Background: an optimization exercise with open tools, aiming at small area and a short achievable clock period. Do not read the settings as production practice.
At most, simulation tests tie the RTL to the original design; equivalence was not proved.
Some runs may be left out. An edit can pass the tests and still lose a function that they never use.
The RTL of run 4 was laid out without a check of its function.

## flow/flow/run.sh

```bash
#!/bin/bash
# Layout flow: the standard ORFS flow (standard.sh, with its standard
# synthesis), changed only in how it optimises:
#  - the port buffers that global placement inserts on every input and output
#    are sky130_fd_sc_hd__buf_1 instead of the resizer's default choice;
#  - timing repair aims for a larger setup slack at the same 12 ns clock.
# The SDC (clock period, I/O delays, loads) is the standard flow's, unchanged.
set -euo pipefail
export BUFFER_PORTS_ARGS="-buffer_cell sky130_fd_sc_hd__buf_1"
bash standard.sh SETUP_SLACK_MARGIN=8 finish > make_finish.log 2>&1
```

## flow/standard.sh

```bash
#!/bin/bash
# synth_recipe.tcl (not shown) runs the flow's synth.tcl, then flattens the netlist and writes it again
# the make line also repeats each setting of config.mk as NAME=value (left out here)
make -C /OpenROAD-flow-scripts/flow DESIGN_CONFIG=/design/flow/config.mk WORK_HOME=/design/flow/orfs CLKGATE_MAP_FILE= SYNTH_SCRIPT=/design/flow/synth_recipe.tcl "${@:-finish}"
```

## flow/config.mk

```make
export PLATFORM = sky130hd
export DESIGN_NAME = rv_plic_core
export DESIGN_NICKNAME = rv_plic_core
export VERILOG_FILES = /design/flow/design.v
export SDC_FILE = /design/flow/constraint.sdc
export NUM_CORES = 4
export LEC_CHECK = 0
export CAP_MARGIN = 20
export CORE_MARGIN = 2
export CORE_UTILIZATION = 40
export SLEW_MARGIN = 20
```

## flow/constraint.sdc

```tcl
create_clock -name core_clock -period 12.0 [get_ports {clk_i}]
set_input_delay 2.4000 -clock core_clock [delete_from_list [all_inputs] [get_ports {clk_i}]]
set_output_delay 2.4000 -clock core_clock [all_outputs]
set_load 0.01 [all_outputs]
```

## flow/design.v

```verilog
module prim_flop_2sync #(
  parameter int               Width      = 16,
  parameter logic [Width-1:0] ResetValue = '0
) (
  input                    clk_i,
  input                    rst_ni,
  input        [Width-1:0] d_i,
  output logic [Width-1:0] q_o
);
  logic [Width-1:0] intq;
  always_ff @(posedge clk_i or negedge rst_ni) begin
    if (!rst_ni) begin
      intq <= ResetValue;
      q_o  <= ResetValue;
    end else begin
      intq <= d_i;
      q_o  <= intq;
    end
  end
endmodule
module prim_max_tree #(
  parameter int NumSrc = 32,
  parameter int Width = 4,
  localparam int SrcWidth = $clog2(NumSrc)
) (
  input        [NumSrc-1:0][Width-1:0] therm_i,
  output logic [Width-1:0]             max_therm_o,
  output logic [SrcWidth-1:0]          max_idx_o
);
  localparam int NumLevels = SrcWidth;
  localparam int NumNodes  = 2**(NumLevels+1)-1;
  logic [NumNodes-1:0][Width-1:0]    t_tree;
  logic [NumNodes-1:0][SrcWidth-1:0] idx_tree;
  for (genvar level = 0; level < NumLevels+1; level++) begin : gen_tree
    localparam int Base0 = (2**level)-1;
    localparam int Base1 = (2**(level+1))-1;
    for (genvar offset = 0; offset < 2**level; offset++) begin : gen_level
      localparam int Pa = Base0 + offset;
      localparam int C0 = Base1 + 2*offset;
      localparam int C1 = Base1 + 2*offset + 1;
      if (level == NumLevels) begin : gen_leafs
        if (offset < NumSrc) begin : gen_assign
          assign t_tree[Pa] = therm_i[offset];
        end else begin : gen_tie_off
          assign t_tree[Pa] = '0;
        end
        assign idx_tree[Pa] = '0;
      end else begin : gen_nodes
        logic sel;
        assign sel = |(t_tree[C1] & ~t_tree[C0]);
        assign t_tree[Pa] = t_tree[C0] | t_tree[C1];
        if (level < NumLevels - 1) begin : gen_mux
          assign idx_tree[Pa][NumLevels-level-2:0] =
              sel ? idx_tree[C1][NumLevels-level-2:0] : idx_tree[C0][NumLevels-level-2:0];
        end
        assign idx_tree[Pa][NumLevels-level-1] = sel;
        if (level > 0) begin : gen_zero
          assign idx_tree[Pa][SrcWidth-1:NumLevels-level] = '0;
        end
      end
    end
  end
  assign max_therm_o = t_tree[0];
  assign max_idx_o   = idx_tree[0];
endmodule
module rv_plic_gateway #(
  parameter int N_SOURCE = 32,
  parameter int IDW      = 5
) (
  input clk_i,
  input rst_ni,
  input [N_SOURCE-1:0] src_i,
  input           claim_i,
  input [IDW-1:0] claim_id_i,
  input           complete_i,
  input [IDW-1:0] complete_id_i,
  output logic [N_SOURCE-1:0] ip_o
);
  localparam int LoW = 4;
  localparam int HiW = IDW - LoW;
  localparam int NLo = 2**LoW;
  localparam int NHi = (N_SOURCE + NLo - 1) / NLo;
  logic [NHi-1:0] claim_hi, comp_hi;
  logic [NLo-1:0] claim_lo, comp_lo;
  always_comb begin
    for (int h = 0; h < NHi; h++) begin
      claim_hi[h] = claim_i    & (claim_id_i[IDW-1:LoW]    == HiW'(h));
      comp_hi[h]  = complete_i & (complete_id_i[IDW-1:LoW] == HiW'(h));
    end
    for (int l = 0; l < NLo; l++) begin
      claim_lo[l] = (claim_id_i[LoW-1:0]    == LoW'(l));
      comp_lo[l]  = (complete_id_i[LoW-1:0] == LoW'(l));
    end
  end
  logic [N_SOURCE-1:0] ia;
  logic [N_SOURCE-1:0] ip_d, ia_d;
  always_comb begin
    for (int s = 0; s < N_SOURCE; s++) begin
      ip_d[s] = ip_o[s] ? ~(claim_hi[s/NLo] & claim_lo[s%NLo]) : (src_i[s] & ~ia[s]);
      ia_d[s] = ia[s] ? (ip_o[s] | ~(comp_hi[s/NLo] & comp_lo[s%NLo])) : src_i[s];
    end
  end
  always_ff @(posedge clk_i or negedge rst_ni) begin
    if (!rst_ni) begin
      ip_o <= '0;
      ia   <= '0;
    end else begin
      ip_o <= ip_d;
      ia   <= ia_d;
    end
  end
endmodule
module rv_plic_target #(
  parameter int N_SOURCE = 32,
  parameter int MAX_PRIO = 7,
  localparam int SrcWidth  = $clog2(N_SOURCE),
  localparam int PrioWidth = $clog2(MAX_PRIO+1)
) (
  input clk_i,
  input rst_ni,
  input [N_SOURCE-1:0]  ip_i,
  input [N_SOURCE-1:0]  ie_i,
  input [N_SOURCE*PrioWidth-1:0] prio_i,
  input [PrioWidth-1:0]          threshold_i,
  output logic                irq_o,
  output logic [SrcWidth-1:0] irq_id_o
);
  localparam int NLev = MAX_PRIO + 1;
  logic [N_SOURCE-1:0][NLev-1:0] therm;
  always_comb begin
    for (int s = 0; s < N_SOURCE; s++) begin
      for (int k = 0; k < NLev; k++) begin
        therm[s][k] = ip_i[s] & ie_i[s] & (prio_i[s*PrioWidth +: PrioWidth] >= PrioWidth'(k));
      end
    end
  end
  logic [NLev-1:0]     max_therm;
  logic [SrcWidth-1:0] max_idx;
  prim_max_tree #(
    .NumSrc(N_SOURCE),
    .Width(NLev)
  ) u_prim_max_tree (
    .therm_i(therm),
    .max_therm_o(max_therm),
    .max_idx_o(max_idx)
  );
  logic irq_d;
  always_comb begin
    irq_d = 1'b0;
    for (int k = 1; k < NLev; k++) begin
      if (threshold_i == PrioWidth'(k-1)) irq_d = max_therm[k];
    end
  end
  always_ff @(posedge clk_i or negedge rst_ni) begin
    if (!rst_ni) begin
      irq_o    <= 1'b0;
      irq_id_o <= '0;
    end else begin
      irq_o    <= irq_d;
      irq_id_o <= max_idx;
    end
  end
endmodule
module rv_plic_core #(
  parameter int NumSrc = 186,
  localparam int SRCW  = $clog2(NumSrc),
  localparam int MAX_PRIO = 3,
  localparam int PRIOW = $clog2(MAX_PRIO+1)
) (
  input                     clk_i,
  input                     rst_ni,
  input  [NumSrc-1:0]       intr_src_i,
  input  [NumSrc*PRIOW-1:0] prio_i,
  input  [NumSrc-1:0]       ie_i,
  input  [PRIOW-1:0]        threshold_i,
  input                     claim_i,
  input                     complete_i,
  input  [SRCW-1:0]         complete_id_i,
  output [NumSrc-1:0]       ip_o,
  output                    irq_o,
  output [SRCW-1:0]         irq_id_o
);
  logic [NumSrc-1:0] ip;
  logic [NumSrc-1:0] intr_src_synced;
  assign ip_o = ip;
  prim_flop_2sync #(
    .Width(NumSrc)
  ) u_prim_flop_2sync (
    .clk_i,
    .rst_ni,
    .d_i(intr_src_i),
    .q_o(intr_src_synced)
  );
  rv_plic_gateway #(
    .N_SOURCE   (NumSrc),
    .IDW        (SRCW)
  ) u_gateway (
    .clk_i,
    .rst_ni,
    .src_i         (intr_src_synced),
    .claim_i       (claim_i),
    .claim_id_i    (irq_id_o),
    .complete_i    (complete_i),
    .complete_id_i (complete_id_i),
    .ip_o          (ip)
  );
  rv_plic_target #(
    .N_SOURCE    (NumSrc),
    .MAX_PRIO    (MAX_PRIO)
  ) u_target (
    .clk_i,
    .rst_ni,
    .ip_i        (ip),
    .ie_i        (ie_i),
    .prio_i      (prio_i),
    .threshold_i (threshold_i),
    .irq_o       (irq_o),
    .irq_id_o    (irq_id_o)
  );
endmodule
```

==> impl_metrics.csv, run 1 <==
group,metric,value,unit
grt,grt_use_total,33.5,%
worst_setup_path,reg2reg_from,"u_gateway.ip_o[63]",
floorplanning,die_h,320,um
detailed_routing,ant_nets,0,
synthesis,ys_warn_count,3,
detailed_routing,route.detailed.drc,0,
worst_setup_path,critPathLaunch,"ie_i[146]",
clocking,cts_resized,267,
grt,grt-ovfl-total,0,
worst_hold_path,hold_path.startpoint,"u_prim_flop_2sync.intq[140]",
place,io_buffers,952,
cells_and_area,layout_common_cells,"buf_1, dfrtp_1, a21oi_1, inv_1, nor2_1",
detailed_routing,drt_iter0_drc,4109,
sta,period_share,38.3,%
worst_hold_path,holdPathEnd,"u_prim_flop_2sync.q_o[140]",
clocking,clk_pin_slew_worst_paths,0.06,ns
sta,finalSetupViolations,0,
cells_and_area,nFlopsAndLatches,753,
worst_setup_path,cpMaxStageDelayCell,"nor4_4",
clocking,insertion_delay,0.63,ns
floorplanning,taps,1298,
grt,grt_max_degree,167,
detailed_routing,top_layer,"met5",
floorplanning,dieArea,103000,sq um
sta,fmax,0.217,GHz
floorplanning,rows,116,
detailed_routing,dr_wl_met2,83700,um
cells_and_area,multi_input_area,21000,sq um
worst_setup_path,required,12.52,ns
worst_setup_path,regToRegEndpoint,"u_target.irq_id_o[0]",
sta,tns,0,ns
clocking,tritoncts,"built",
cells_and_area,fin_nets,6171,
sta,finalHoldViolations,0,
run_status,status,"complete, no violations",
sta,skew,0.0255,ns
grt,grt_use_met1,43.5,%
clocking,post_cts_buffers,62,
cells_and_area,diodes,57,
clocking,h-tree-depth,3,
cells_and_area,bufAreaShareNonClock,9.68,%
detailed_routing,drt-met1-wl,73500,um
synthesis,synth.distinct_cells,85,
floorplanning,start_util,40.2,%
worst_setup_path,r2r_cells,9,
worst_setup_path,r2r_setup_slack,8.74,ns
cells_and_area,seq_area_share,37.3,%
clocking,cts_buffer_depth,3,
cells_and_area,multi_input_area_share,41.5,%
clocking,ctsHoldBuffers,0,
floorplanning,io_pins,953,
synthesis,ys_seq_elements,753,
cells_and_area,num-nonclk-inverters,326,
synthesis,syn_avg_cell_area,9.12,sq um
sta,slew_violations,0,
synthesis,async_flop_share,100,%
sta,fin_crit,4.60,ns
cells_and_area,seq_area,18800,sq um
worst_setup_path,crit_arrival,5.12,ns
synthesis,synth_edf_count,0,
flow_run,max_cap_violations,0,
grt,grt_pass1_wl,254000,um
synthesis,synth_area,40000,sq um
worst_setup_path,worstPathCellList,"buf_1 > nand3_1 > nand4_1 > nor4_2 > nor2b_1 > nor4_4 > a21oi_1 > a32oi_2 > o22ai_1 > nor4_1",
worst_setup_path,critPathLaunchType,"input port",
cells_and_area,clkbuf_count,112,
-- run 1: state kept, by name, indices dropped and copies added, names as in the netlist --
register and cells:
u_gateway.ia 186, u_gateway.ip_o 186, u_prim_flop_2sync.intq 186, u_prim_flop_2sync.q_o 186, u_target.irq_id_o 8, u_target.irq_o 1
-- run 1: cells by family (layout without fill, tap and decap cells) --
logic type	after synthesis	after routing	share of synthesized area, %
AOI/OAI and AO/OA	1336	1336	22.2
adders and majority gates	50	50	1.25
buffers and inverters	464	1548	4.36
DFF	753	753	47.1
muxes	109	109	2.81
other	0	57	0
and+or+nand+nor	1678	1678	22.3
-- run 1: per-stage QoR --
stage | hold slack [ns] | cells | utilization (%) | instance area (sq um) | setup slack (ns)
final | 0.325 | 6829 | 50.6 | 50500 | 7.40
after global routing | 0.348 | 6817 | 50.6 | 50400 | 7.31
after CTS | 0.325 | 6745 | 50.0 | 49800 | 7.53
after detailed placement | 0.335 | 6541 | 45.5 | 45300 | 5.93
after global placement | 0.331 | 6538 | 45.4 | 45300 | 5.88
after floorplan | 0.331 | 4390 | - | 40100 | 7.29
==> run_1/congestion.png <==
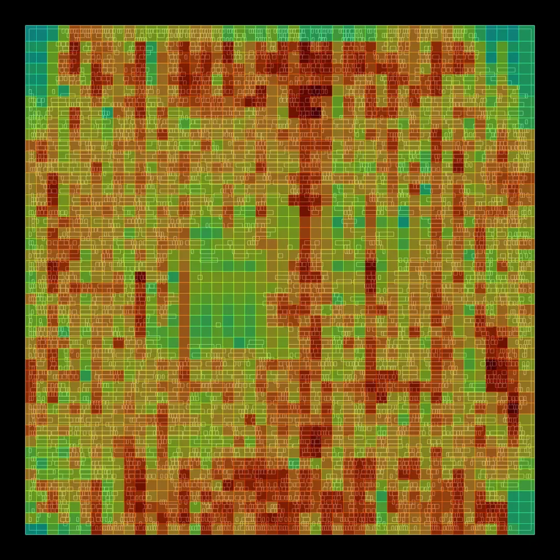
M3 GR Usage: 6.94%
M2 GR Usage: 53.8%

==> run_1/detail.png <==
Scale bar: 10 um. Window x 225 to 255, y 65 to 95 um. Cells in gray, sequential cells in the stronger gray; small squares are vias.
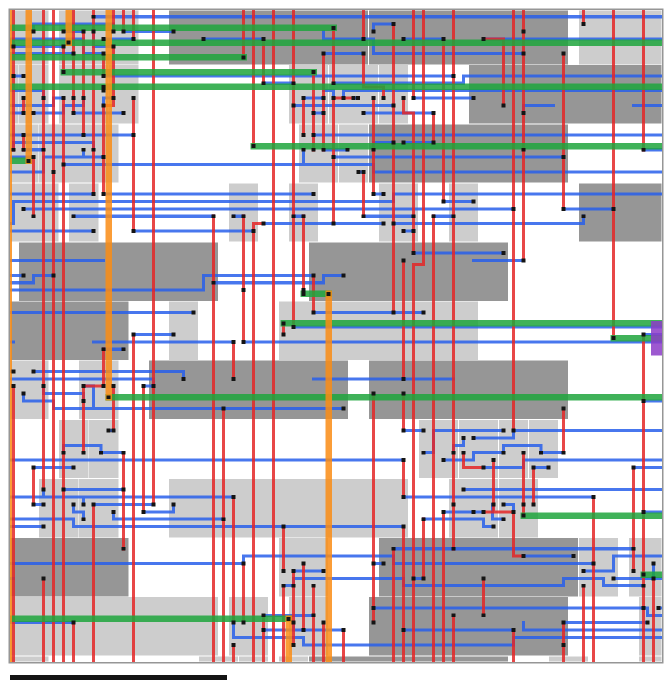
- metal 5: purple
- metal 3: green
- metal 2: red
- metal 1: blue
- metal 4: orange
- sequential cells in the window: 12
- netlist names of flops here include: u_gateway.ia (4), u_gateway.ip_o (3), u_prim_flop_2sync.intq (3)
- cells with their middle in the window: 52
- most frequent: dfrtp_1 (12), a21oi_1 (7)

==> run_1/logic_types.png <==
Scale bar: 100 um.
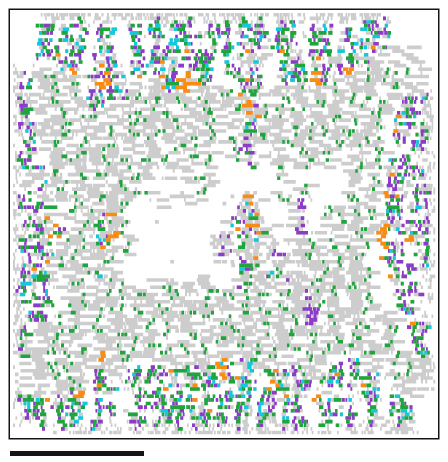
- NAND gates: purple (cells 798; where widely spread)
- AND and OR gates: cyan (cells 232; where widely spread)
- multiplexers: orange (cells 109; where widely spread)
- inverting AOI/OAI gates: green (cells 1,182; where widely spread)

==> run_1/flops_by_reg.png <==
Scale bar: 100 um. Other sequential cells in the stronger gray, the rest of the logic in the fainter gray.
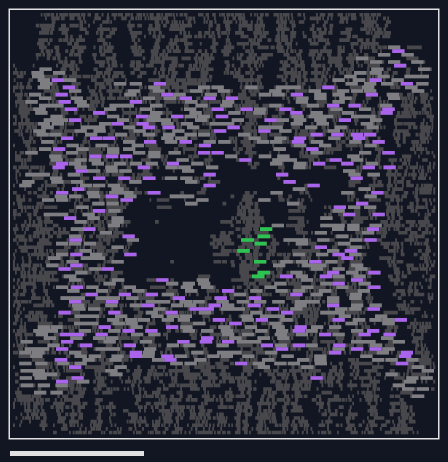

## Run 2: what changed since run 1
--- a/flow/flow/run.sh
+++ b/flow/flow/run.sh
@@ -7,4 +7,4 @@
 # The SDC (clock period, I/O delays, loads) is the standard flow's, unchanged.
 set -euo pipefail
 export BUFFER_PORTS_ARGS="-buffer_cell sky130_fd_sc_hd__buf_1"
-bash standard.sh SETUP_SLACK_MARGIN=8 finish > make_finish.log 2>&1
+bash standard.sh SETUP_SLACK_MARGIN=6 finish > make_finish.log 2>&1
==> run_2/flops_by_reg.png <==
Scale bar: 100 um. Other sequential cells in the stronger gray, the rest of the logic in the fainter gray.
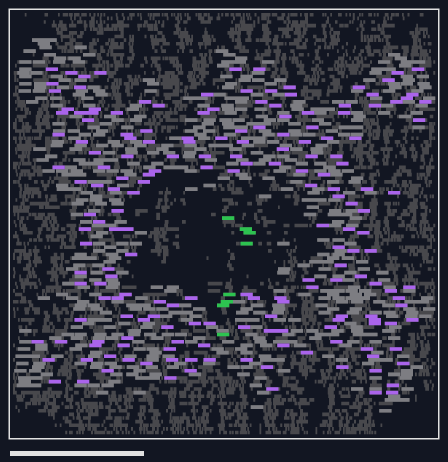
- u_gateway.ip_o: purple (flops 186; where widely spread)
- u_target.irq_id_o: green (flops 8; where center)
- not colored: 559
final core occ: 48.3%

==> run_2/congestion.png <==
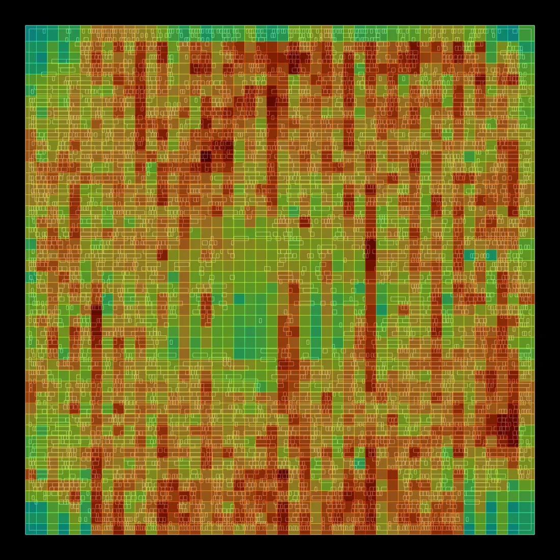
gr usage total: 33.7%
M2 GR Usage: 53.9%
M1 GR Usage: 43.7%

==> impl_metrics.csv, run 2 <==
group,metric,value,unit
clocking,cts_buffer_depth,3,
synthesis,synth_top_family_by_area,"simple AND/OR/NAND/NOR gates",
worst_hold_path,min_path_type,"flip-flop to flip-flop",
cells_and_area,multi_input_area,19700,sq um
detailed_routing,drt_pre_antenna_iters,6,
grt,grt-ovfl-total,0,
sta,finalSetupViolations,0,
cells_and_area,num-multi-input-gates,3173,
sta,tns,0,ns
worst_setup_path,endpoint,"u_target.irq_id_o[0]",
worst_setup_path,required,12.55,ns
sta,finalHoldViolations,0,
cells_and_area,fin_nets,6083,
clocking,tritoncts,"built",
detailed_routing,drt-met1-wl,73300,um
detailed_routing,route.detailed.drc,0,
clocking,cts_resized,0,
synthesis,synth_area_leader_cell,"dfrtp_1",
clocking,cts_sinks,753,
worst_setup_path,reg2reg_from,"u_gateway.ip_o[94]",
floorplanning,die_x,320,um
synthesis,synth.distinct_cells,85,
synthesis,synthSimpleGateAreaFrac,22.3,%
synthesis,synth.area.top_cells,"dfrtp_1, a21oi_1, a31oi_1",
synthesis,synth_fa_ha_area_share,1.25,%
cells_and_area,seq_area,18800,sq um
run_status,status,"complete, no violations",
cells_and_area,layout-drive-gt1-share,5.58,%
grt,grt_max_degree,176,
worst_setup_path,crit_arrival,6.08,ns
place,io_buffers,952,
sta,relSlewSlack,16.8,%
sta,period_share,46.1,%
floorplanning,start_util,40.2,%
cells_and_area,seq_area_share,39.1,%
detailed_routing,route.met3.wl,14700,um
clocking,post_cts_buffers,0,
floorplanning,dieArea,103000,sq um
worst_setup_path,path_max_fanout,5,
cells_and_area,nFlopsAndLatches,753,
clocking,cts-root-buf,"clkbuf_16",
cells_and_area,clkCellAreaFrac,5.70,%
sta,rsz0062_at_grt,"no",
cells_and_area,bufAreaShareNonClock,8.19,%
floorplanning,rows,116,
sta,fin_crit,5.53,ns
detailed_routing,drt_iter0_drc,3969,
synthesis,syn_avg_cell_area,9.12,sq um
flow_run,max_cap_violations,0,
grt,grt_pass1_wl,255000,um
cells_and_area,area_dominant_class,"multi-input combinational cells",
cells_and_area,clkbuf_count,109,
synthesis,synthXorXnorAreaFrac,0,%
cells_and_area,diodes,48,
place,routabilityCongestion,0.964,
detailed_routing,ant_nets,0,
synthesis,synth_area,40000,sq um
worst_setup_path,regToRegEndpoint,"u_target.irq_id_o[0]",
synthesis,ys_seq_elements,753,
detailed_routing,vias,41000,
synthesis,synth_common_cells,"dfrtp_1, a21oi_1, inv_1",
worst_setup_path,worst-path-stages,11,
cells_and_area,buffers,991,
floorplanning,taps,1298,
grt,grt-busiest-layer,"met2",
worst_setup_path,critical_path_class,"input port to flip-flop",
clocking,clk_pin_slew_worst_paths,0.06,ns
floorplanning,io_pins,953,
detailed_routing,top_layer,"met5",
clocking,insertion_delay,0.65,ns
synthesis,yosysTopAreaCellShare,47.1,%
worst_setup_path,cpMostUsedCell,"nor4_1",
worst_hold_path,holdPathEnd,"u_prim_flop_2sync.q_o[11]",
sta,worst_pin_slew,1.24,ns
sta,slew_violations,0,
synthesis,synth_mux_area_share,2.81,%
detailed_routing,wire_per_inst,26.6,um
worst_setup_path,crit_family,"simple AND/OR/NAND/NOR gates",
detailed_routing,viasPerCell,6.09,
worst_setup_path,critPathLaunchType,"input port",
place,dp_hpwl,139000,um
sta,skew,0.0241,ns
worst_setup_path,slowest_delay,0.77,ns
grt,grt_antenna_before_repair,69,
worst_setup_path,worstPathCellList,"buf_1 > a22oi_1 > nand4_1 > nor4_1 > nand3_1 > a211oi_1 > a21o_1 > or3_4 > inv_2 > and4b_1 > nor4_1",
synthesis,synth.most_common_cell,"dfrtp_1",
clocking,ctsHoldBuffers,0,
synthesis,syn_nets,5148,
worst_setup_path,path_buf_inv,2,
worst_setup_path,critPathCaptureType,"flip-flop",
grt,use_met3,7.90,%
cells_and_area,num-nonclk-inverters,326,
floorplanning,core,99700,sq um
worst_hold_path,hold_path.startpoint,"u_prim_flop_2sync.intq[11]",
synthesis,async_flop_share,100,%
clocking,numCtsBuffers,80,
synthesis,ys_warn_count,3,
cells_and_area,nFillCells,9639,
synthesis,ys_seq_area_share,47.1,%
worst_setup_path,r2r_cells,10,
clocking,h-tree-depth,3,
floorplanning,die_h,320,um
grt,grt_pass1_vias,37700,
cells_and_area,syn_to_final_growth,20.3,%
detailed_routing,wl,179000,um
synthesis,synth_edf_count,0,
worst_setup_path,cpMaxStageDelayCell,"nor4_1",
worst_setup_path,critPathLaunch,"ie_i[94]",
synthesis,dominantRegCellSynth,"dfrtp_1",
worst_hold_path,holdPathStages,0,
synthesis,synthCells,4390,
detailed_routing,dr_wl_met2,83500,um
cells_and_area,layout_common_cells,"buf_1, dfrtp_1, a21oi_1, inv_1, nor2_1",
synthesis,synth_compound_area_share,22.2,%
sta,fmax,0.181,GHz
place,dp_cells,6541,
worst_setup_path,r2r_setup_slack,7.74,ns
==> run_2/logic_types.png <==
Scale bar: 100 um.
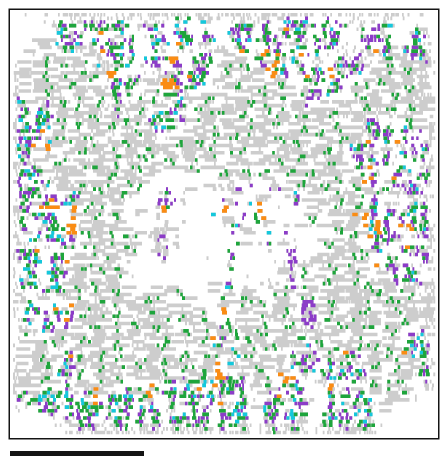
final std cells w/o fill: 6,736
fraction of area in multi-input gates: 40.8%
most common cell after layout, fill and taps aside: buf_1

==> run_2/detail.png <==
Scale bar: 10 um. Window x 225 to 255, y 65 to 95 um. Cells in gray, sequential cells in the stronger gray; small squares are vias.
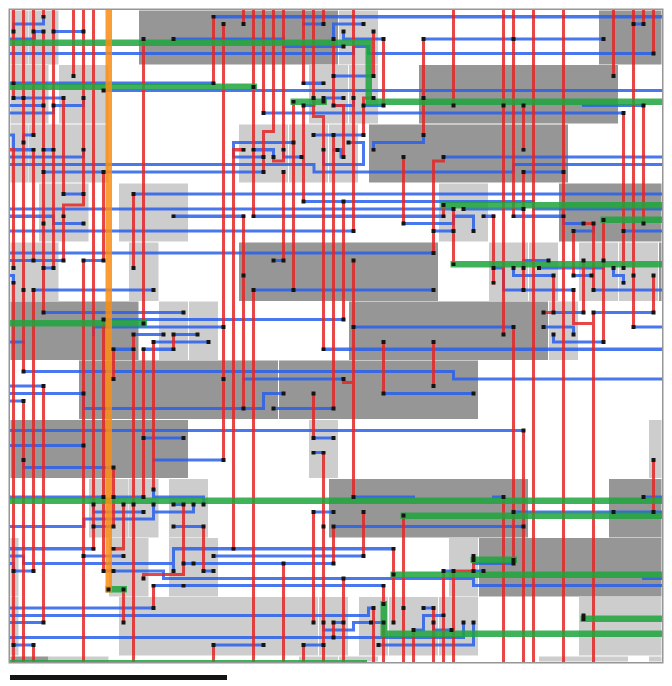

-- run 2: cell counts after synthesis --
No cell type changed its count.
-- run 2: cells by family (layout without fill, tap and decap cells) --
group | count (synthesis) | in the layout
buffers and inverters | 464 | 1464
adders and majority gates | 50 | 50
DFF | 753 | 753
other | 0 | 48
and+or+nand+nor | 1678 | 1678
AOI/OAI and AO/OA | 1336 | 1336
muxes | 109 | 109
-- run 2: per-stage QoR --
stage | utilization [%] | setup WS, ns | cell area (sq um) | hold WS (ns)
2_1_floorplan | - | 7.17 | 40000 | 0.331
3_3_place_gp | 45.4 | 5.91 | 45200 | 0.332
3_5_place_dp | 45.4 | 5.91 | 45300 | 0.335
4_1_cts | 48.2 | 6.60 | 48000 | 0.339
5_1_grt | 48.3 | 6.39 | 48100 | 0.341
6_report | 48.3 | 6.47 | 48200 | 0.340
==> run_2/by_instance.png <==
Other sequential cells in the stronger gray, the rest of the logic in the fainter gray.
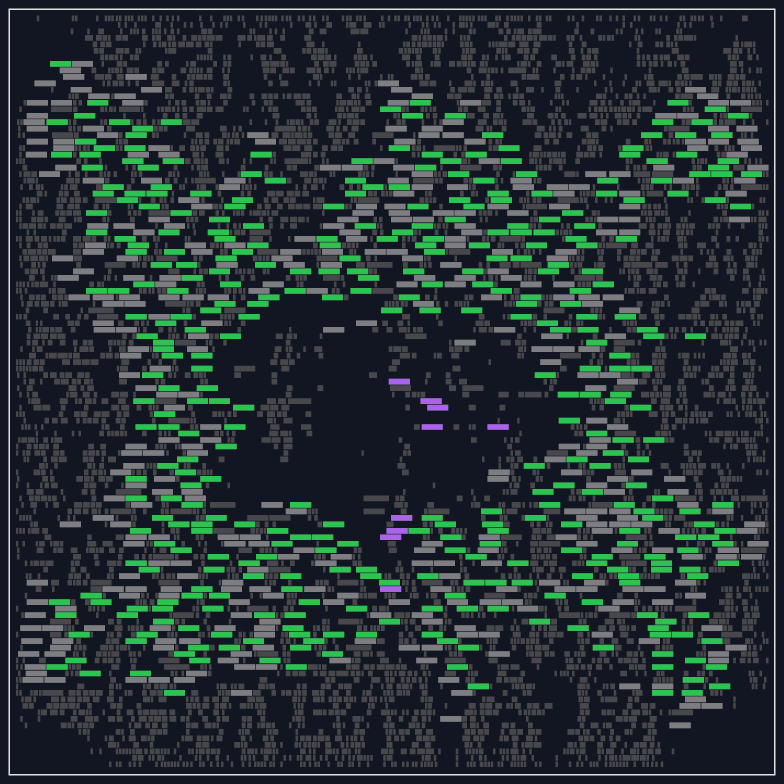

## Run 3: what changed since run 2
==> flow/run.sh (new file) <==
#!/bin/bash
# synth_recipe.tcl (not shown) runs the flow's synth.tcl, then flattens the netlist and writes it again
# the make line also repeats each setting of config.mk as NAME=value (left out here)
make -C /OpenROAD-flow-scripts/flow DESIGN_CONFIG=/design/flow/config.mk WORK_HOME=/design/flow/orfs CLKGATE_MAP_FILE= SYNTH_SCRIPT=/design/flow/synth_recipe.tcl finish
removed: flow/flow/run.sh
removed: flow/standard.sh
==> run_3/by_instance.png <==
Other sequential cells in the stronger gray, the rest of the logic in the fainter gray.
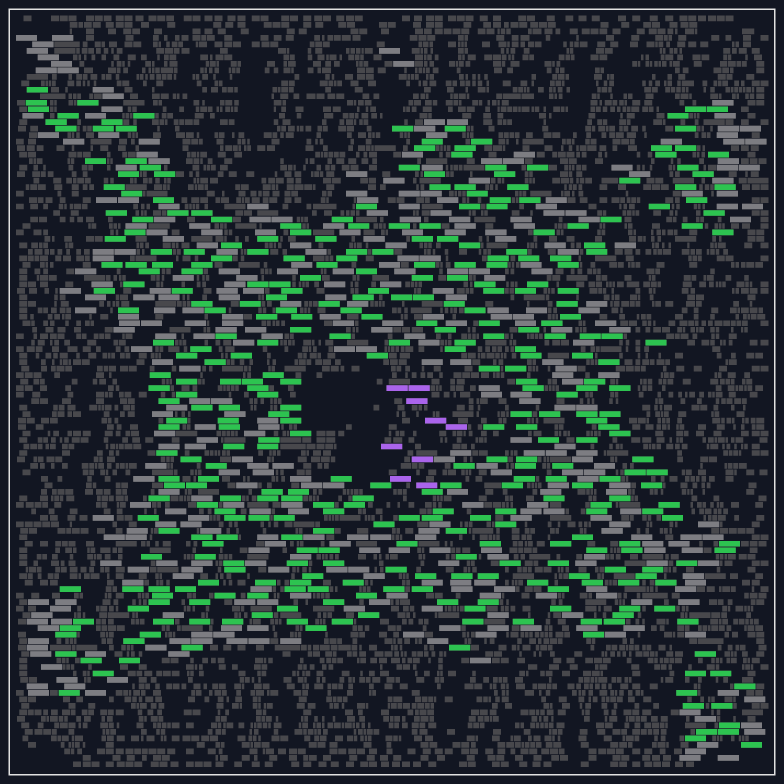
- u_target: purple (flops 9; where center)
- u_gateway: green (flops 372)
final std cells w/o fill: 6,750
final core occ: 54.2%
die area: 103,000 sq um

==> run_3/logic_types.png <==
Scale bar: 100 um.
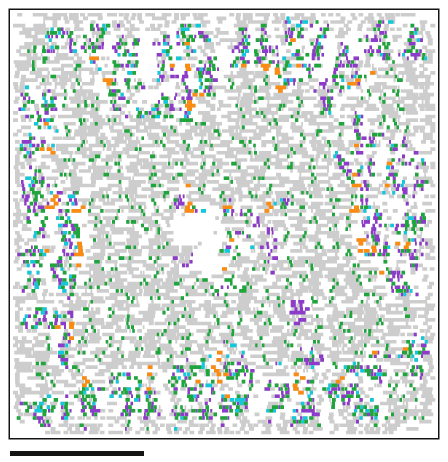
- NAND gates: purple (cells 798; where widely spread)
- multiplexers: orange (cells 109; where widely spread)
- AND and OR gates: cyan (cells 232; where widely spread)
- inverting AOI/OAI gates: green (cells 1,182; where widely spread)
fraction of area in multi-input gates: 36.3%
most common cell after layout, fill and taps aside: clkdlybuf4s50_1

==> run_3/detail.png <==
Scale bar: 10 um. Window x 225 to 255, y 65 to 95 um. Cells in gray, sequential cells in the stronger gray; small squares are vias.
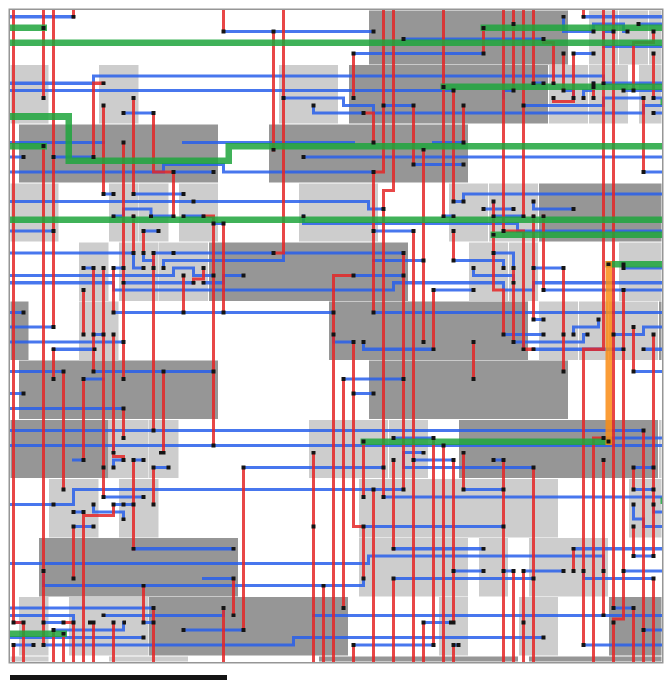
- metal 3: green
- metal 4: orange
- metal 2: red
- metal 1: blue
- sequential cells in the window: 12
- cells with their middle in the window: 49
- netlist names of flops here include: u_gateway.ia (4), u_gateway.ip_o (3), u_prim_flop_2sync.q_o (3)
- most frequent: dfrtp_1 (12), a21oi_1 (9)

==> run_3/congestion.png <==
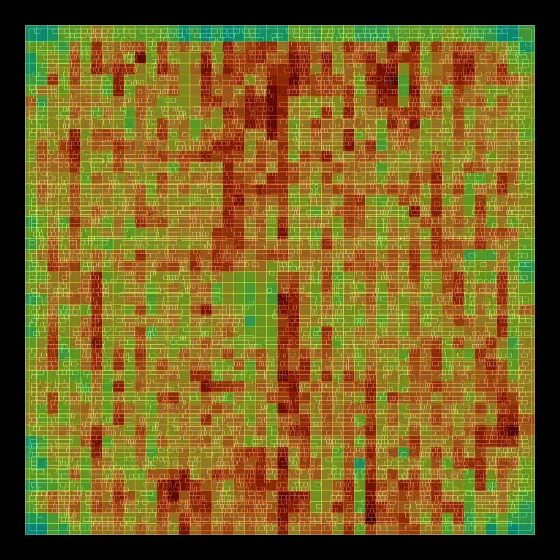
wire per inst: 27.5 um
M1 GR Usage: 43.6%

==> impl_metrics.csv, run 3 <==
group,metric,value,unit
run_status,status,"complete, no violations",
cells_and_area,layout_common_cells,"clkdlybuf4s50_1, dfrtp_1, a21oi_1, inv_1, nor2_1",
synthesis,synthSimpleGateAreaFrac,22.3,%
worst_setup_path,critical_path_class,"input port to flip-flop",
floorplanning,die_x,320,um
synthesis,synthCells,4390,
cells_and_area,layout-drive-gt1-share,5.40,%
grt,grt_max_degree,185,
synthesis,synthXorXnorAreaFrac,0,%
worst_setup_path,critPathLaunchType,"input port",
worst_setup_path,reg2reg_from,"u_gateway.ip_o[6]",
sta,worst_pin_slew,1.16,ns
detailed_routing,wl,185000,um
place,dp_slack,5.68,ns
clocking,h-tree-depth,3,
synthesis,synth_area,40000,sq um
clocking,cts_resized,0,
worst_hold_path,min_path_type,"flip-flop to flip-flop",
floorplanning,core,99700,sq um
sta,slew_violations,0,
detailed_routing,dr_wl_met2,87600,um
detailed_routing,drt-met1-wl,73200,um
grt,grt_util_met2,56.7,%
detailed_routing,ant_nets,0,
synthesis,synth.most_common_cell,"dfrtp_1",
worst_setup_path,r2r_cells,10,
worst_setup_path,r2r_setup_slack,7.91,ns
sta,skew,0.0218,ns
grt,grt_pass1_vias,38100,
synthesis,yosysTopAreaCellShare,47.1,%
cells_and_area,stdcell_area,54100,sq um
place,io_buffers,952,
synthesis,syn_avg_cell_area,9.12,sq um
worst_setup_path,path_max_fanout,4,
floorplanning,rows,116,
sta,finalSetupViolations,0,
grt,grt-busiest-layer,"met2",
place,routabilityCongestion,0.998,
clocking,insertion_delay,0.65,ns
synthesis,synth_fa_ha_area_share,1.25,%
detailed_routing,top_layer,"met5",
synthesis,synth_top_family_by_area,"simple AND/OR/NAND/NOR gates",
clocking,ctsHoldBuffers,0,
synthesis,synth_common_cells,"dfrtp_1, a21oi_1, inv_1",
sta,period_share,47.9,%
grt,grt_antenna_before_repair,91,
synthesis,synth.area.top_cells,"dfrtp_1, a21oi_1, a31oi_1",
worst_setup_path,endpoint,"u_target.irq_id_o[0]",
worst_setup_path,required,12.54,ns
synthesis,async_flop_share,100,%
clocking,cts_sinks,753,
sta,rsz0062_at_grt,"no",
place,dp_hpwl,145000,um
clocking,tritoncts,"built",
detailed_routing,drt_pre_antenna_iters,8,
synthesis,synth_compound_area_share,22.2,%
synthesis,ys_seq_area_share,47.1,%
sta,tns,0,ns
grt,grt-ovfl-total,0,
clocking,cts-root-buf,"clkbuf_16",
clocking,post_cts_buffers,0,
synthesis,syn_nets,5148,
clocking,cts_buffer_depth,3,
synthesis,synth_area_leader_cell,"dfrtp_1",
synthesis,synth_mux_area_share,2.81,%
detailed_routing,route.met3.wl,15900,um
sta,fmax,0.174,GHz
flow_run,max_cap_violations,0,
clocking,clk_pin_slew_worst_paths,0.06,ns
worst_setup_path,critPathLaunch,"ie_i[7]",
place,dp_cells,6540,
floorplanning,io_pins,953,
grt,grt_use_total,34.9,%
sta,whs,0.337,ns
sta,fin_crit,5.75,ns
detailed_routing,route.detailed.drc,0,
sta,fin_ws,6.25,ns
-- run 3: layout make-up --
type                    instances  area, sq um
well taps                    1298         1620
repair buffers                991         9860
diodes                         65          163
inverters                     326         1220
clock buffers                 118         2390
fillers                      9008        45600
clock inverters                26          308
flip-flops and latches        753        18800
multi-input cells            3173        19700
-- run 3: critical path, cell delays in order --
cell and delay, ns:
clkdlybuf4s50_1 0.49, nand3_1 0.25, o22ai_1 0.27, nor4_1 0.67
nand4_1 0.55, nor4_1 0.74, a32o_1 0.28, or3_4 0.15
inv_2 0.04, and4b_1 0.18, nor4_1 0.27
-- run 3: worst min-delay path by stage --
stage	cells after the start	from	end	slack (ns)
after floorplan	0	u_prim_flop_2sync.intq[0]	u_prim_flop_2sync.q_o[0]	0.33
after global placement	0	u_prim_flop_2sync.intq[48]	u_prim_flop_2sync.q_o[48]	0.33
after detailed placement	0	u_prim_flop_2sync.intq[100]	u_prim_flop_2sync.q_o[100]	0.33
after CTS	0	u_prim_flop_2sync.intq[120]	u_prim_flop_2sync.q_o[120]	0.34
after global routing	0	u_prim_flop_2sync.intq[79]	u_prim_flop_2sync.q_o[79]	0.34
final	0	u_prim_flop_2sync.intq[125]	u_prim_flop_2sync.q_o[125]	0.34
==> run_3/flops_by_reg.png <==
Scale bar: 100 um. Other sequential cells in the stronger gray, the rest of the logic in the fainter gray.
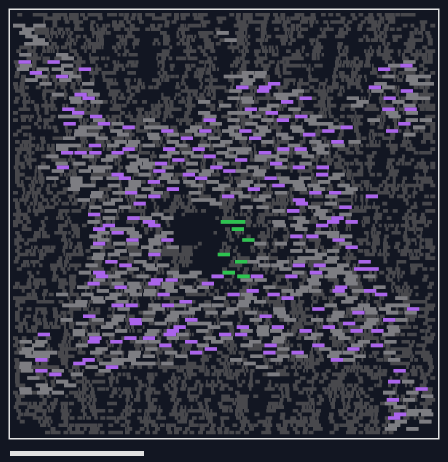

## Run 4: what changed since run 3
--- a/flow/design.v
+++ b/flow/design.v
@@ -20,16 +20,14 @@
 endmodule
 module prim_max_tree #(
   parameter int NumSrc = 32,
-  parameter int Width = 4,
   localparam int SrcWidth = $clog2(NumSrc)
 ) (
-  input        [NumSrc-1:0][Width-1:0] therm_i,
-  output logic [Width-1:0]             max_therm_o,
-  output logic [SrcWidth-1:0]          max_idx_o
+  input        [NumSrc-1:0]   req_i,
+  output logic [SrcWidth-1:0] idx_o
 );
   localparam int NumLevels = SrcWidth;
   localparam int NumNodes  = 2**(NumLevels+1)-1;
-  logic [NumNodes-1:0][Width-1:0]    t_tree;
+  logic [NumNodes-1:0]               any_tree;
   logic [NumNodes-1:0][SrcWidth-1:0] idx_tree;
   for (genvar level = 0; level < NumLevels+1; level++) begin : gen_tree
     localparam int Base0 = (2**level)-1;
@@ -40,28 +38,26 @@
       localparam int C1 = Base1 + 2*offset + 1;
       if (level == NumLevels) begin : gen_leafs
         if (offset < NumSrc) begin : gen_assign
-          assign t_tree[Pa] = therm_i[offset];
+          assign any_tree[Pa] = req_i[offset];
         end else begin : gen_tie_off
-          assign t_tree[Pa] = '0;
+          assign any_tree[Pa] = 1'b0;
         end
         assign idx_tree[Pa] = '0;
       end else begin : gen_nodes
-        logic sel;
-        assign sel = |(t_tree[C1] & ~t_tree[C0]);
-        assign t_tree[Pa] = t_tree[C0] | t_tree[C1];
+        assign any_tree[Pa] = any_tree[C0] | any_tree[C1];
         if (level < NumLevels - 1) begin : gen_mux
           assign idx_tree[Pa][NumLevels-level-2:0] =
-              sel ? idx_tree[C1][NumLevels-level-2:0] : idx_tree[C0][NumLevels-level-2:0];
+              idx_tree[C0][NumLevels-level-2:0] |
+              (idx_tree[C1][NumLevels-level-2:0] & {(NumLevels-level-1){~any_tree[C0]}});
         end
-        assign idx_tree[Pa][NumLevels-level-1] = sel;
+        assign idx_tree[Pa][NumLevels-level-1] = ~any_tree[C0] & any_tree[C1];
         if (level > 0) begin : gen_zero
           assign idx_tree[Pa][SrcWidth-1:NumLevels-level] = '0;
         end
       end
     end
   end
-  assign max_therm_o = t_tree[0];
-  assign max_idx_o   = idx_tree[0];
+  assign idx_o = idx_tree[0];
 endmodule
 module rv_plic_gateway #(
   parameter int N_SOURCE = 32,
@@ -112,7 +108,7 @@
 endmodule
 module rv_plic_target #(
   parameter int N_SOURCE = 32,
-  parameter int MAX_PRIO = 7,
+  parameter int MAX_PRIO = 3,
   localparam int SrcWidth  = $clog2(N_SOURCE),
   localparam int PrioWidth = $clog2(MAX_PRIO+1)
 ) (
@@ -125,39 +121,38 @@
   output logic                irq_o,
   output logic [SrcWidth-1:0] irq_id_o
 );
-  localparam int NLev = MAX_PRIO + 1;
-  logic [N_SOURCE-1:0][NLev-1:0] therm;
+  logic [N_SOURCE-1:0] v, p1, p0;
   always_comb begin
     for (int s = 0; s < N_SOURCE; s++) begin
-      for (int k = 0; k < NLev; k++) begin
-        therm[s][k] = ip_i[s] & ie_i[s] & (prio_i[s*PrioWidth +: PrioWidth] >= PrioWidth'(k));
-      end
-    end
-  end
-  logic [NLev-1:0]     max_therm;
-  logic [SrcWidth-1:0] max_idx;
+      v[s]  = ip_i[s] & ie_i[s];
+      p1[s] = prio_i[2*s+1];
+      p0[s] = prio_i[2*s];
+    end
+  end
+  logic any3, any2, any1, mp1, mp0;
+  assign any3 = |(v & p1 & p0);
+  assign any2 = |(v & p1);
+  assign any1 = |(v & p0);
+  assign mp1  = any2;
+  assign mp0  = any2 ? any3 : any1;
+  logic [N_SOURCE-1:0] cand;
+  assign cand = v & (p1 | {N_SOURCE{~mp1}}) & (p0 | {N_SOURCE{~mp0}});
+  logic [SrcWidth-1:0] first_idx;
   prim_max_tree #(
-    .NumSrc(N_SOURCE),
-    .Width(NLev)
+    .NumSrc(N_SOURCE)
   ) u_prim_max_tree (
-    .therm_i(therm),
-    .max_therm_o(max_therm),
-    .max_idx_o(max_idx)
+    .req_i(cand),
+    .idx_o(first_idx)
   );
   logic irq_d;
-  always_comb begin
-    irq_d = 1'b0;
-    for (int k = 1; k < NLev; k++) begin
-      if (threshold_i == PrioWidth'(k-1)) irq_d = max_therm[k];
-    end
-  end
+  assign irq_d = ({mp1, mp0} > threshold_i) & (|v);
   always_ff @(posedge clk_i or negedge rst_ni) begin
     if (!rst_ni) begin
       irq_o    <= 1'b0;
       irq_id_o <= '0;
     end else begin
       irq_o    <= irq_d;
-      irq_id_o <= max_idx;
+      irq_id_o <= first_idx;
     end
   end
 endmodule
==> run_4/flops_by_reg.png <==
Scale bar: 100 um. Other sequential cells in the stronger gray, the rest of the logic in the fainter gray.
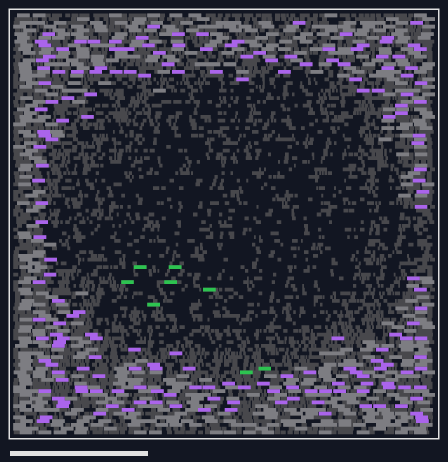
final core occ: 55.5%

==> run_4/logic_types.png <==
Scale bar: 100 um.
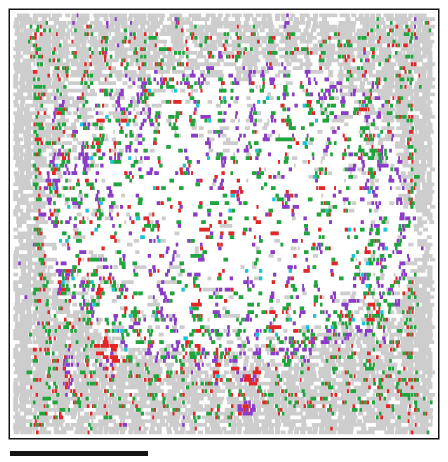
- NAND gates: purple (cells 850; where widely spread)
- inverting AOI/OAI gates: green (cells 1,184; where widely spread)
- AND and OR gates: cyan (cells 74)
- NOR gates: red (cells 721; where widely spread)

==> run_4/by_instance.png <==
Other sequential cells in the stronger gray, the rest of the logic in the fainter gray.
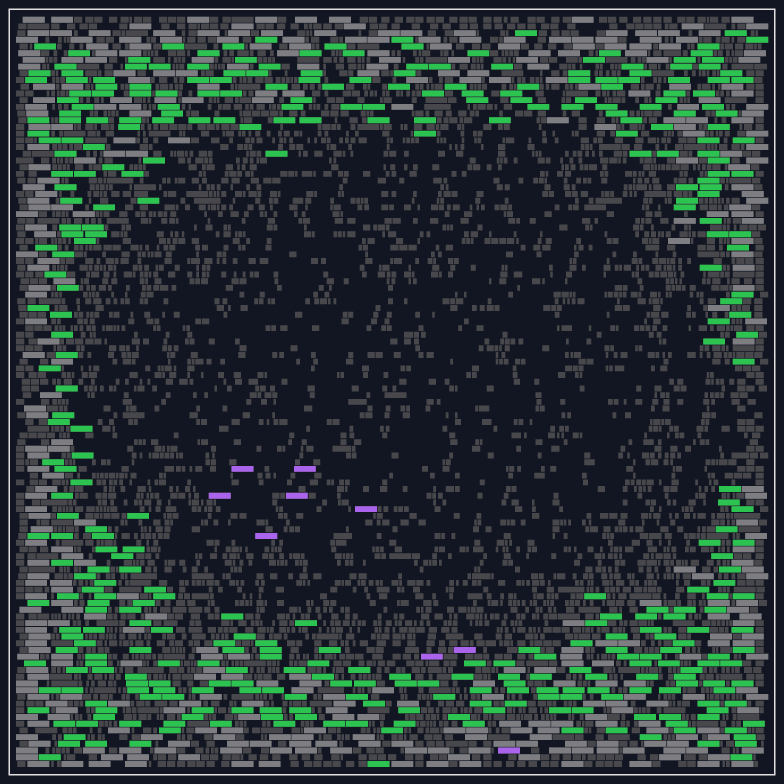
- u_target: purple (flops 9)
- u_gateway: green (flops 372; where widely spread)
- not colored: 372

==> run_4/detail.png <==
Scale bar: 10 um. Window x 217 to 247, y 62 to 92 um. Cells in gray, sequential cells in the stronger gray; small squares are vias.
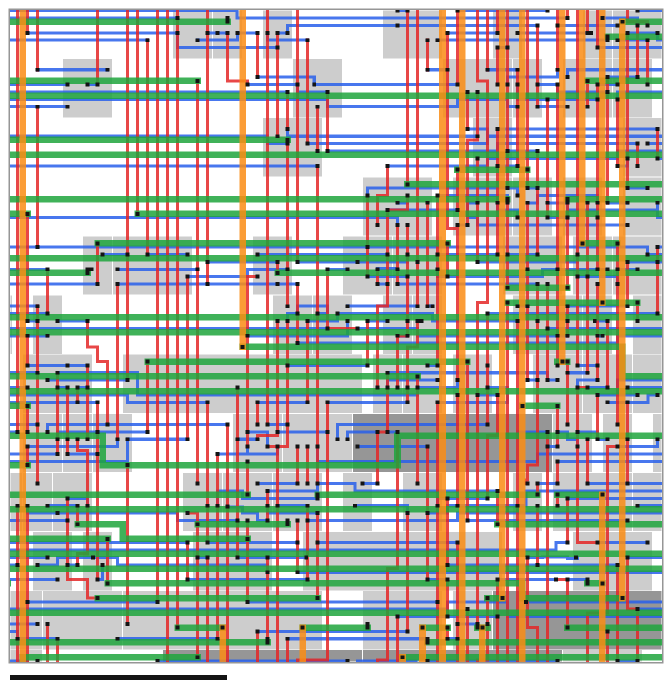
- metal 3: green
- metal 1: blue
- metal 4: orange
- metal 2: red
- netlist names of flops here include: u_gateway.ia (1), u_gateway.ip_o (1)
- sequential cells in the window: 2
- cells with their middle in the window: 72
- most frequent: nand3_1 (9), a21oi_1 (9), nand2_1 (7)

==> impl_metrics.csv, run 4 <==
group,metric,value,unit
sta,tns,0,ns
synthesis,syn_nets,4947,
worst_setup_path,r2r_setup_slack,4.23,ns
worst_setup_path,r2r_cells,17,
synthesis,synth.area.top_cells,"dfrtp_1, a21oi_1, nand3_1",
synthesis,synth.distinct_cells,86,
detailed_routing,dr_wl_met2,116000,um
worst_setup_path,worstPathCellList,"clkdlybuf4s50_1 > nand4_1 > o2111ai_1 > nor4_1 > nand4_1 > nor4_4 > o31ai_4 > buf_4 > inv_6 > buf_4 > nor2_1 > o221ai_1 > o21ai_0 > a32oi_1 > a2bb2oi_1 > o21ai_0 > a221oi_1 > o2111ai_1",
detailed_routing,ant_nets,0,
sta,worst_pin_slew,1.36,ns
grt,grt_pass1_vias,42600,
floorplanning,die_h,310,um
cells_and_area,final_common_cell,"clkdlybuf4s50_1",
worst_hold_path,holdPathEnd,"u_prim_flop_2sync.q_o[133]",
detailed_routing,route.detailed.drc,0,
worst_setup_path,crit_family,"compound AO/OA/AOI/OAI gates",
clocking,tritoncts,"built",
synthesis,syn_avg_cell_area,8.94,sq um
detailed_routing,drt-met1-wl,96000,um
synthesis,yosysTopAreaCellShare,50.3,%
sta,skew,0.0432,ns
clocking,insertion_delay,0.73,ns
synthesis,ys_seq_area_share,50.3,%
detailed_routing,wl,290000,um
cells_and_area,layout-drive-gt1-share,5.37,%
floorplanning,core,93000,sq um
synthesis,synth_common_cells,"dfrtp_1, a21oi_1, nor2_1",
worst_setup_path,critPathLaunchType,"input port",
synthesis,synth_area_leader_cell,"dfrtp_1",
clocking,ctsHoldBuffers,0,
worst_setup_path,regToRegEndpoint,"u_target.irq_id_o[0]",
floorplanning,taps,1254,
worst_setup_path,path_buf_inv,4,
detailed_routing,wire_per_inst,44.2,um
worst_hold_path,hold_path.startpoint,"u_prim_flop_2sync.intq[133]",
floorplanning,io_pins,953,
cells_and_area,clkbuf_count,108,
grt,grt_use_total,58.4,%
run_status,status,"complete, no violations",
worst_setup_path,critical_path_class,"input port to flip-flop",
worst_setup_path,reg2reg_from,"u_gateway.ip_o[162]",
sta,fmax,0.106,GHz
clocking,post_cts_buffers,0,
cells_and_area,fin_nets,5912,
place,io_buffers,952,
worst_setup_path,worst-path-stages,18,
grt,grt_util_met2,80.8,%
flow_run,max_cap_violations,0,
worst_setup_path,cpMaxStageDelayCell,"o221ai_1",
cells_and_area,syn_to_final_growth,38.0,%
grt,grt_use_met1,66.6,%
sta,finalHoldViolations,0,
cells_and_area,stdcell_area,51700,sq um
cells_and_area,nFillCells,8108,
cells_and_area,num-multi-input-gates,2963,
cells_and_area,bufAreaShareNonClock,19.7,%
grt,use_met3,25.4,%
worst_setup_path,critPathLaunch,"ie_i[162]",
worst_setup_path,slowest_delay,0.85,ns
synthesis,synthCells,4187,
worst_setup_path,required,12.54,ns
place,dpl_cell_area,48700,sq um
synthesis,dominantRegCellSynth,"dfrtp_1",
cells_and_area,buffers,1029,
synthesis,async_flop_share,100,%
clocking,cts_resized,0,
cells_and_area,clkCellAreaFrac,5.27,%
detailed_routing,viasPerCell,7.20,
cells_and_area,nFlopsAndLatches,753,
synthesis,synth_edf_count,0,
sta,rsz0062_at_grt,"no",
cells_and_area,multi_input_area,16900,sq um
grt,grt-ovfl-total,0,
worst_setup_path,path_max_fanout,86,
sta,period_share,78.4,%
grt,grt_max_degree,179,
synthesis,synth.most_common_cell,"dfrtp_1",
grt,grt_pass1_wl,371000,um
place,dp_hpwl,237000,um
sta,slew_violations,0,
floorplanning,dieArea,96100,sq um
synthesis,synth_area,37400,sq um
clocking,cts-root-buf,"clkbuf_16",
floorplanning,rows,112,
clocking,numCtsBuffers,77,
cells_and_area,seq_area,18800,sq um
place,routabilityCongestion,1.25,
cells_and_area,seq_area_share,36.5,%
clocking,h-tree-depth,3,
clocking,clk_pin_slew_worst_paths,0.08,ns
clocking,cts_buffer_depth,3,
cells_and_area,diodes,91,
sta,fin_crit,9.41,ns
clocking,cts_sinks,753,
worst_setup_path,endpoint,"u_target.irq_id_o[0]",
floorplanning,start_util,40.2,%
cells_and_area,layout_common_cells,"clkdlybuf4s50_1, dfrtp_1, a21oi_1, nor2_1, nand3_1",
synthesis,ys_warn_count,3,
cells_and_area,num-nonclk-inverters,328,
worst_setup_path,critPathCaptureType,"flip-flop",
worst_hold_path,min_path_type,"flip-flop to flip-flop",
synthesis,ys_seq_elements,753,
detailed_routing,top_layer,"met5",
worst_hold_path,holdPathStages,0,
sta,finalSetupViolations,0,
detailed_routing,vias,47200,
sta,whs,0.317,ns
cells_and_area,multi_input_area_share,32.7,%
detailed_routing,drt_pre_antenna_iters,15,
grt,grt_antenna_before_repair,101,
floorplanning,die_x,310,um
grt,grt-busiest-layer,"met2",
sta,relSlewSlack,9.49,%
detailed_routing,drt_iter0_drc,9212,
cells_and_area,area_dominant_class,"flip-flops and latches",
detailed_routing,route.met3.wl,42800,um
worst_setup_path,crit_arrival,9.95,ns
run 4: cells by family (layout without fill, tap and decap cells):
logic type	count (synthesis)	count (layout)	share of synthesized area, %
other	0	91	0
buffers and inverters	471	1498	5.01
DFF	753	753	50.3
and+or+nand+nor	1645	1645	21.9
adders and majority gates	2	2	0.0668
AOI/OAI and AO/OA	1316	1316	22.7
run 4: per-stage QoR:
step / instances / setup slack [ns] / util (%)
CTS: 6467 / 3.40 / 55.3
finish: 6559 / 2.59 / 55.5
global route: 6517 / 3.00 / 55.4
global placement: 6325 / 2.66 / 52.3
floorplan: 4187 / 6.42 / -
detailed placement: 6326 / 2.72 / 52.4
==> run_4/congestion.png <==
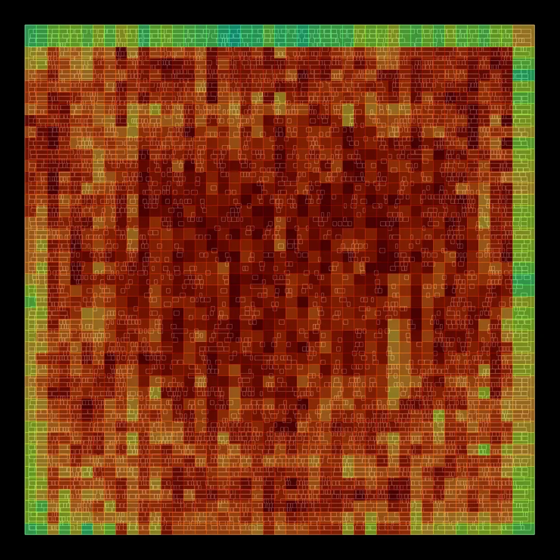

## Run 5: what changed since run 4
--- a/flow/design.v
+++ b/flow/design.v
@@ -23,6 +23,7 @@
   localparam int SrcWidth = $clog2(NumSrc)
 ) (
   input        [NumSrc-1:0]   req_i,
+  output logic                any_o,
   output logic [SrcWidth-1:0] idx_o
 );
   localparam int NumLevels = SrcWidth;
@@ -57,6 +58,7 @@
       end
     end
   end
+  assign any_o = any_tree[0];
   assign idx_o = idx_tree[0];
 endmodule
 module rv_plic_gateway #(
@@ -121,38 +123,45 @@
   output logic                irq_o,
   output logic [SrcWidth-1:0] irq_id_o
 );
-  logic [N_SOURCE-1:0] v, p1, p0;
-  always_comb begin
-    for (int s = 0; s < N_SOURCE; s++) begin
-      v[s]  = ip_i[s] & ie_i[s];
-      p1[s] = prio_i[2*s+1];
-      p0[s] = prio_i[2*s];
-    end
-  end
-  logic any3, any2, any1, mp1, mp0;
-  assign any3 = |(v & p1 & p0);
-  assign any2 = |(v & p1);
-  assign any1 = |(v & p0);
-  assign mp1  = any2;
-  assign mp0  = any2 ? any3 : any1;
-  logic [N_SOURCE-1:0] cand;
-  assign cand = v & (p1 | {N_SOURCE{~mp1}}) & (p0 | {N_SOURCE{~mp0}});
-  logic [SrcWidth-1:0] first_idx;
-  prim_max_tree #(
-    .NumSrc(N_SOURCE)
-  ) u_prim_max_tree (
-    .req_i(cand),
-    .idx_o(first_idx)
-  );
-  logic irq_d;
-  assign irq_d = ({mp1, mp0} > threshold_i) & (|v);
+  localparam int NLev = MAX_PRIO + 1;
+  logic [NLev-1:0][N_SOURCE-1:0] ge;    
+  always_comb begin
+    for (int k = 0; k < NLev; k++) begin
+      for (int s = 0; s < N_SOURCE; s++) begin
+        ge[k][s] = ip_i[s] & ie_i[s] & (prio_i[s*PrioWidth +: PrioWidth] >= PrioWidth'(k));
+      end
+    end
+  end
+  logic [NLev-1:0]               any;
+  logic [NLev-1:0][SrcWidth-1:0] idx;
+  for (genvar k = 0; k < NLev; k++) begin : gen_level
+    prim_max_tree #(
+      .NumSrc(N_SOURCE)
+    ) u_prim_max_tree (
+      .req_i(ge[k]),
+      .any_o(any[k]),
+      .idx_o(idx[k])
+    );
+  end
+  logic                irq_d;
+  logic [SrcWidth-1:0] irq_id_d;
+  always_comb begin
+    irq_id_d = idx[0];
+    for (int k = 1; k < NLev; k++) begin
+      if (any[k]) irq_id_d = idx[k];
+    end
+    irq_d = 1'b0;
+    for (int k = 1; k < NLev; k++) begin
+      if (threshold_i == PrioWidth'(k-1)) irq_d = any[k];
+    end
+  end
   always_ff @(posedge clk_i or negedge rst_ni) begin
     if (!rst_ni) begin
       irq_o    <= 1'b0;
       irq_id_o <= '0;
     end else begin
       irq_o    <= irq_d;
-      irq_id_o <= first_idx;
+      irq_id_o <= irq_id_d;
     end
   end
 endmodule
==> flow/flow/run.sh (new file) <==
#!/bin/bash
# Layout flow: the standard ORFS flow (standard.sh, with its standard
# synthesis), changed only in how it optimises:
#  - the port buffers that global placement inserts on every input and output
#    are sky130_fd_sc_hd__buf_1 instead of the resizer's default choice;
#  - timing repair aims for a larger setup slack at the same 12 ns clock.
# The SDC (clock period, I/O delays, loads) is the standard flow's, unchanged.
set -euo pipefail
export BUFFER_PORTS_ARGS="-buffer_cell sky130_fd_sc_hd__buf_1"
bash standard.sh SETUP_SLACK_MARGIN=8 finish > make_finish.log 2>&1
==> flow/standard.sh (new file) <==
#!/bin/bash
# synth_recipe.tcl (not shown) runs the flow's synth.tcl, then flattens the netlist and writes it again
# the make line also repeats each setting of config.mk as NAME=value (left out here)
make -C /OpenROAD-flow-scripts/flow DESIGN_CONFIG=/design/flow/config.mk WORK_HOME=/design/flow/orfs CLKGATE_MAP_FILE= SYNTH_SCRIPT=/design/flow/synth_recipe.tcl "${@:-finish}"
--- a/flow/config.mk
+++ b/flow/config.mk
@@ -5,6 +5,7 @@
 export SDC_FILE = /design/flow/constraint.sdc
 export NUM_CORES = 4
 export LEC_CHECK = 0
+export ABC_AREA = 1
 export CAP_MARGIN = 20
 export CORE_MARGIN = 2
 export CORE_UTILIZATION = 40
removed: flow/run.sh
==> run_5/congestion.png <==
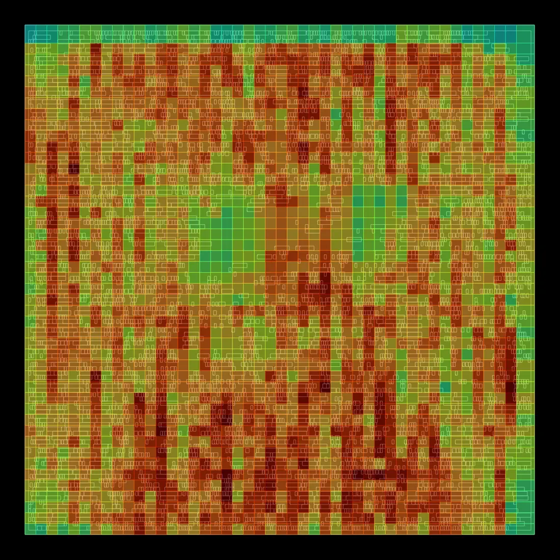
final core occ: 49.2%
wire per inst: 25.1 um
M2 GR Usage: 59.5%
GRT busiest layer: met2

==> run_5/flops_by_reg.png <==
Scale bar: 100 um. Other sequential cells in the stronger gray, the rest of the logic in the fainter gray.
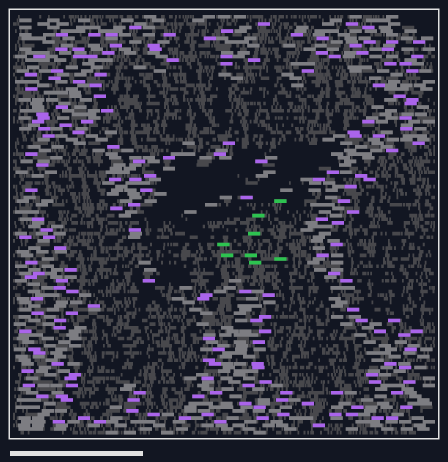
- u_gateway.ip_o: purple (flops 186; where widely spread)
- u_target.irq_id_o: green (flops 8; where center)
- not colored: 559

==> impl_metrics.csv, run 5 <==
group,metric,value,unit
cells_and_area,stdcell_area,49200,sq um
cells_and_area,fin_nets,7150,
grt,grt-ovfl-total,0,
floorplanning,core,100000,sq um
worst_setup_path,path_buf_inv,1,
detailed_routing,drt_pre_antenna_iters,6,
worst_setup_path,r2r_cells,14,
clocking,insertion_delay,0.69,ns
place,dp_hpwl,157000,um
clocking,numCtsBuffers,85,
worst_setup_path,worst-path-stages,1,
worst_setup_path,worstPathCellList,"buf_1",
grt,grt_max_degree,164,
place,routabilityCongestion,1.05,
detailed_routing,wl,196000,um
worst_setup_path,endpoint,"irq_id_o[4]",
clocking,cts-root-buf,"clkbuf_16",
clocking,ctsHoldBuffers,0,
detailed_routing,route.detailed.drc,0,
synthesis,synth_compound_area_share,17.0,%
synthesis,synthCells,5374,
sta,whs,0.339,ns
floorplanning,rows,116,
detailed_routing,viasPerCell,5.43,
worst_hold_path,holdPathStages,0,
worst_setup_path,cpMaxStageDelayCell,"buf_1",
synthesis,synth_common_cells,"nand2_1, dfrtp_1, inv_1",
flow_run,max_cap_violations,0,
sta,skew,0.0276,ns
worst_setup_path,path_max_fanout,5,
place,dp_slack,7.32,ns
clocking,tritoncts,"built",
worst_hold_path,holdPathEnd,"u_prim_flop_2sync.q_o[143]",
worst_setup_path,required,9.60,ns
detailed_routing,drt_iter0_drc,3928,
synthesis,synth_area,40400,sq um
grt,grt_pass1_vias,40000,
grt,grt_use_total,36.9,%
worst_hold_path,min_path_type,"flip-flop to flip-flop",
synthesis,ys_warn_count,3,
sta,worst_pin_slew,1.22,ns
cells_and_area,syn_to_final_growth,21.8,%
place,dp_cells,7602,
worst_setup_path,critPathLaunchType,"flip-flop",
synthesis,synthXorXnorAreaFrac,0,%
worst_setup_path,r2r_setup_slack,9.35,ns
grt,grt_antenna_before_repair,67,
clocking,clk_pin_slew_worst_paths,0.07,ns
synthesis,async_flop_share,100,%
synthesis,synth_fa_ha_area_share,0,%
floorplanning,die_h,322,um
worst_setup_path,critical_path_class,"flip-flop to primary output",
floorplanning,start_util,40.4,%
synthesis,ys_seq_area_share,46.6,%
worst_setup_path,regToRegEndpoint,"u_target.irq_id_o[5]",
worst_setup_path,critPathLaunch,"u_target.irq_id_o[4]",
worst_setup_path,crit_family,"buffers and inverters",
synthesis,synth_edf_count,0,
synthesis,ys_seq_elements,753,
worst_setup_path,crit_arrival,1.57,ns
synthesis,synth_mux_area_share,0,%
clocking,cts_resized,1,
clocking,h-tree-depth,3,
clocking,cts_buffer_depth,3,
synthesis,syn_nets,6132,
sta,fin_ws,8.03,ns
synthesis,syn_avg_cell_area,7.52,sq um
worst_setup_path,reg2reg_from,"u_gateway.ip_o[169]",
grt,grt_pass1_wl,272000,um
detailed_routing,vias,42400,
synthesis,synth.most_common_cell,"nand2_1",
synthesis,synthSimpleGateAreaFrac,28.2,%
sta,rsz0062_at_grt,"yes",
worst_setup_path,slowest_delay,0.44,ns
synthesis,dominantRegCellSynth,"dfrtp_1",
clocking,post_cts_buffers,0,
floorplanning,die_x,322,um
synthesis,synth_area_leader_cell,"dfrtp_1",
sta,relSlewSlack,18.6,%
sta,slew_violations,0,
worst_hold_path,hold_path.startpoint,"u_prim_flop_2sync.intq[143]",
cells_and_area,layout_common_cells,"nand2_1, buf_1, dfrtp_1, inv_1, nor2_1",
sta,finalSetupViolations,0,
worst_setup_path,critPathCaptureType,"primary output",
sta,period_share,33.1,%
clocking,cts_sinks,753,
cells_and_area,layout-drive-gt1-share,13.2,%
place,dpl_cell_area,46100,sq um
sta,fmax,0.252,GHz
sta,tns,0,ns
synthesis,yosysTopAreaCellShare,46.6,%
synthesis,synth.distinct_cells,42,
sta,finalHoldViolations,0,
floorplanning,io_pins,953,
place,io_buffers,952,
synthesis,synth.area.top_cells,"dfrtp_1, nand2_1, a31oi_1",
run_status,status,"complete, no violations",
sta,fin_crit,3.97,ns
synthesis,synth_top_family_by_area,"simple AND/OR/NAND/NOR gates",
detailed_routing,ant_nets,0,
==> run_5/by_instance.png <==
Other sequential cells in the stronger gray, the rest of the logic in the fainter gray.
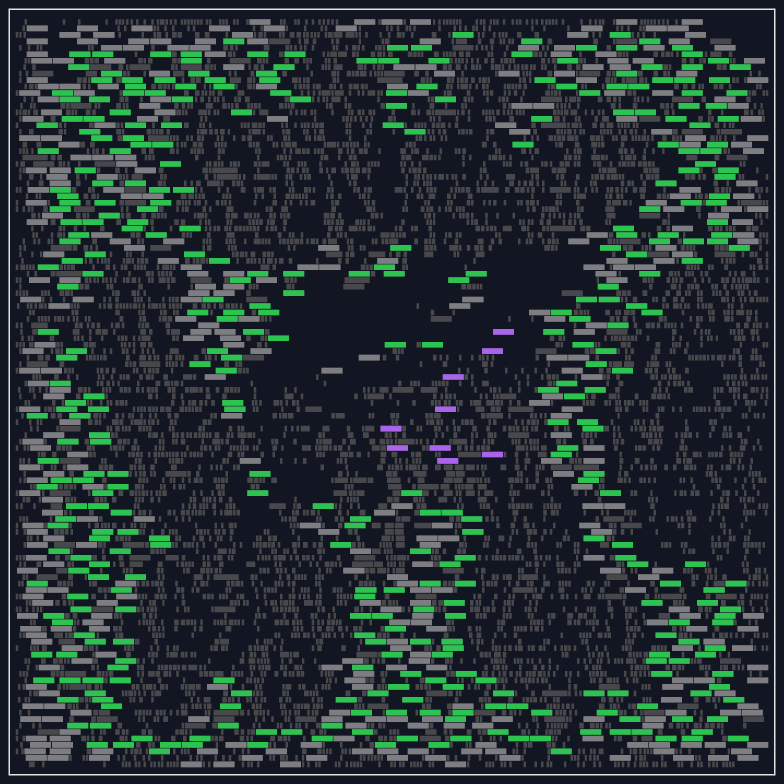
- u_target: purple (flops 9; where center)
- u_gateway: green (flops 372; where widely spread)
final std cells w/o fill: 7,812
die area: 104,000 sq um

==> run_5/logic_types.png <==
Scale bar: 100 um.
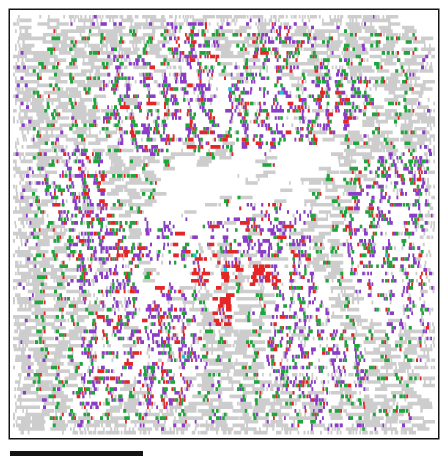
- NAND gates: purple (cells 1,733; where widely spread)
- NOR gates: red (cells 792; where widely spread)
- inverting AOI/OAI gates: green (cells 1,203; where widely spread)
- AND and OR gates: cyan (cells 6)
fraction of area in multi-input gates: 37.9%
most common cell after layout, fill and taps aside: nand2_1

run 5: changes by cell type after synthesis, moves of 161 or more:
cell / previous run / this run
a31oi_1: 234 / 395
inv_1: 326 / 636
inv_2: 2 / 188
nand2_1: 232 / 1203
nand2_2: 0 / 233
nand4_1: 256 / 14
nor2_1: 395 / 623
nor3_1: 215 / 46
o21ai_0: 91 / 264
run 5: layer usage:
metal	vias to the layer above	GRT usage, %	wire length (um)	share of wire [%]
met1	20300	46.4	77400	40
met5	-	0	163	0.083
li1	19600	-	-	-
met4	26	20.7	12100	6.2
met3	462	7.19	15500	7.9
met2	2054	59.5	90800	46
run 5: cell type report:
type                    instances  area, sq um
fillers                     10200        50900
flip-flops and latches        753        18800
multi-input cells            3735        18600
repair buffers                985         3910
inverters                     832         3130
clock buffers                 117         2400
well taps                    1298         1620
clock inverters                38          561
diodes                         54          135
==> run_5/detail.png <==
Scale bar: 10 um. Window x 226 to 256, y 65 to 95 um. Cells in gray, sequential cells in the stronger gray; small squares are vias.
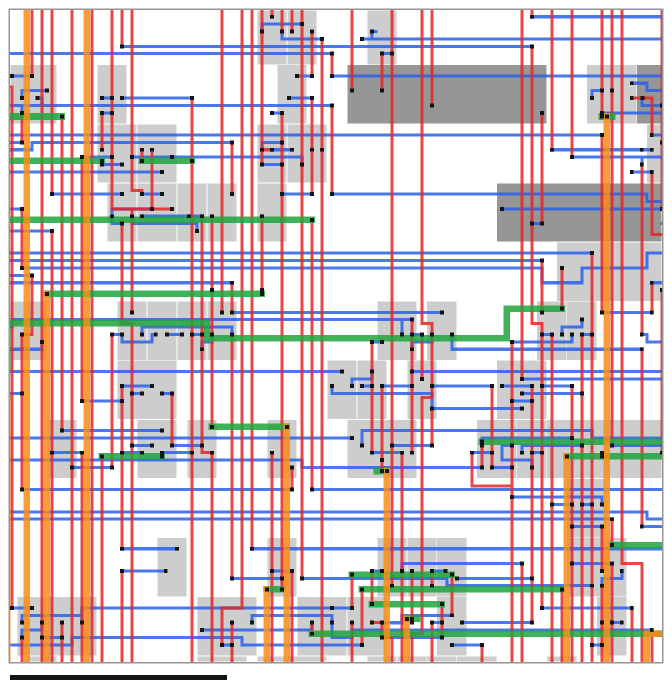

## Run 6: what changed since run 5
==> flow/flow/run.sh (replaced) <==
#!/bin/bash
# Layout flow: the standard ORFS flow (standard.sh, with its standard
# synthesis), changed only in how it optimises:
#  - the port buffers that global placement inserts on every input and output
#    are sky130_fd_sc_hd__buf_1 instead of the resizer's default choice;
#  - clock tree synthesis clusters up to 20 flip-flops within 120 um per leaf
#    buffer and inserts no dummy loads;
#  - timing repair aims for a larger setup slack at the same 12 ns clock.
# The SDC (clock period, I/O delays, loads) is the standard flow's, unchanged.
set -euo pipefail
export BUFFER_PORTS_ARGS="-buffer_cell sky130_fd_sc_hd__buf_1"
export CTS_ARGS="-sink_clustering_enable -repair_clock_nets -dont_use_dummy_load -sink_clustering_size 20 -sink_clustering_max_diameter 120"
bash standard.sh SETUP_SLACK_MARGIN=8.25 finish > make_finish.log 2>&1
==> run_6/detail.png <==
Scale bar: 10 um. Window x 226 to 256, y 65 to 95 um. Cells in gray, sequential cells in the stronger gray; small squares are vias.
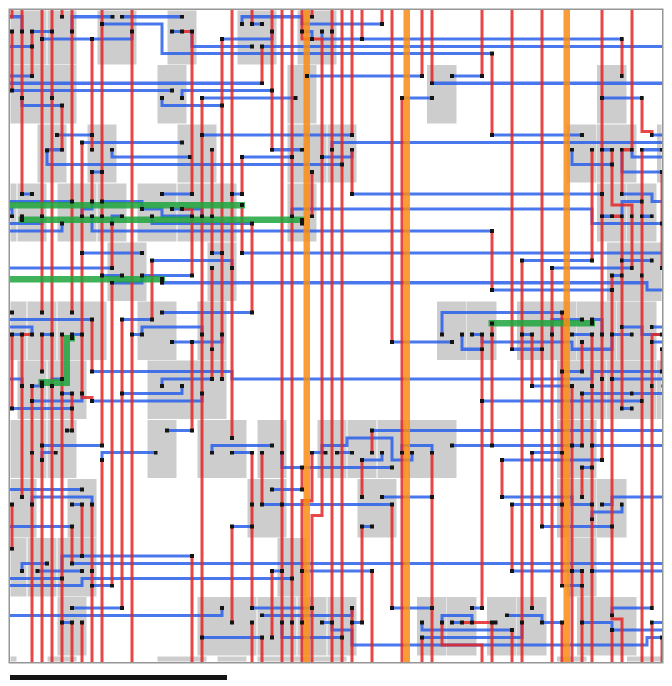

==> run_6/by_instance.png <==
Other sequential cells in the stronger gray, the rest of the logic in the fainter gray.
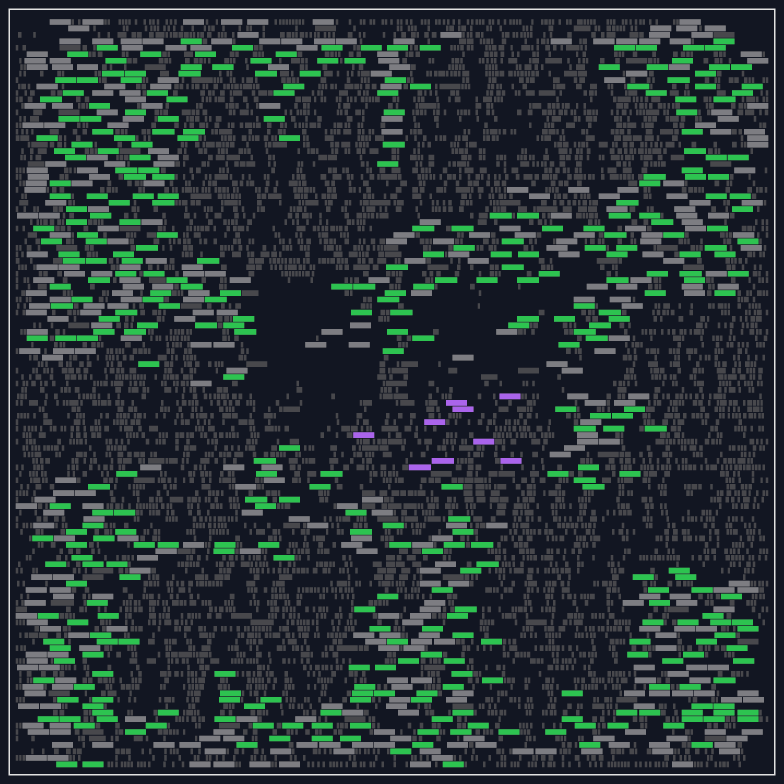
- u_target: purple (flops 9; where center)
- u_gateway: green (flops 372; where widely spread)
- not colored: 372
final std cells w/o fill: 7,786
final core occ: 49.8%

==> run_6/flops_by_reg.png <==
Scale bar: 100 um. Other sequential cells in the stronger gray, the rest of the logic in the fainter gray.
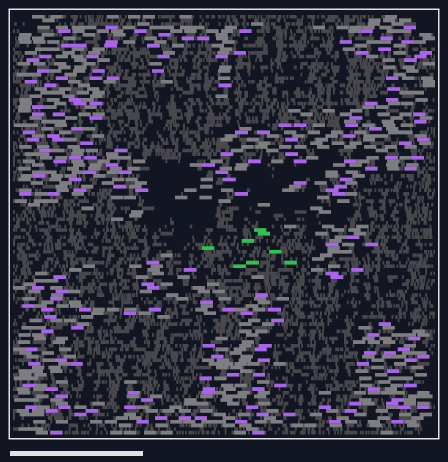
Reg area: 18,900 sq um

==> run_6/logic_types.png <==
Scale bar: 100 um.
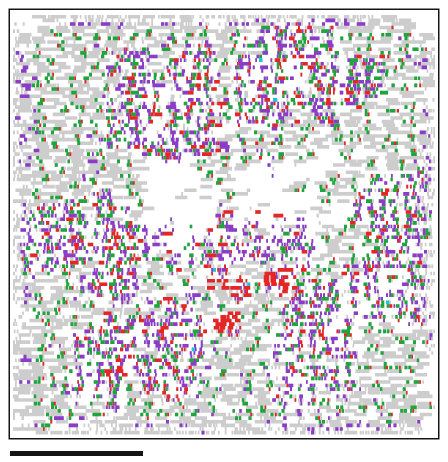
- NOR gates: red (cells 792; where widely spread)
- inverting AOI/OAI gates: green (cells 1,203; where widely spread)
- NAND gates: purple (cells 1,733; where widely spread)
- AND and OR gates: cyan (cells 6)
fraction of area in multi-input gates: 40.4%

==> impl_metrics.csv, run 6 <==
group,metric,value,unit
floorplanning,io_pins,953,
cells_and_area,fin_nets,7206,
worst_setup_path,regToRegEndpoint,"u_target.irq_id_o[5]",
place,dpl_cell_area,46400,sq um
detailed_routing,top_layer,"met5",
synthesis,synth.distinct_cells,42,
place,dp_cells,7600,
synthesis,synth_common_cells,"nand2_1, dfrtp_1, inv_1",
synthesis,synth_area,40400,sq um
worst_setup_path,reg2reg_from,"u_gateway.ip_o[28]",
worst_hold_path,hold_path.startpoint,"u_prim_flop_2sync.intq[56]",
worst_setup_path,r2r_cells,19,
synthesis,dominantRegCellSynth,"dfrtp_1",
cells_and_area,stdcell_area,49900,sq um
detailed_routing,wire_per_inst,25.3,um
floorplanning,dieArea,104000,sq um
detailed_routing,drt_iter0_drc,4023,
clocking,cts_buffer_depth,3,
worst_setup_path,cpMaxStageDelayCell,"nand2_1",
synthesis,synthXorXnorAreaFrac,0,%
synthesis,synth_compound_area_share,17.0,%
floorplanning,core,100000,sq um
grt,grt_pass1_wl,269000,um
worst_setup_path,path_buf_inv,3,
clocking,h-tree-depth,2,
worst_setup_path,critical_path_class,"input port to flip-flop",
sta,fin_crit,3.81,ns
clocking,cts-root-buf,"clkbuf_16",
cells_and_area,layout-drive-gt1-share,19.5,%
detailed_routing,vias,42600,
floorplanning,start_util,40.4,%
synthesis,syn_nets,6132,
synthesis,syn_avg_cell_area,7.52,sq um
synthesis,synth_fa_ha_area_share,0,%
worst_setup_path,crit_family,"simple AND/OR/NAND/NOR gates",
run_status,status,"complete, no violations",
clocking,tritoncts,"built",
place,dp_hpwl,156000,um
synthesis,ys_seq_elements,753,
detailed_routing,ant_nets,0,
worst_setup_path,crit_arrival,4.41,ns
detailed_routing,route.detailed.drc,0,
synthesis,synthCells,5374,
clocking,insertion_delay,0.67,ns
sta,finalHoldViolations,0,
worst_setup_path,required,12.60,ns
detailed_routing,drt_pre_antenna_iters,8,
detailed_routing,drt-met1-wl,77500,um
worst_setup_path,cpMostUsedCell,"nand2_1",
synthesis,synthSimpleGateAreaFrac,28.2,%
worst_setup_path,worstPathCellList,"buf_1 > nand2_1 > inv_2 > nand2_1 > nand2_1 > nor2_2 > nand2_2 > nor2_4 > nand2_4 > nor2_8 > nand2_4 > inv_4 > nand2_1 > nand2_1 > nor2_1 > nand2_1 > nand2_1 > a21oi_1",
sta,tns,0,ns
detailed_routing,wl,197000,um
cells_and_area,syn_to_final_growth,23.3,%
synthesis,synth.area.top_cells,"dfrtp_1, nand2_1, a31oi_1",
worst_setup_path,worst-path-stages,18,
clocking,ctsHoldBuffers,0,
sta,relSlewSlack,16.2,%
sta,whs,0.312,ns
detailed_routing,route.met3.wl,16900,um
worst_hold_path,holdPathEnd,"u_prim_flop_2sync.q_o[56]",
clocking,numCtsBuffers,44,
==> run 6: cell counts after synthesis <==
Identical to the previous run, type by type.
==> run 6: repair_timing <==
| action | 4_1_cts | 5_1_grt |
|---|---|---|
| buffers inserted | 31 | 68 |
| cloned | 0 | 1 |
| resized for setup | 153 | 367 |
| endpoints found under the setup margin | 298 | 231 |
| pin swaps | 13 | 110 |
==> run 6: routing by layer <==
metal | vias up | global-route usage (%)
met1 | 20500 | 46.4
met5 | - | 0
met2 | 2025 | 59.8
met4 | 30 | 17.4
li1 | 19600 | -
met3 | 432 | 7.33
==> run 6: cell families (layout without fill, tap and decap cells) <==
logic type,after synthesis,after routing
other cells,0,42
compound gates,1204,1204
simple gates,2531,2531
flops,753,753
buf+inv,886,1958
==> run 6: layout make-up <==
cell class              instances  area, sq um
well taps                    1298         1620
clock buffers                  44         1100
repair buffers               1082         4780
inverters                     832         3160
multi-input cells            3735        20200
fillers                     10100        50300
flip-flops and latches        753        18900
diodes                         42          105
==> run_6/congestion.png <==
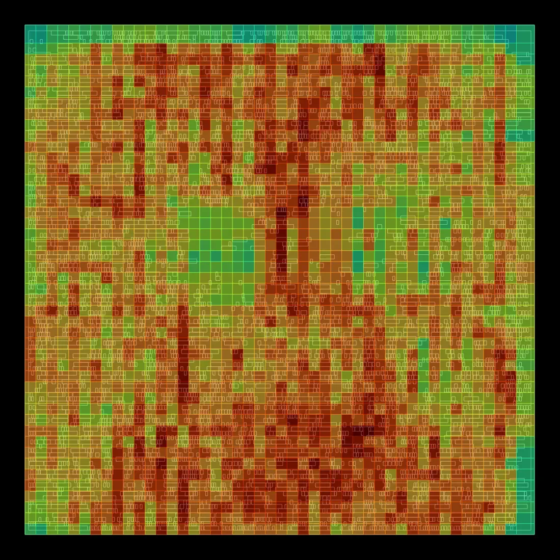

## Run 7: what changed since run 6
--- a/flow/design.v
+++ b/flow/design.v
@@ -143,16 +143,20 @@
       .idx_o(idx[k])
     );
   end
+  logic [NLev-1:0] has;
+  always_comb begin
+    for (int k = 0; k < NLev; k++) has[k] = |ge[k];
+  end
   logic                irq_d;
   logic [SrcWidth-1:0] irq_id_d;
   always_comb begin
     irq_id_d = idx[0];
     for (int k = 1; k < NLev; k++) begin
-      if (any[k]) irq_id_d = idx[k];
+      if (has[k]) irq_id_d = idx[k];
     end
     irq_d = 1'b0;
     for (int k = 1; k < NLev; k++) begin
-      if (threshold_i == PrioWidth'(k-1)) irq_d = any[k];
+      if (threshold_i == PrioWidth'(k-1)) irq_d = has[k];
     end
   end
   always_ff @(posedge clk_i or negedge rst_ni) begin
==> run_7/congestion.png <==
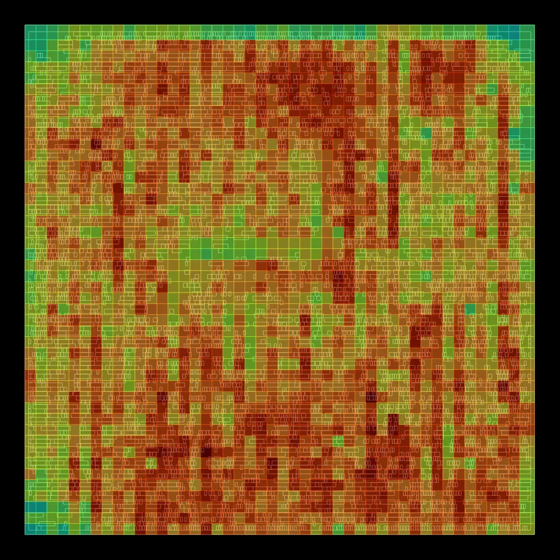
M1 GR Usage: 49.9%
M3 GR Usage: 7.28%
final core occ: 50.4%

==> run_7/flops_by_reg.png <==
Scale bar: 100 um. Other sequential cells in the stronger gray, the rest of the logic in the fainter gray.
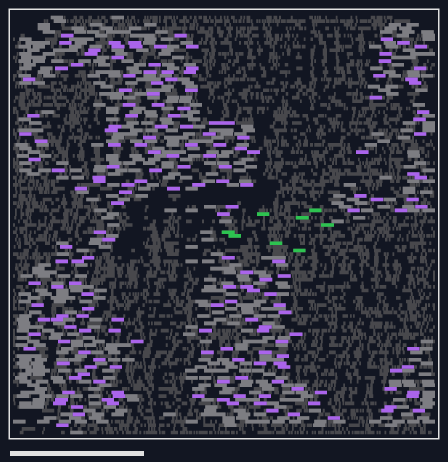
Seq/total area: 38.1%
Reg area: 18,900 sq um

==> run_7/by_instance.png <==
Other sequential cells in the stronger gray, the rest of the logic in the fainter gray.
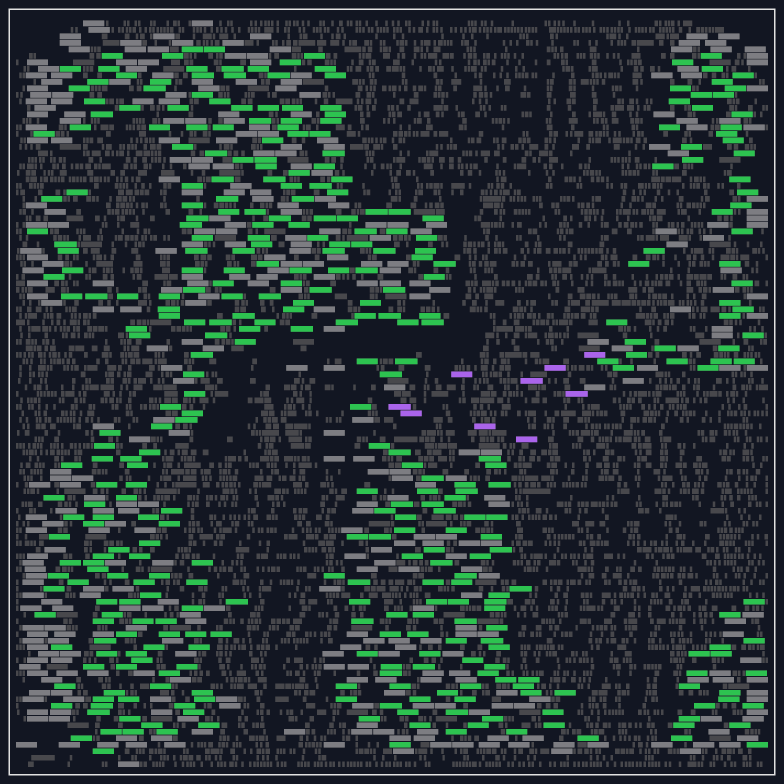
- u_gateway: green (flops 372; where widely spread)
- u_target: purple (flops 9)

==> run_7/logic_types.png <==
Scale bar: 100 um.
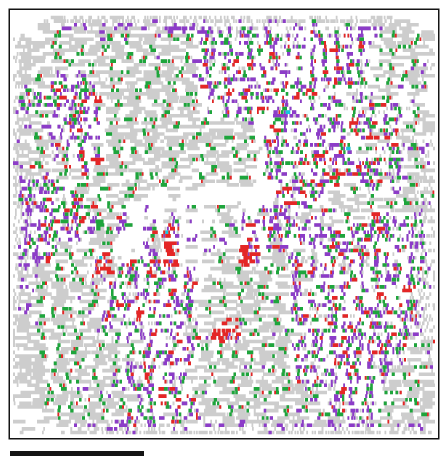
- NAND gates: purple (cells 1,692; where widely spread)
- inverting AOI/OAI gates: green (cells 1,225; where widely spread)
- NOR gates: red (cells 750; where widely spread)
- AND and OR gates: cyan (cells 4)

==> impl_metrics.csv, run 7 <==
group,metric,value,unit
detailed_routing,drt_pre_antenna_iters,6,
synthesis,synth_edf_count,0,
worst_hold_path,hold_path.startpoint,"u_prim_flop_2sync.intq[60]",
detailed_routing,ant_nets,0,
worst_setup_path,worstPathCellList,"buf_1 > nand2_2 > nor2_1 > inv_2 > nand4_1 > nor2_4 > nand2_4 > nor3_4 > nand2_4 > nor2_8 > nand3_4 > clkinv_4 > nand2_1 > inv_1 > nand2_1 > a21oi_2",
grt,grt_pass1_vias,39800,
sta,fin_crit,3.87,ns
run_status,status,"complete, no violations",
clocking,post_cts_buffers,84,
sta,worst_pin_slew,1.18,ns
worst_setup_path,critPathLaunchType,"input port",
floorplanning,die_x,320,um
grt,grt_use_total,38.7,%
synthesis,ys_seq_elements,753,
clocking,clk_pin_slew_worst_paths,0.08,ns
detailed_routing,wl,204000,um
sta,skew,0.113,ns
worst_hold_path,min_path_type,"flip-flop to flip-flop",
place,dp_cells,7525,
cells_and_area,num-multi-input-gates,3675,
grt,grt_antenna_before_repair,47,
sta,rsz0062_at_grt,"yes",
cells_and_area,finalNonFillerCells,7731,
cells_and_area,nFillCells,9998,
clocking,insertion_delay,0.66,ns
synthesis,ys_seq_area_share,47.3,%
worst_setup_path,cpMaxStageDelayCell,"nor3_4",
worst_setup_path,reg2reg_from,"u_gateway.ip_o[140]",
cells_and_area,syn_to_final_growth,24.5,%
detailed_routing,drt_iter0_drc,4350,
floorplanning,io_pins,953,
sta,period_share,32.2,%
cells_and_area,clkbuf_count,45,
place,dp_slack,6.86,ns
detailed_routing,vias,42700,
floorplanning,dieArea,102000,sq um
cells_and_area,num-nonclk-inverters,822,
place,dp_hpwl,162000,um
sta,fin_ws,8.13,ns
detailed_routing,wire_per_inst,26.3,um
sta,finalSetupViolations,0,
synthesis,yosysTopAreaCellShare,47.3,%
clocking,cts_buffer_depth,3,
synthesis,ys_warn_count,3,
worst_setup_path,crit_arrival,4.38,ns
clocking,cts_sinks,753,
synthesis,syn_nets,6062,
cells_and_area,final_common_cell,"nand2_1",
synthesis,dominantRegCellSynth,"dfrtp_1",
synthesis,synth.area.top_cells,"dfrtp_1, nand2_1, inv_1",
worst_setup_path,critPathCaptureType,"flip-flop",
worst_setup_path,critical_path_class,"input port to flip-flop",
grt,grt_max_degree,155,
grt,grt-ovfl-total,0,
sta,relSlewSlack,21.0,%
cells_and_area,area_dominant_class,"multi-input combinational cells",
floorplanning,die_h,320,um
synthesis,syn_avg_cell_area,7.52,sq um
floorplanning,start_util,40.5,%
detailed_routing,route.detailed.drc,0,
run 7: per-layer routing:
metal | share of wire, % | GRT usage [%] | wire, um | vias to the layer above
li1 | - | - | - | 19500
met1 | 41 | 49.9 | 82600 | 20600
met2 | 45 | 61.9 | 92100 | 2027
met3 | 7.9 | 7.28 | 16200 | 466
met4 | 6.2 | 20.2 | 12600 | 20
met5 | 0.067 | 0 | 136 | -
run 7: worst paths after layout:
check | to | slack [ns] | depth (start not counted)
setup / recovery | u_target.irq_id_o[0] | 8.13 | 16
hold / removal | u_prim_flop_2sync.q_o[60] | 0.23 | 0
setup reg to reg | u_target.irq_id_o[5] | 9.28 | 13
hold reg to reg | u_prim_flop_2sync.q_o[60] | 0.23 | 0
max in group asynchronous | u_gateway.ip_o[15] | 8.54 | 4
min in group asynchronous | u_prim_flop_2sync.intq[115] | 1.63 | 1
run 7: kinds of logic (layout without fill, tap and decap cells):
kind of cell	after synthesis	count (layout)	synth area share [%]
buffers and inverters	876	1988	8.29
other	0	28	0
flip-flops	753	753	47.3
AO/OA/AOI/OAI	1229	1229	17.4
AND/OR/NAND/NOR	2446	2446	27.1
==> run_7/detail.png <==
Scale bar: 10 um. Window x 225 to 255, y 65 to 95 um. Cells in gray, sequential cells in the stronger gray; small squares are vias.
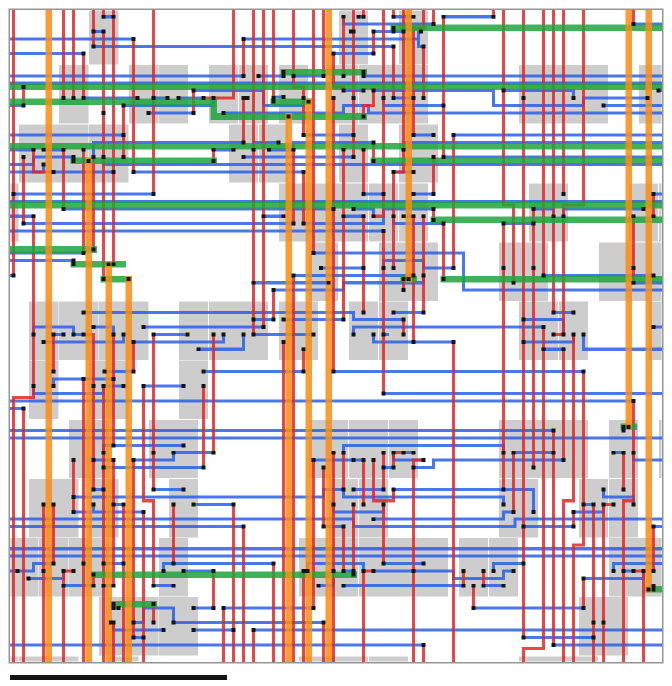

## Run 8: what changed since run 7
--- a/flow/design.v
+++ b/flow/design.v
@@ -143,20 +143,16 @@
       .idx_o(idx[k])
     );
   end
-  logic [NLev-1:0] has;
-  always_comb begin
-    for (int k = 0; k < NLev; k++) has[k] = |ge[k];
-  end
   logic                irq_d;
   logic [SrcWidth-1:0] irq_id_d;
   always_comb begin
     irq_id_d = idx[0];
     for (int k = 1; k < NLev; k++) begin
-      if (has[k]) irq_id_d = idx[k];
+      if (any[k]) irq_id_d = idx[k];
     end
     irq_d = 1'b0;
     for (int k = 1; k < NLev; k++) begin
-      if (threshold_i == PrioWidth'(k-1)) irq_d = has[k];
+      if (threshold_i == PrioWidth'(k-1)) irq_d = any[k];
     end
   end
   always_ff @(posedge clk_i or negedge rst_ni) begin
==> flow/flow/run.sh (replaced) <==
#!/bin/bash
# Layout flow: the standard ORFS flow (standard.sh, with its standard
# synthesis), changed only in how it optimises:
#  - the port buffers that global placement inserts on every input and output
#    are sky130_fd_sc_hd__buf_1 instead of the resizer's default choice;
#  - clock tree synthesis clusters up to 20 flip-flops within 120 um per leaf
#    buffer and inserts no dummy loads;
#  - timing repair up to clock tree synthesis aims for a larger setup slack at
#    the same 12 ns clock; the repair after global routing aims lower.
# The SDC (clock period, I/O delays, loads) is the standard flow's, unchanged.
set -euo pipefail
export BUFFER_PORTS_ARGS="-buffer_cell sky130_fd_sc_hd__buf_1"
export CTS_ARGS="-sink_clustering_enable -repair_clock_nets -dont_use_dummy_load -sink_clustering_size 20 -sink_clustering_max_diameter 120"
bash standard.sh SETUP_SLACK_MARGIN=8.25 cts > make_cts.log 2>&1
bash standard.sh SETUP_SLACK_MARGIN=7.5 finish > make_finish.log 2>&1
==> run_8/detail.png <==
Scale bar: 10 um. Window x 226 to 256, y 65 to 95 um. Cells in gray, sequential cells in the stronger gray; small squares are vias.
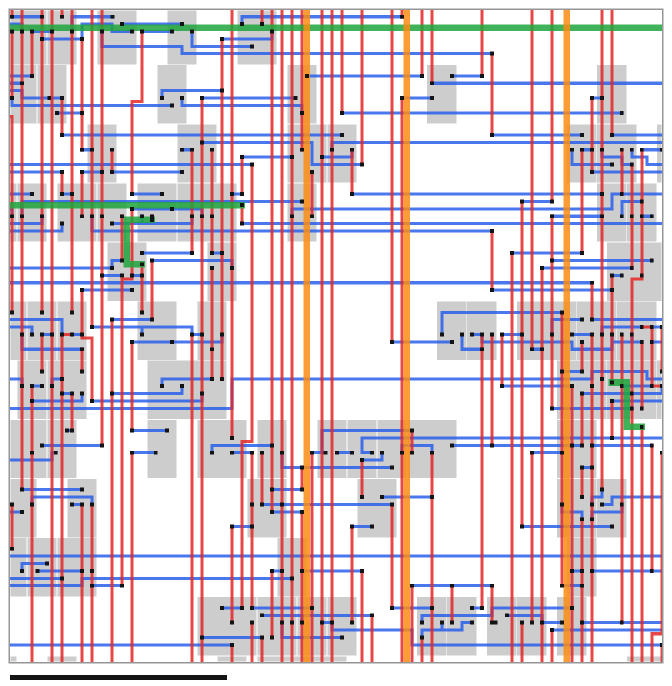
- metal 2: red
- metal 3: green
- metal 4: orange
- metal 1: blue
- cells with their middle in the window: 73
- sequential cells in the window: 0
- most frequent: nand2_1 (28), inv_1 (7), nand3_1 (7)

==> run_8/congestion.png <==
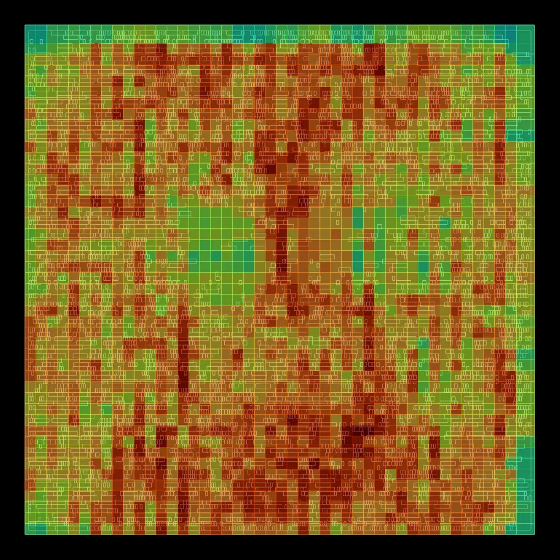
M1 GR Usage: 46.4%
gr usage total: 36.6%
M3 GR Usage: 7.33%

==> impl_metrics.csv, run 8 <==
group,metric,value,unit
detailed_routing,drt_pre_antenna_iters,6,
grt,grt_antenna_before_repair,65,
cells_and_area,stdcell_area,48200,sq um
clocking,tritoncts,"built",
clocking,cts-root-buf,"clkbuf_16",
cells_and_area,diodes,42,
cells_and_area,multi_input_area_share,39.7,%
cells_and_area,num-multi-input-gates,3735,
clocking,h-tree-depth,2,
clocking,numCtsBuffers,44,
synthesis,syn_avg_cell_area,7.52,sq um
synthesis,ys_seq_elements,753,
cells_and_area,layout-drive-gt1-share,14.8,%
worst_setup_path,worst-path-stages,16,
worst_setup_path,slowest_delay,0.38,ns
clocking,cts_sinks,753,
worst_setup_path,critical_path_class,"input port to flip-flop",
sta,fmax,0.255,GHz
worst_setup_path,worstPathCellList,"buf_1 > nand2_1 > nand2_1 > nor3_1 > nand2_1 > nor2_1 > nand2_1 > inv_2 > nand2_1 > nand3_1 > nand2_1 > nand3_1 > nor2_1 > nor2_1 > nand2_1 > a21oi_1",
synthesis,synth.most_common_cell,"nand2_1",
floorplanning,die_h,322,um
sta,finalHoldViolations,0,
synthesis,ys_seq_area_share,46.6,%
cells_and_area,clkbuf_count,44,
clocking,cts_buffer_depth,3,
place,dpl_cell_area,46400,sq um
worst_setup_path,path_max_fanout,4,
floorplanning,dieArea,104000,sq um
worst_setup_path,critPathCaptureType,"flip-flop",
synthesis,synth_mux_area_share,0,%
sta,tns,0,ns
synthesis,synth.area.top_cells,"dfrtp_1, nand2_1, a31oi_1",
place,io_buffers,952,
sta,skew,0.0592,ns
sta,slew_violations,0,
worst_hold_path,holdPathStages,0,
detailed_routing,wl,195000,um
synthesis,async_flop_share,100,%
detailed_routing,wire_per_inst,25.3,um
clocking,clk_pin_slew_worst_paths,0.10,ns
sta,period_share,32.7,%
synthesis,synthCells,5374,
cells_and_area,clkCellAreaFrac,2.28,%
synthesis,synth_fa_ha_area_share,0,%
sta,worst_pin_slew,1.23,ns
cells_and_area,layout_common_cells,"nand2_1, buf_1, dfrtp_1, inv_1, nor2_1",
synthesis,ys_warn_count,3,
place,dp_cells,7600,
cells_and_area,final_common_cell,"nand2_1",
worst_setup_path,cpMostUsedCell,"nand2_1",
sta,finalSetupViolations,0,
clocking,ctsHoldBuffers,0,
floorplanning,taps,1298,
grt,grt-busiest-layer,"met2",
worst_setup_path,r2r_cells,17,
floorplanning,die_x,322,um
grt,grt_max_degree,179,
detailed_routing,viasPerCell,5.43,
synthesis,synthSimpleGateAreaFrac,28.2,%
floorplanning,core,100000,sq um
sta,whs,0.316,ns
grt,grt_pass1_wl,269000,um
flow_run,max_cap_violations,0,
synthesis,synth_area_leader_cell,"dfrtp_1",
synthesis,synth_top_family_by_area,"simple AND/OR/NAND/NOR gates",
cells_and_area,buffers,1013,
sta,rsz0062_at_grt,"no",
run_status,status,"complete, no violations",
detailed_routing,ant_nets,0,
synthesis,yosysTopAreaCellShare,46.6,%
worst_setup_path,critPathLaunchType,"input port",
worst_setup_path,crit_arrival,4.52,ns
synthesis,synth_area,40400,sq um
detailed_routing,dr_wl_met2,91100,um
cells_and_area,area_dominant_class,"multi-input combinational cells",
place,routabilityCongestion,1.00,
clocking,insertion_delay,0.67,ns
synthesis,synthXorXnorAreaFrac,0,%
worst_setup_path,required,12.60,ns
detailed_routing,route.detailed.drc,0,
place,dp_hpwl,156000,um
cells_and_area,num-nonclk-inverters,832,
floorplanning,io_pins,953,
synthesis,synth_compound_area_share,17.0,%
synthesis,syn_nets,6132,
worst_setup_path,cpMaxStageDelayCell,"nor3_1",
cells_and_area,nFillCells,10200,
synthesis,synth.distinct_cells,42,
synthesis,synth_common_cells,"nand2_1, dfrtp_1, inv_1",
synthesis,dominantRegCellSynth,"dfrtp_1",
worst_hold_path,min_path_type,"flip-flop to flip-flop",
detailed_routing,drt_iter0_drc,4148,
worst_setup_path,crit_family,"simple AND/OR/NAND/NOR gates",
detailed_routing,drt-met1-wl,77300,um
detailed_routing,route.met3.wl,16500,um
floorplanning,rows,116,
cells_and_area,nFlopsAndLatches,753,
worst_setup_path,path_buf_inv,2,
detailed_routing,vias,41900,
grt,grt_pass1_vias,38900,
cells_and_area,fin_nets,7137,
detailed_routing,top_layer,"met5",
grt,grt_util_met2,59.8,%
grt,grt-ovfl-total,0,
cells_and_area,syn_to_final_growth,19.3,%
cells_and_area,bufAreaShareNonClock,8.67,%
==> run_8/by_instance.png <==
Other sequential cells in the stronger gray, the rest of the logic in the fainter gray.
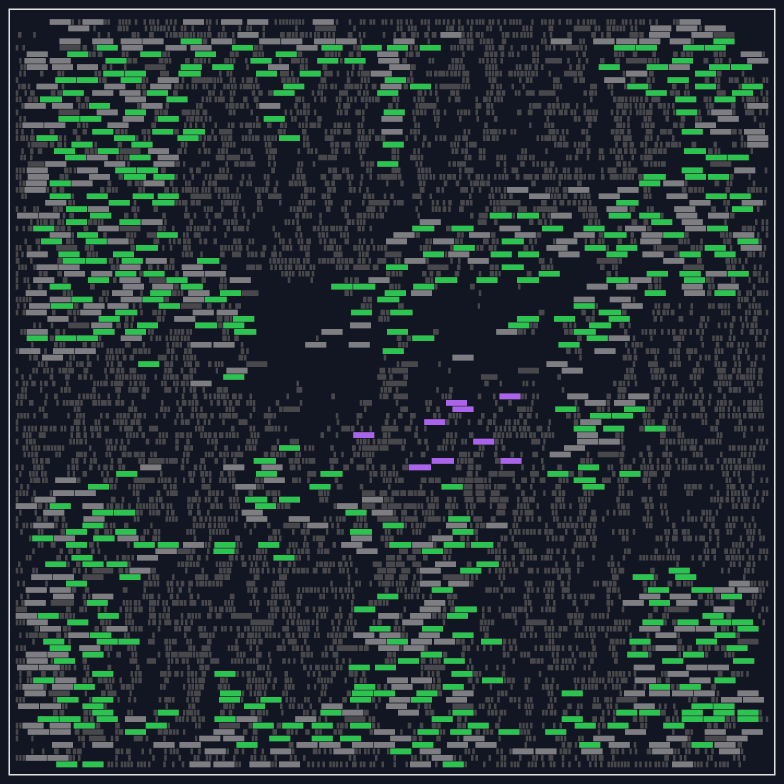
final core occ: 48.2%
final std cells w/o fill: 7,717

==> run_8/flops_by_reg.png <==
Scale bar: 100 um. Other sequential cells in the stronger gray, the rest of the logic in the fainter gray.
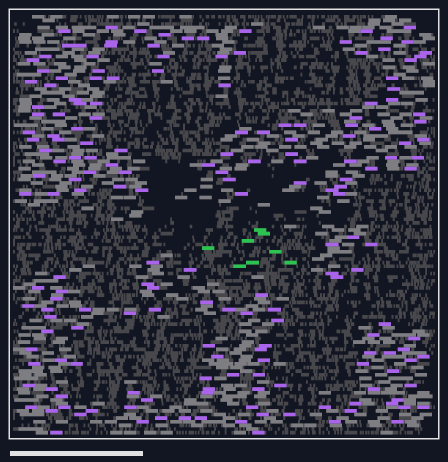
- u_target.irq_id_o: green (flops 8; where center)
- u_gateway.ip_o: purple (flops 186; where widely spread)
Reg area: 18,900 sq um
Seq/total area: 39.2%

==> run 8: path summary, 6_finish.rpt <==
kind                                       startpoint                   endpoint  slack [ns]
max                                         ie_i[157]       u_target.irq_id_o[2]        8.08
min                        u_prim_flop_2sync.intq[56]  u_prim_flop_2sync.q_o[56]        0.32
max reg2reg                        u_gateway.ip_o[28]       u_target.irq_id_o[0]        9.30
min reg2reg                u_prim_flop_2sync.intq[56]  u_prim_flop_2sync.q_o[56]        0.32
max in group asynchronous                      rst_ni        u_gateway.ip_o[140]        8.37
min in group asynchronous                      rst_ni  u_prim_flop_2sync.q_o[79]        1.74
==> run 8: what timing repair did <==
item | 4_1_cts | 5_1_grt
setup endpoints to repair | 298 | 0
buffers inserted | 31 | 0
gates resized for setup | 153 | 0
==> run 8: stage by stage <==
stage / worst slack (ns)
finish: 8.08
global route: 7.94
CTS: 8.24
detailed placement: 7.12
global placement: 7.07
floorplan: 8.14
==> run 8: cells by family after synthesis <==
| logic type | Yosys count |
|---|---|
| simple gates | 2531 |
| compound gates | 1204 |
| buf+inv | 886 |
| flops | 753 |
==> run_8/logic_types.png <==
Scale bar: 100 um.
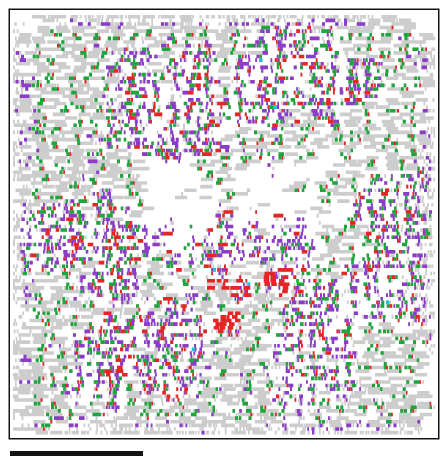

## Run 9: what changed since run 8
==> flow/flow/run.sh (replaced) <==
#!/bin/bash
# Layout flow: the standard ORFS flow (standard.sh, with its standard
# synthesis), changed only in how it optimises:
#  - the port buffers that global placement inserts on every input and output
#    are sky130_fd_sc_hd__buf_1 instead of the resizer's default choice;
#  - clock tree synthesis clusters up to 20 flip-flops within 120 um per leaf
#    buffer and inserts no dummy loads;
#  - timing repair aims for a larger setup slack at the same 12 ns clock,
#    on the worst 5% of endpoints (TNS_END_PERCENT in config.mk).
# The SDC (clock period, I/O delays, loads) is the standard flow's, unchanged.
set -euo pipefail
export BUFFER_PORTS_ARGS="-buffer_cell sky130_fd_sc_hd__buf_1"
export CTS_ARGS="-sink_clustering_enable -repair_clock_nets -dont_use_dummy_load -sink_clustering_size 20 -sink_clustering_max_diameter 120"
bash standard.sh SETUP_SLACK_MARGIN=8.5 finish > make_finish.log 2>&1
--- a/flow/config.mk
+++ b/flow/config.mk
@@ -10,3 +10,4 @@
 export CORE_MARGIN = 2
 export CORE_UTILIZATION = 40
 export SLEW_MARGIN = 20
+export TNS_END_PERCENT = 5
==> run_9/logic_types.png <==
Scale bar: 100 um.
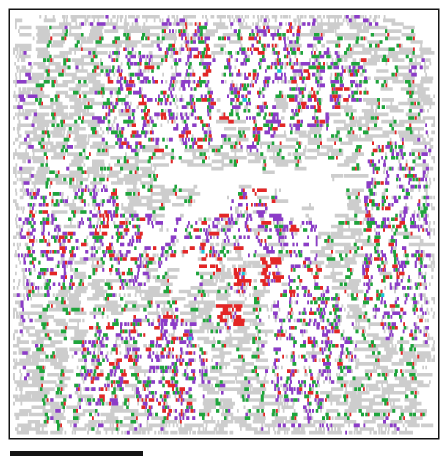
- NOR gates: red (cells 792; where widely spread)
- AND and OR gates: cyan (cells 6)
- NAND gates: purple (cells 1,733; where widely spread)
- inverting AOI/OAI gates: green (cells 1,203; where widely spread)

==> run_9/by_instance.png <==
Other sequential cells in the stronger gray, the rest of the logic in the fainter gray.
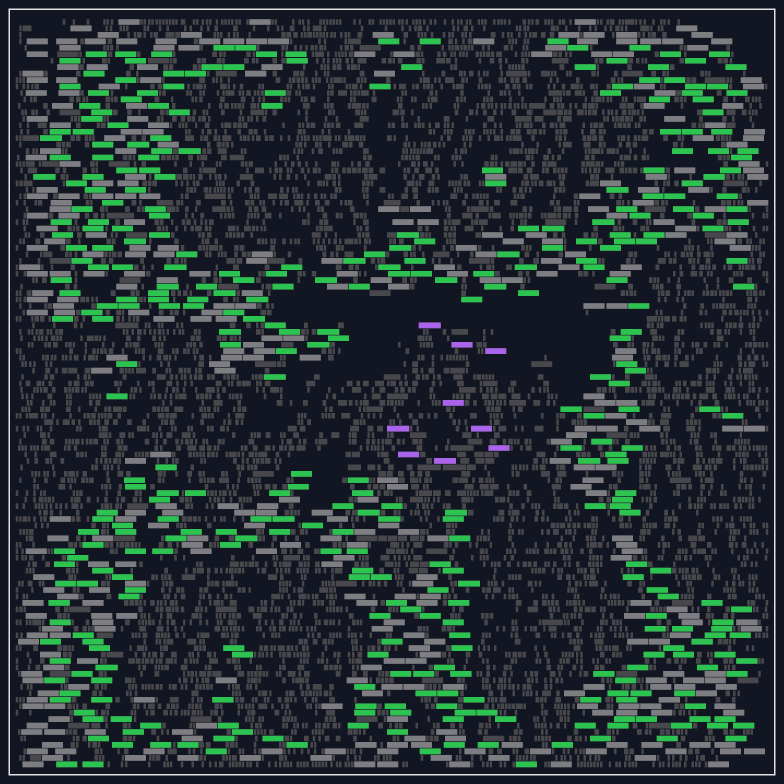
final core occ: 49.1%
final std cells w/o fill: 7,766

==> run_9/congestion.png <==
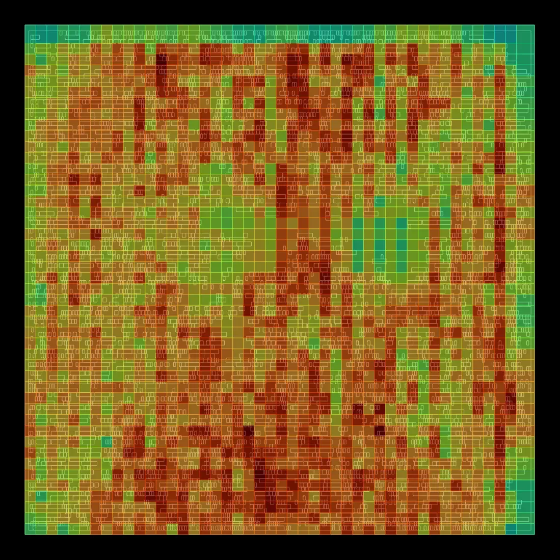
M2 GR Usage: 58.9%
M1 GR Usage: 47.0%
gr usage total: 36.3%
M3 GR Usage: 6.20%

==> run_9/detail.png <==
Scale bar: 10 um. Window x 226 to 256, y 65 to 95 um. Cells in gray, sequential cells in the stronger gray; small squares are vias.
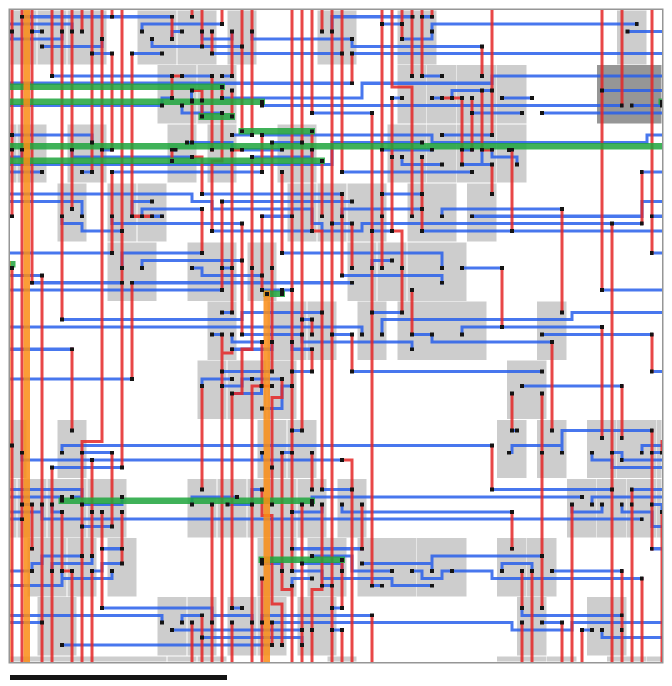
- metal 1: blue
- metal 2: red
- metal 4: orange
- metal 3: green
- most frequent: nand2_1 (30), o21ai_0 (8), nand3_1 (8)
- sequential cells in the window: 0
- cells with their middle in the window: 84

==> impl_metrics.csv, run 9 <==
group,metric,value,unit
synthesis,synthSimpleGateAreaFrac,28.2,%
sta,rsz0062_at_grt,"yes",
clocking,numCtsBuffers,45,
sta,relSlewSlack,21.7,%
floorplanning,start_util,40.4,%
clocking,h-tree-depth,2,
sta,worst_pin_slew,1.17,ns
synthesis,synth_compound_area_share,17.0,%
worst_setup_path,required,12.53,ns
sta,finalHoldViolations,0,
detailed_routing,ant_nets,0,
synthesis,synth.most_common_cell,"nand2_1",
grt,grt-ovfl-total,0,
cells_and_area,multi_input_area,19700,sq um
worst_setup_path,crit_arrival,4.32,ns
flow_run,max_cap_violations,0,
worst_setup_path,r2r_cells,18,
cells_and_area,nFillCells,10200,
floorplanning,io_pins,953,
detailed_routing,route.detailed.drc,0,
worst_setup_path,cpMaxStageDelayCell,"o21ai_0",
place,routabilityCongestion,0.995,
detailed_routing,viasPerCell,5.42,
clocking,ctsHoldBuffers,0,
place,dp_cells,7599,
synthesis,synth_area,40400,sq um
detailed_routing,wire_per_inst,25.0,um
sta,fin_ws,8.21,ns
floorplanning,core,100000,sq um
synthesis,ys_warn_count,3,
floorplanning,die_h,322,um
clocking,cts-root-buf,"clkbuf_16",
worst_setup_path,cpMostUsedCell,"nand2_1",
place,dp_hpwl,155000,um
synthesis,synth.distinct_cells,42,
detailed_routing,drt_pre_antenna_iters,8,
cells_and_area,layout-drive-gt1-share,17.3,%
cells_and_area,fin_nets,7181,
synthesis,synth_area_leader_cell,"dfrtp_1",
synthesis,ys_seq_area_share,46.6,%
synthesis,syn_nets,6132,
sta,period_share,31.6,%
worst_setup_path,crit_family,"compound AO/OA/AOI/OAI gates",
floorplanning,rows,116,
place,dp_slack,7.23,ns
worst_hold_path,holdPathStages,0,
synthesis,synth_fa_ha_area_share,0,%
worst_setup_path,path_buf_inv,3,
synthesis,synthCells,5374,
worst_setup_path,critPathCaptureType,"flip-flop",
cells_and_area,syn_to_final_growth,21.7,%
synthesis,synth.area.top_cells,"dfrtp_1, nand2_1, a31oi_1",
detailed_routing,wl,194000,um
synthesis,synth_mux_area_share,0,%
worst_setup_path,critical_path_class,"input port to flip-flop",
synthesis,synth_edf_count,0,
floorplanning,die_x,322,um
sta,tns,0,ns
clocking,clk_pin_slew_worst_paths,0.09,ns
detailed_routing,drt_iter0_drc,4124,
cells_and_area,final_common_cell,"nand2_1",
sta,whs,0.346,ns
worst_setup_path,worstPathCellList,"buf_1 > nand2_2 > inv_2 > nand2_2 > nor2_1 > a21oi_2 > nand2_1 > inv_2 > nand2_1 > nor2_1 > nor3_1 > o21ai_0 > o21ai_0 > a21oi_1 > nand2_1",
worst_setup_path,path_max_fanout,3,
detailed_routing,vias,42100,
grt,grt_max_degree,158,
clocking,tritoncts,"built",
place,dpl_cell_area,46400,sq um
cells_and_area,layout_common_cells,"nand2_1, buf_1, dfrtp_1, inv_1, nor2_1",
clocking,cts_buffer_depth,3,
clocking,insertion_delay,0.66,ns
worst_setup_path,worst-path-stages,15,
worst_hold_path,min_path_type,"flip-flop to flip-flop",
floorplanning,dieArea,104000,sq um
sta,fin_crit,3.79,ns
grt,grt_pass1_vias,38900,
synthesis,syn_avg_cell_area,7.52,sq um
worst_setup_path,slowest_delay,0.38,ns
cells_and_area,seq_area,18900,sq um
cells_and_area,stdcell_area,49200,sq um
synthesis,ys_seq_elements,753,
run_status,status,"complete, no violations",
synthesis,yosysTopAreaCellShare,46.6,%
sta,finalSetupViolations,0,
sta,slew_violations,0,
sta,skew,0.0387,ns
==> run 9: cell counts after synthesis <==
No cell type changed its count.
==> run 9: what timing repair did <==
action                     CTS  global route
pin swaps                    4            62
buffers inserted            10            62
gates resized for setup     94           252
gates cloned                 1             1
setup endpoints to repair  632           568
==> run 9: final timing paths <==
kind,start,endpoint,slack (ns)
setup / recovery,ie_i[112],u_target.irq_id_o[4],8.21
hold / removal,u_prim_flop_2sync.intq[8],u_prim_flop_2sync.q_o[8],0.35
setup reg to reg,u_gateway.ip_o[46],u_target.irq_id_o[0],9.44
hold reg to reg,u_prim_flop_2sync.intq[8],u_prim_flop_2sync.q_o[8],0.35
max in group asynchronous,rst_ni,u_gateway.ip_o[11],8.62
min in group asynchronous,rst_ni,u_prim_flop_2sync.intq[100],1.73
==> run 9: final cells by class <==
class	instances	share of cell area (%)
inverters	832	6.40
repair buffers	1056	9.29
diodes	47	0.239
multi-input cells	3735	40.1
clock buffers	45	2.29
flip-flops and latches	753	38.4
well taps	1298	3.30
==> run 9: layer usage <==
metal	routed length, um	global-route usage (%)	vias up
met3	14500	6.20	375
met1	78600	47.0	20300
met2	90800	58.9	1826
met4	10100	17.1	18
met5	116	0	-
li1	-	-	19600

## separate check: timing with driven ports
The results above use ideal ports. As a check the final layouts listed here were re-extracted and re-timed, cells and wires unchanged.
Step 1 assumes that a clkbuf_16 drives the clock port and a buf_2 every other input.
Step 2 also shifts input and output timing later by t, the mid clock arrival at the registers, as if the neighbouring blocks saw the same clock.
Three values: no drivers, after step 1, after step 2; two values: the first two.
| run | t (ns) | setup slack, ns | hold slack, ns | worst setup path after step 2 |
|---|---|---|---|---|
| run 1 | 0.693 | 7.399 / 7.444 / 6.751 | 0.325 / 0.325 / 0.325 | input to register |
| run 2 | 0.712 | 6.473 / 6.519 / 5.807 | 0.340 / 0.340 / 0.340 | input to register |
| run 3 | 0.706 | 6.249 / 6.300 / 5.594 | 0.337 / 0.337 / 0.337 | input to register |
| run 4 | 0.788 | 2.593 / 2.627 / 1.839 | 0.317 / 0.317 / 0.317 | input to register |
| run 5 | 0.762 | 8.030 / 7.950 / 7.378 | 0.339 / 0.339 / 0.339 | input to register |
| run 6 | 0.709 | 8.192 / 8.188 / 7.507 | 0.312 / 0.312 / 0.312 | input to register |
| run 7 | 0.685 | 8.134 / 8.176 / 7.491 | 0.228 / 0.228 / 0.228 | input to register |
| run 8 | 0.710 | 8.078 / 8.126 / 7.416 | 0.316 / 0.316 / 0.316 | input to register |
| run 9 | 0.715 | 8.209 / 8.144 / 7.547 | 0.346 / 0.346 / 0.346 | input to register |
After both steps every run listed still meets setup and hold. For run 4, which loses most, drivers alone change the setup slack by +0.034 ns; drivers and shift together by -0.754 ns.
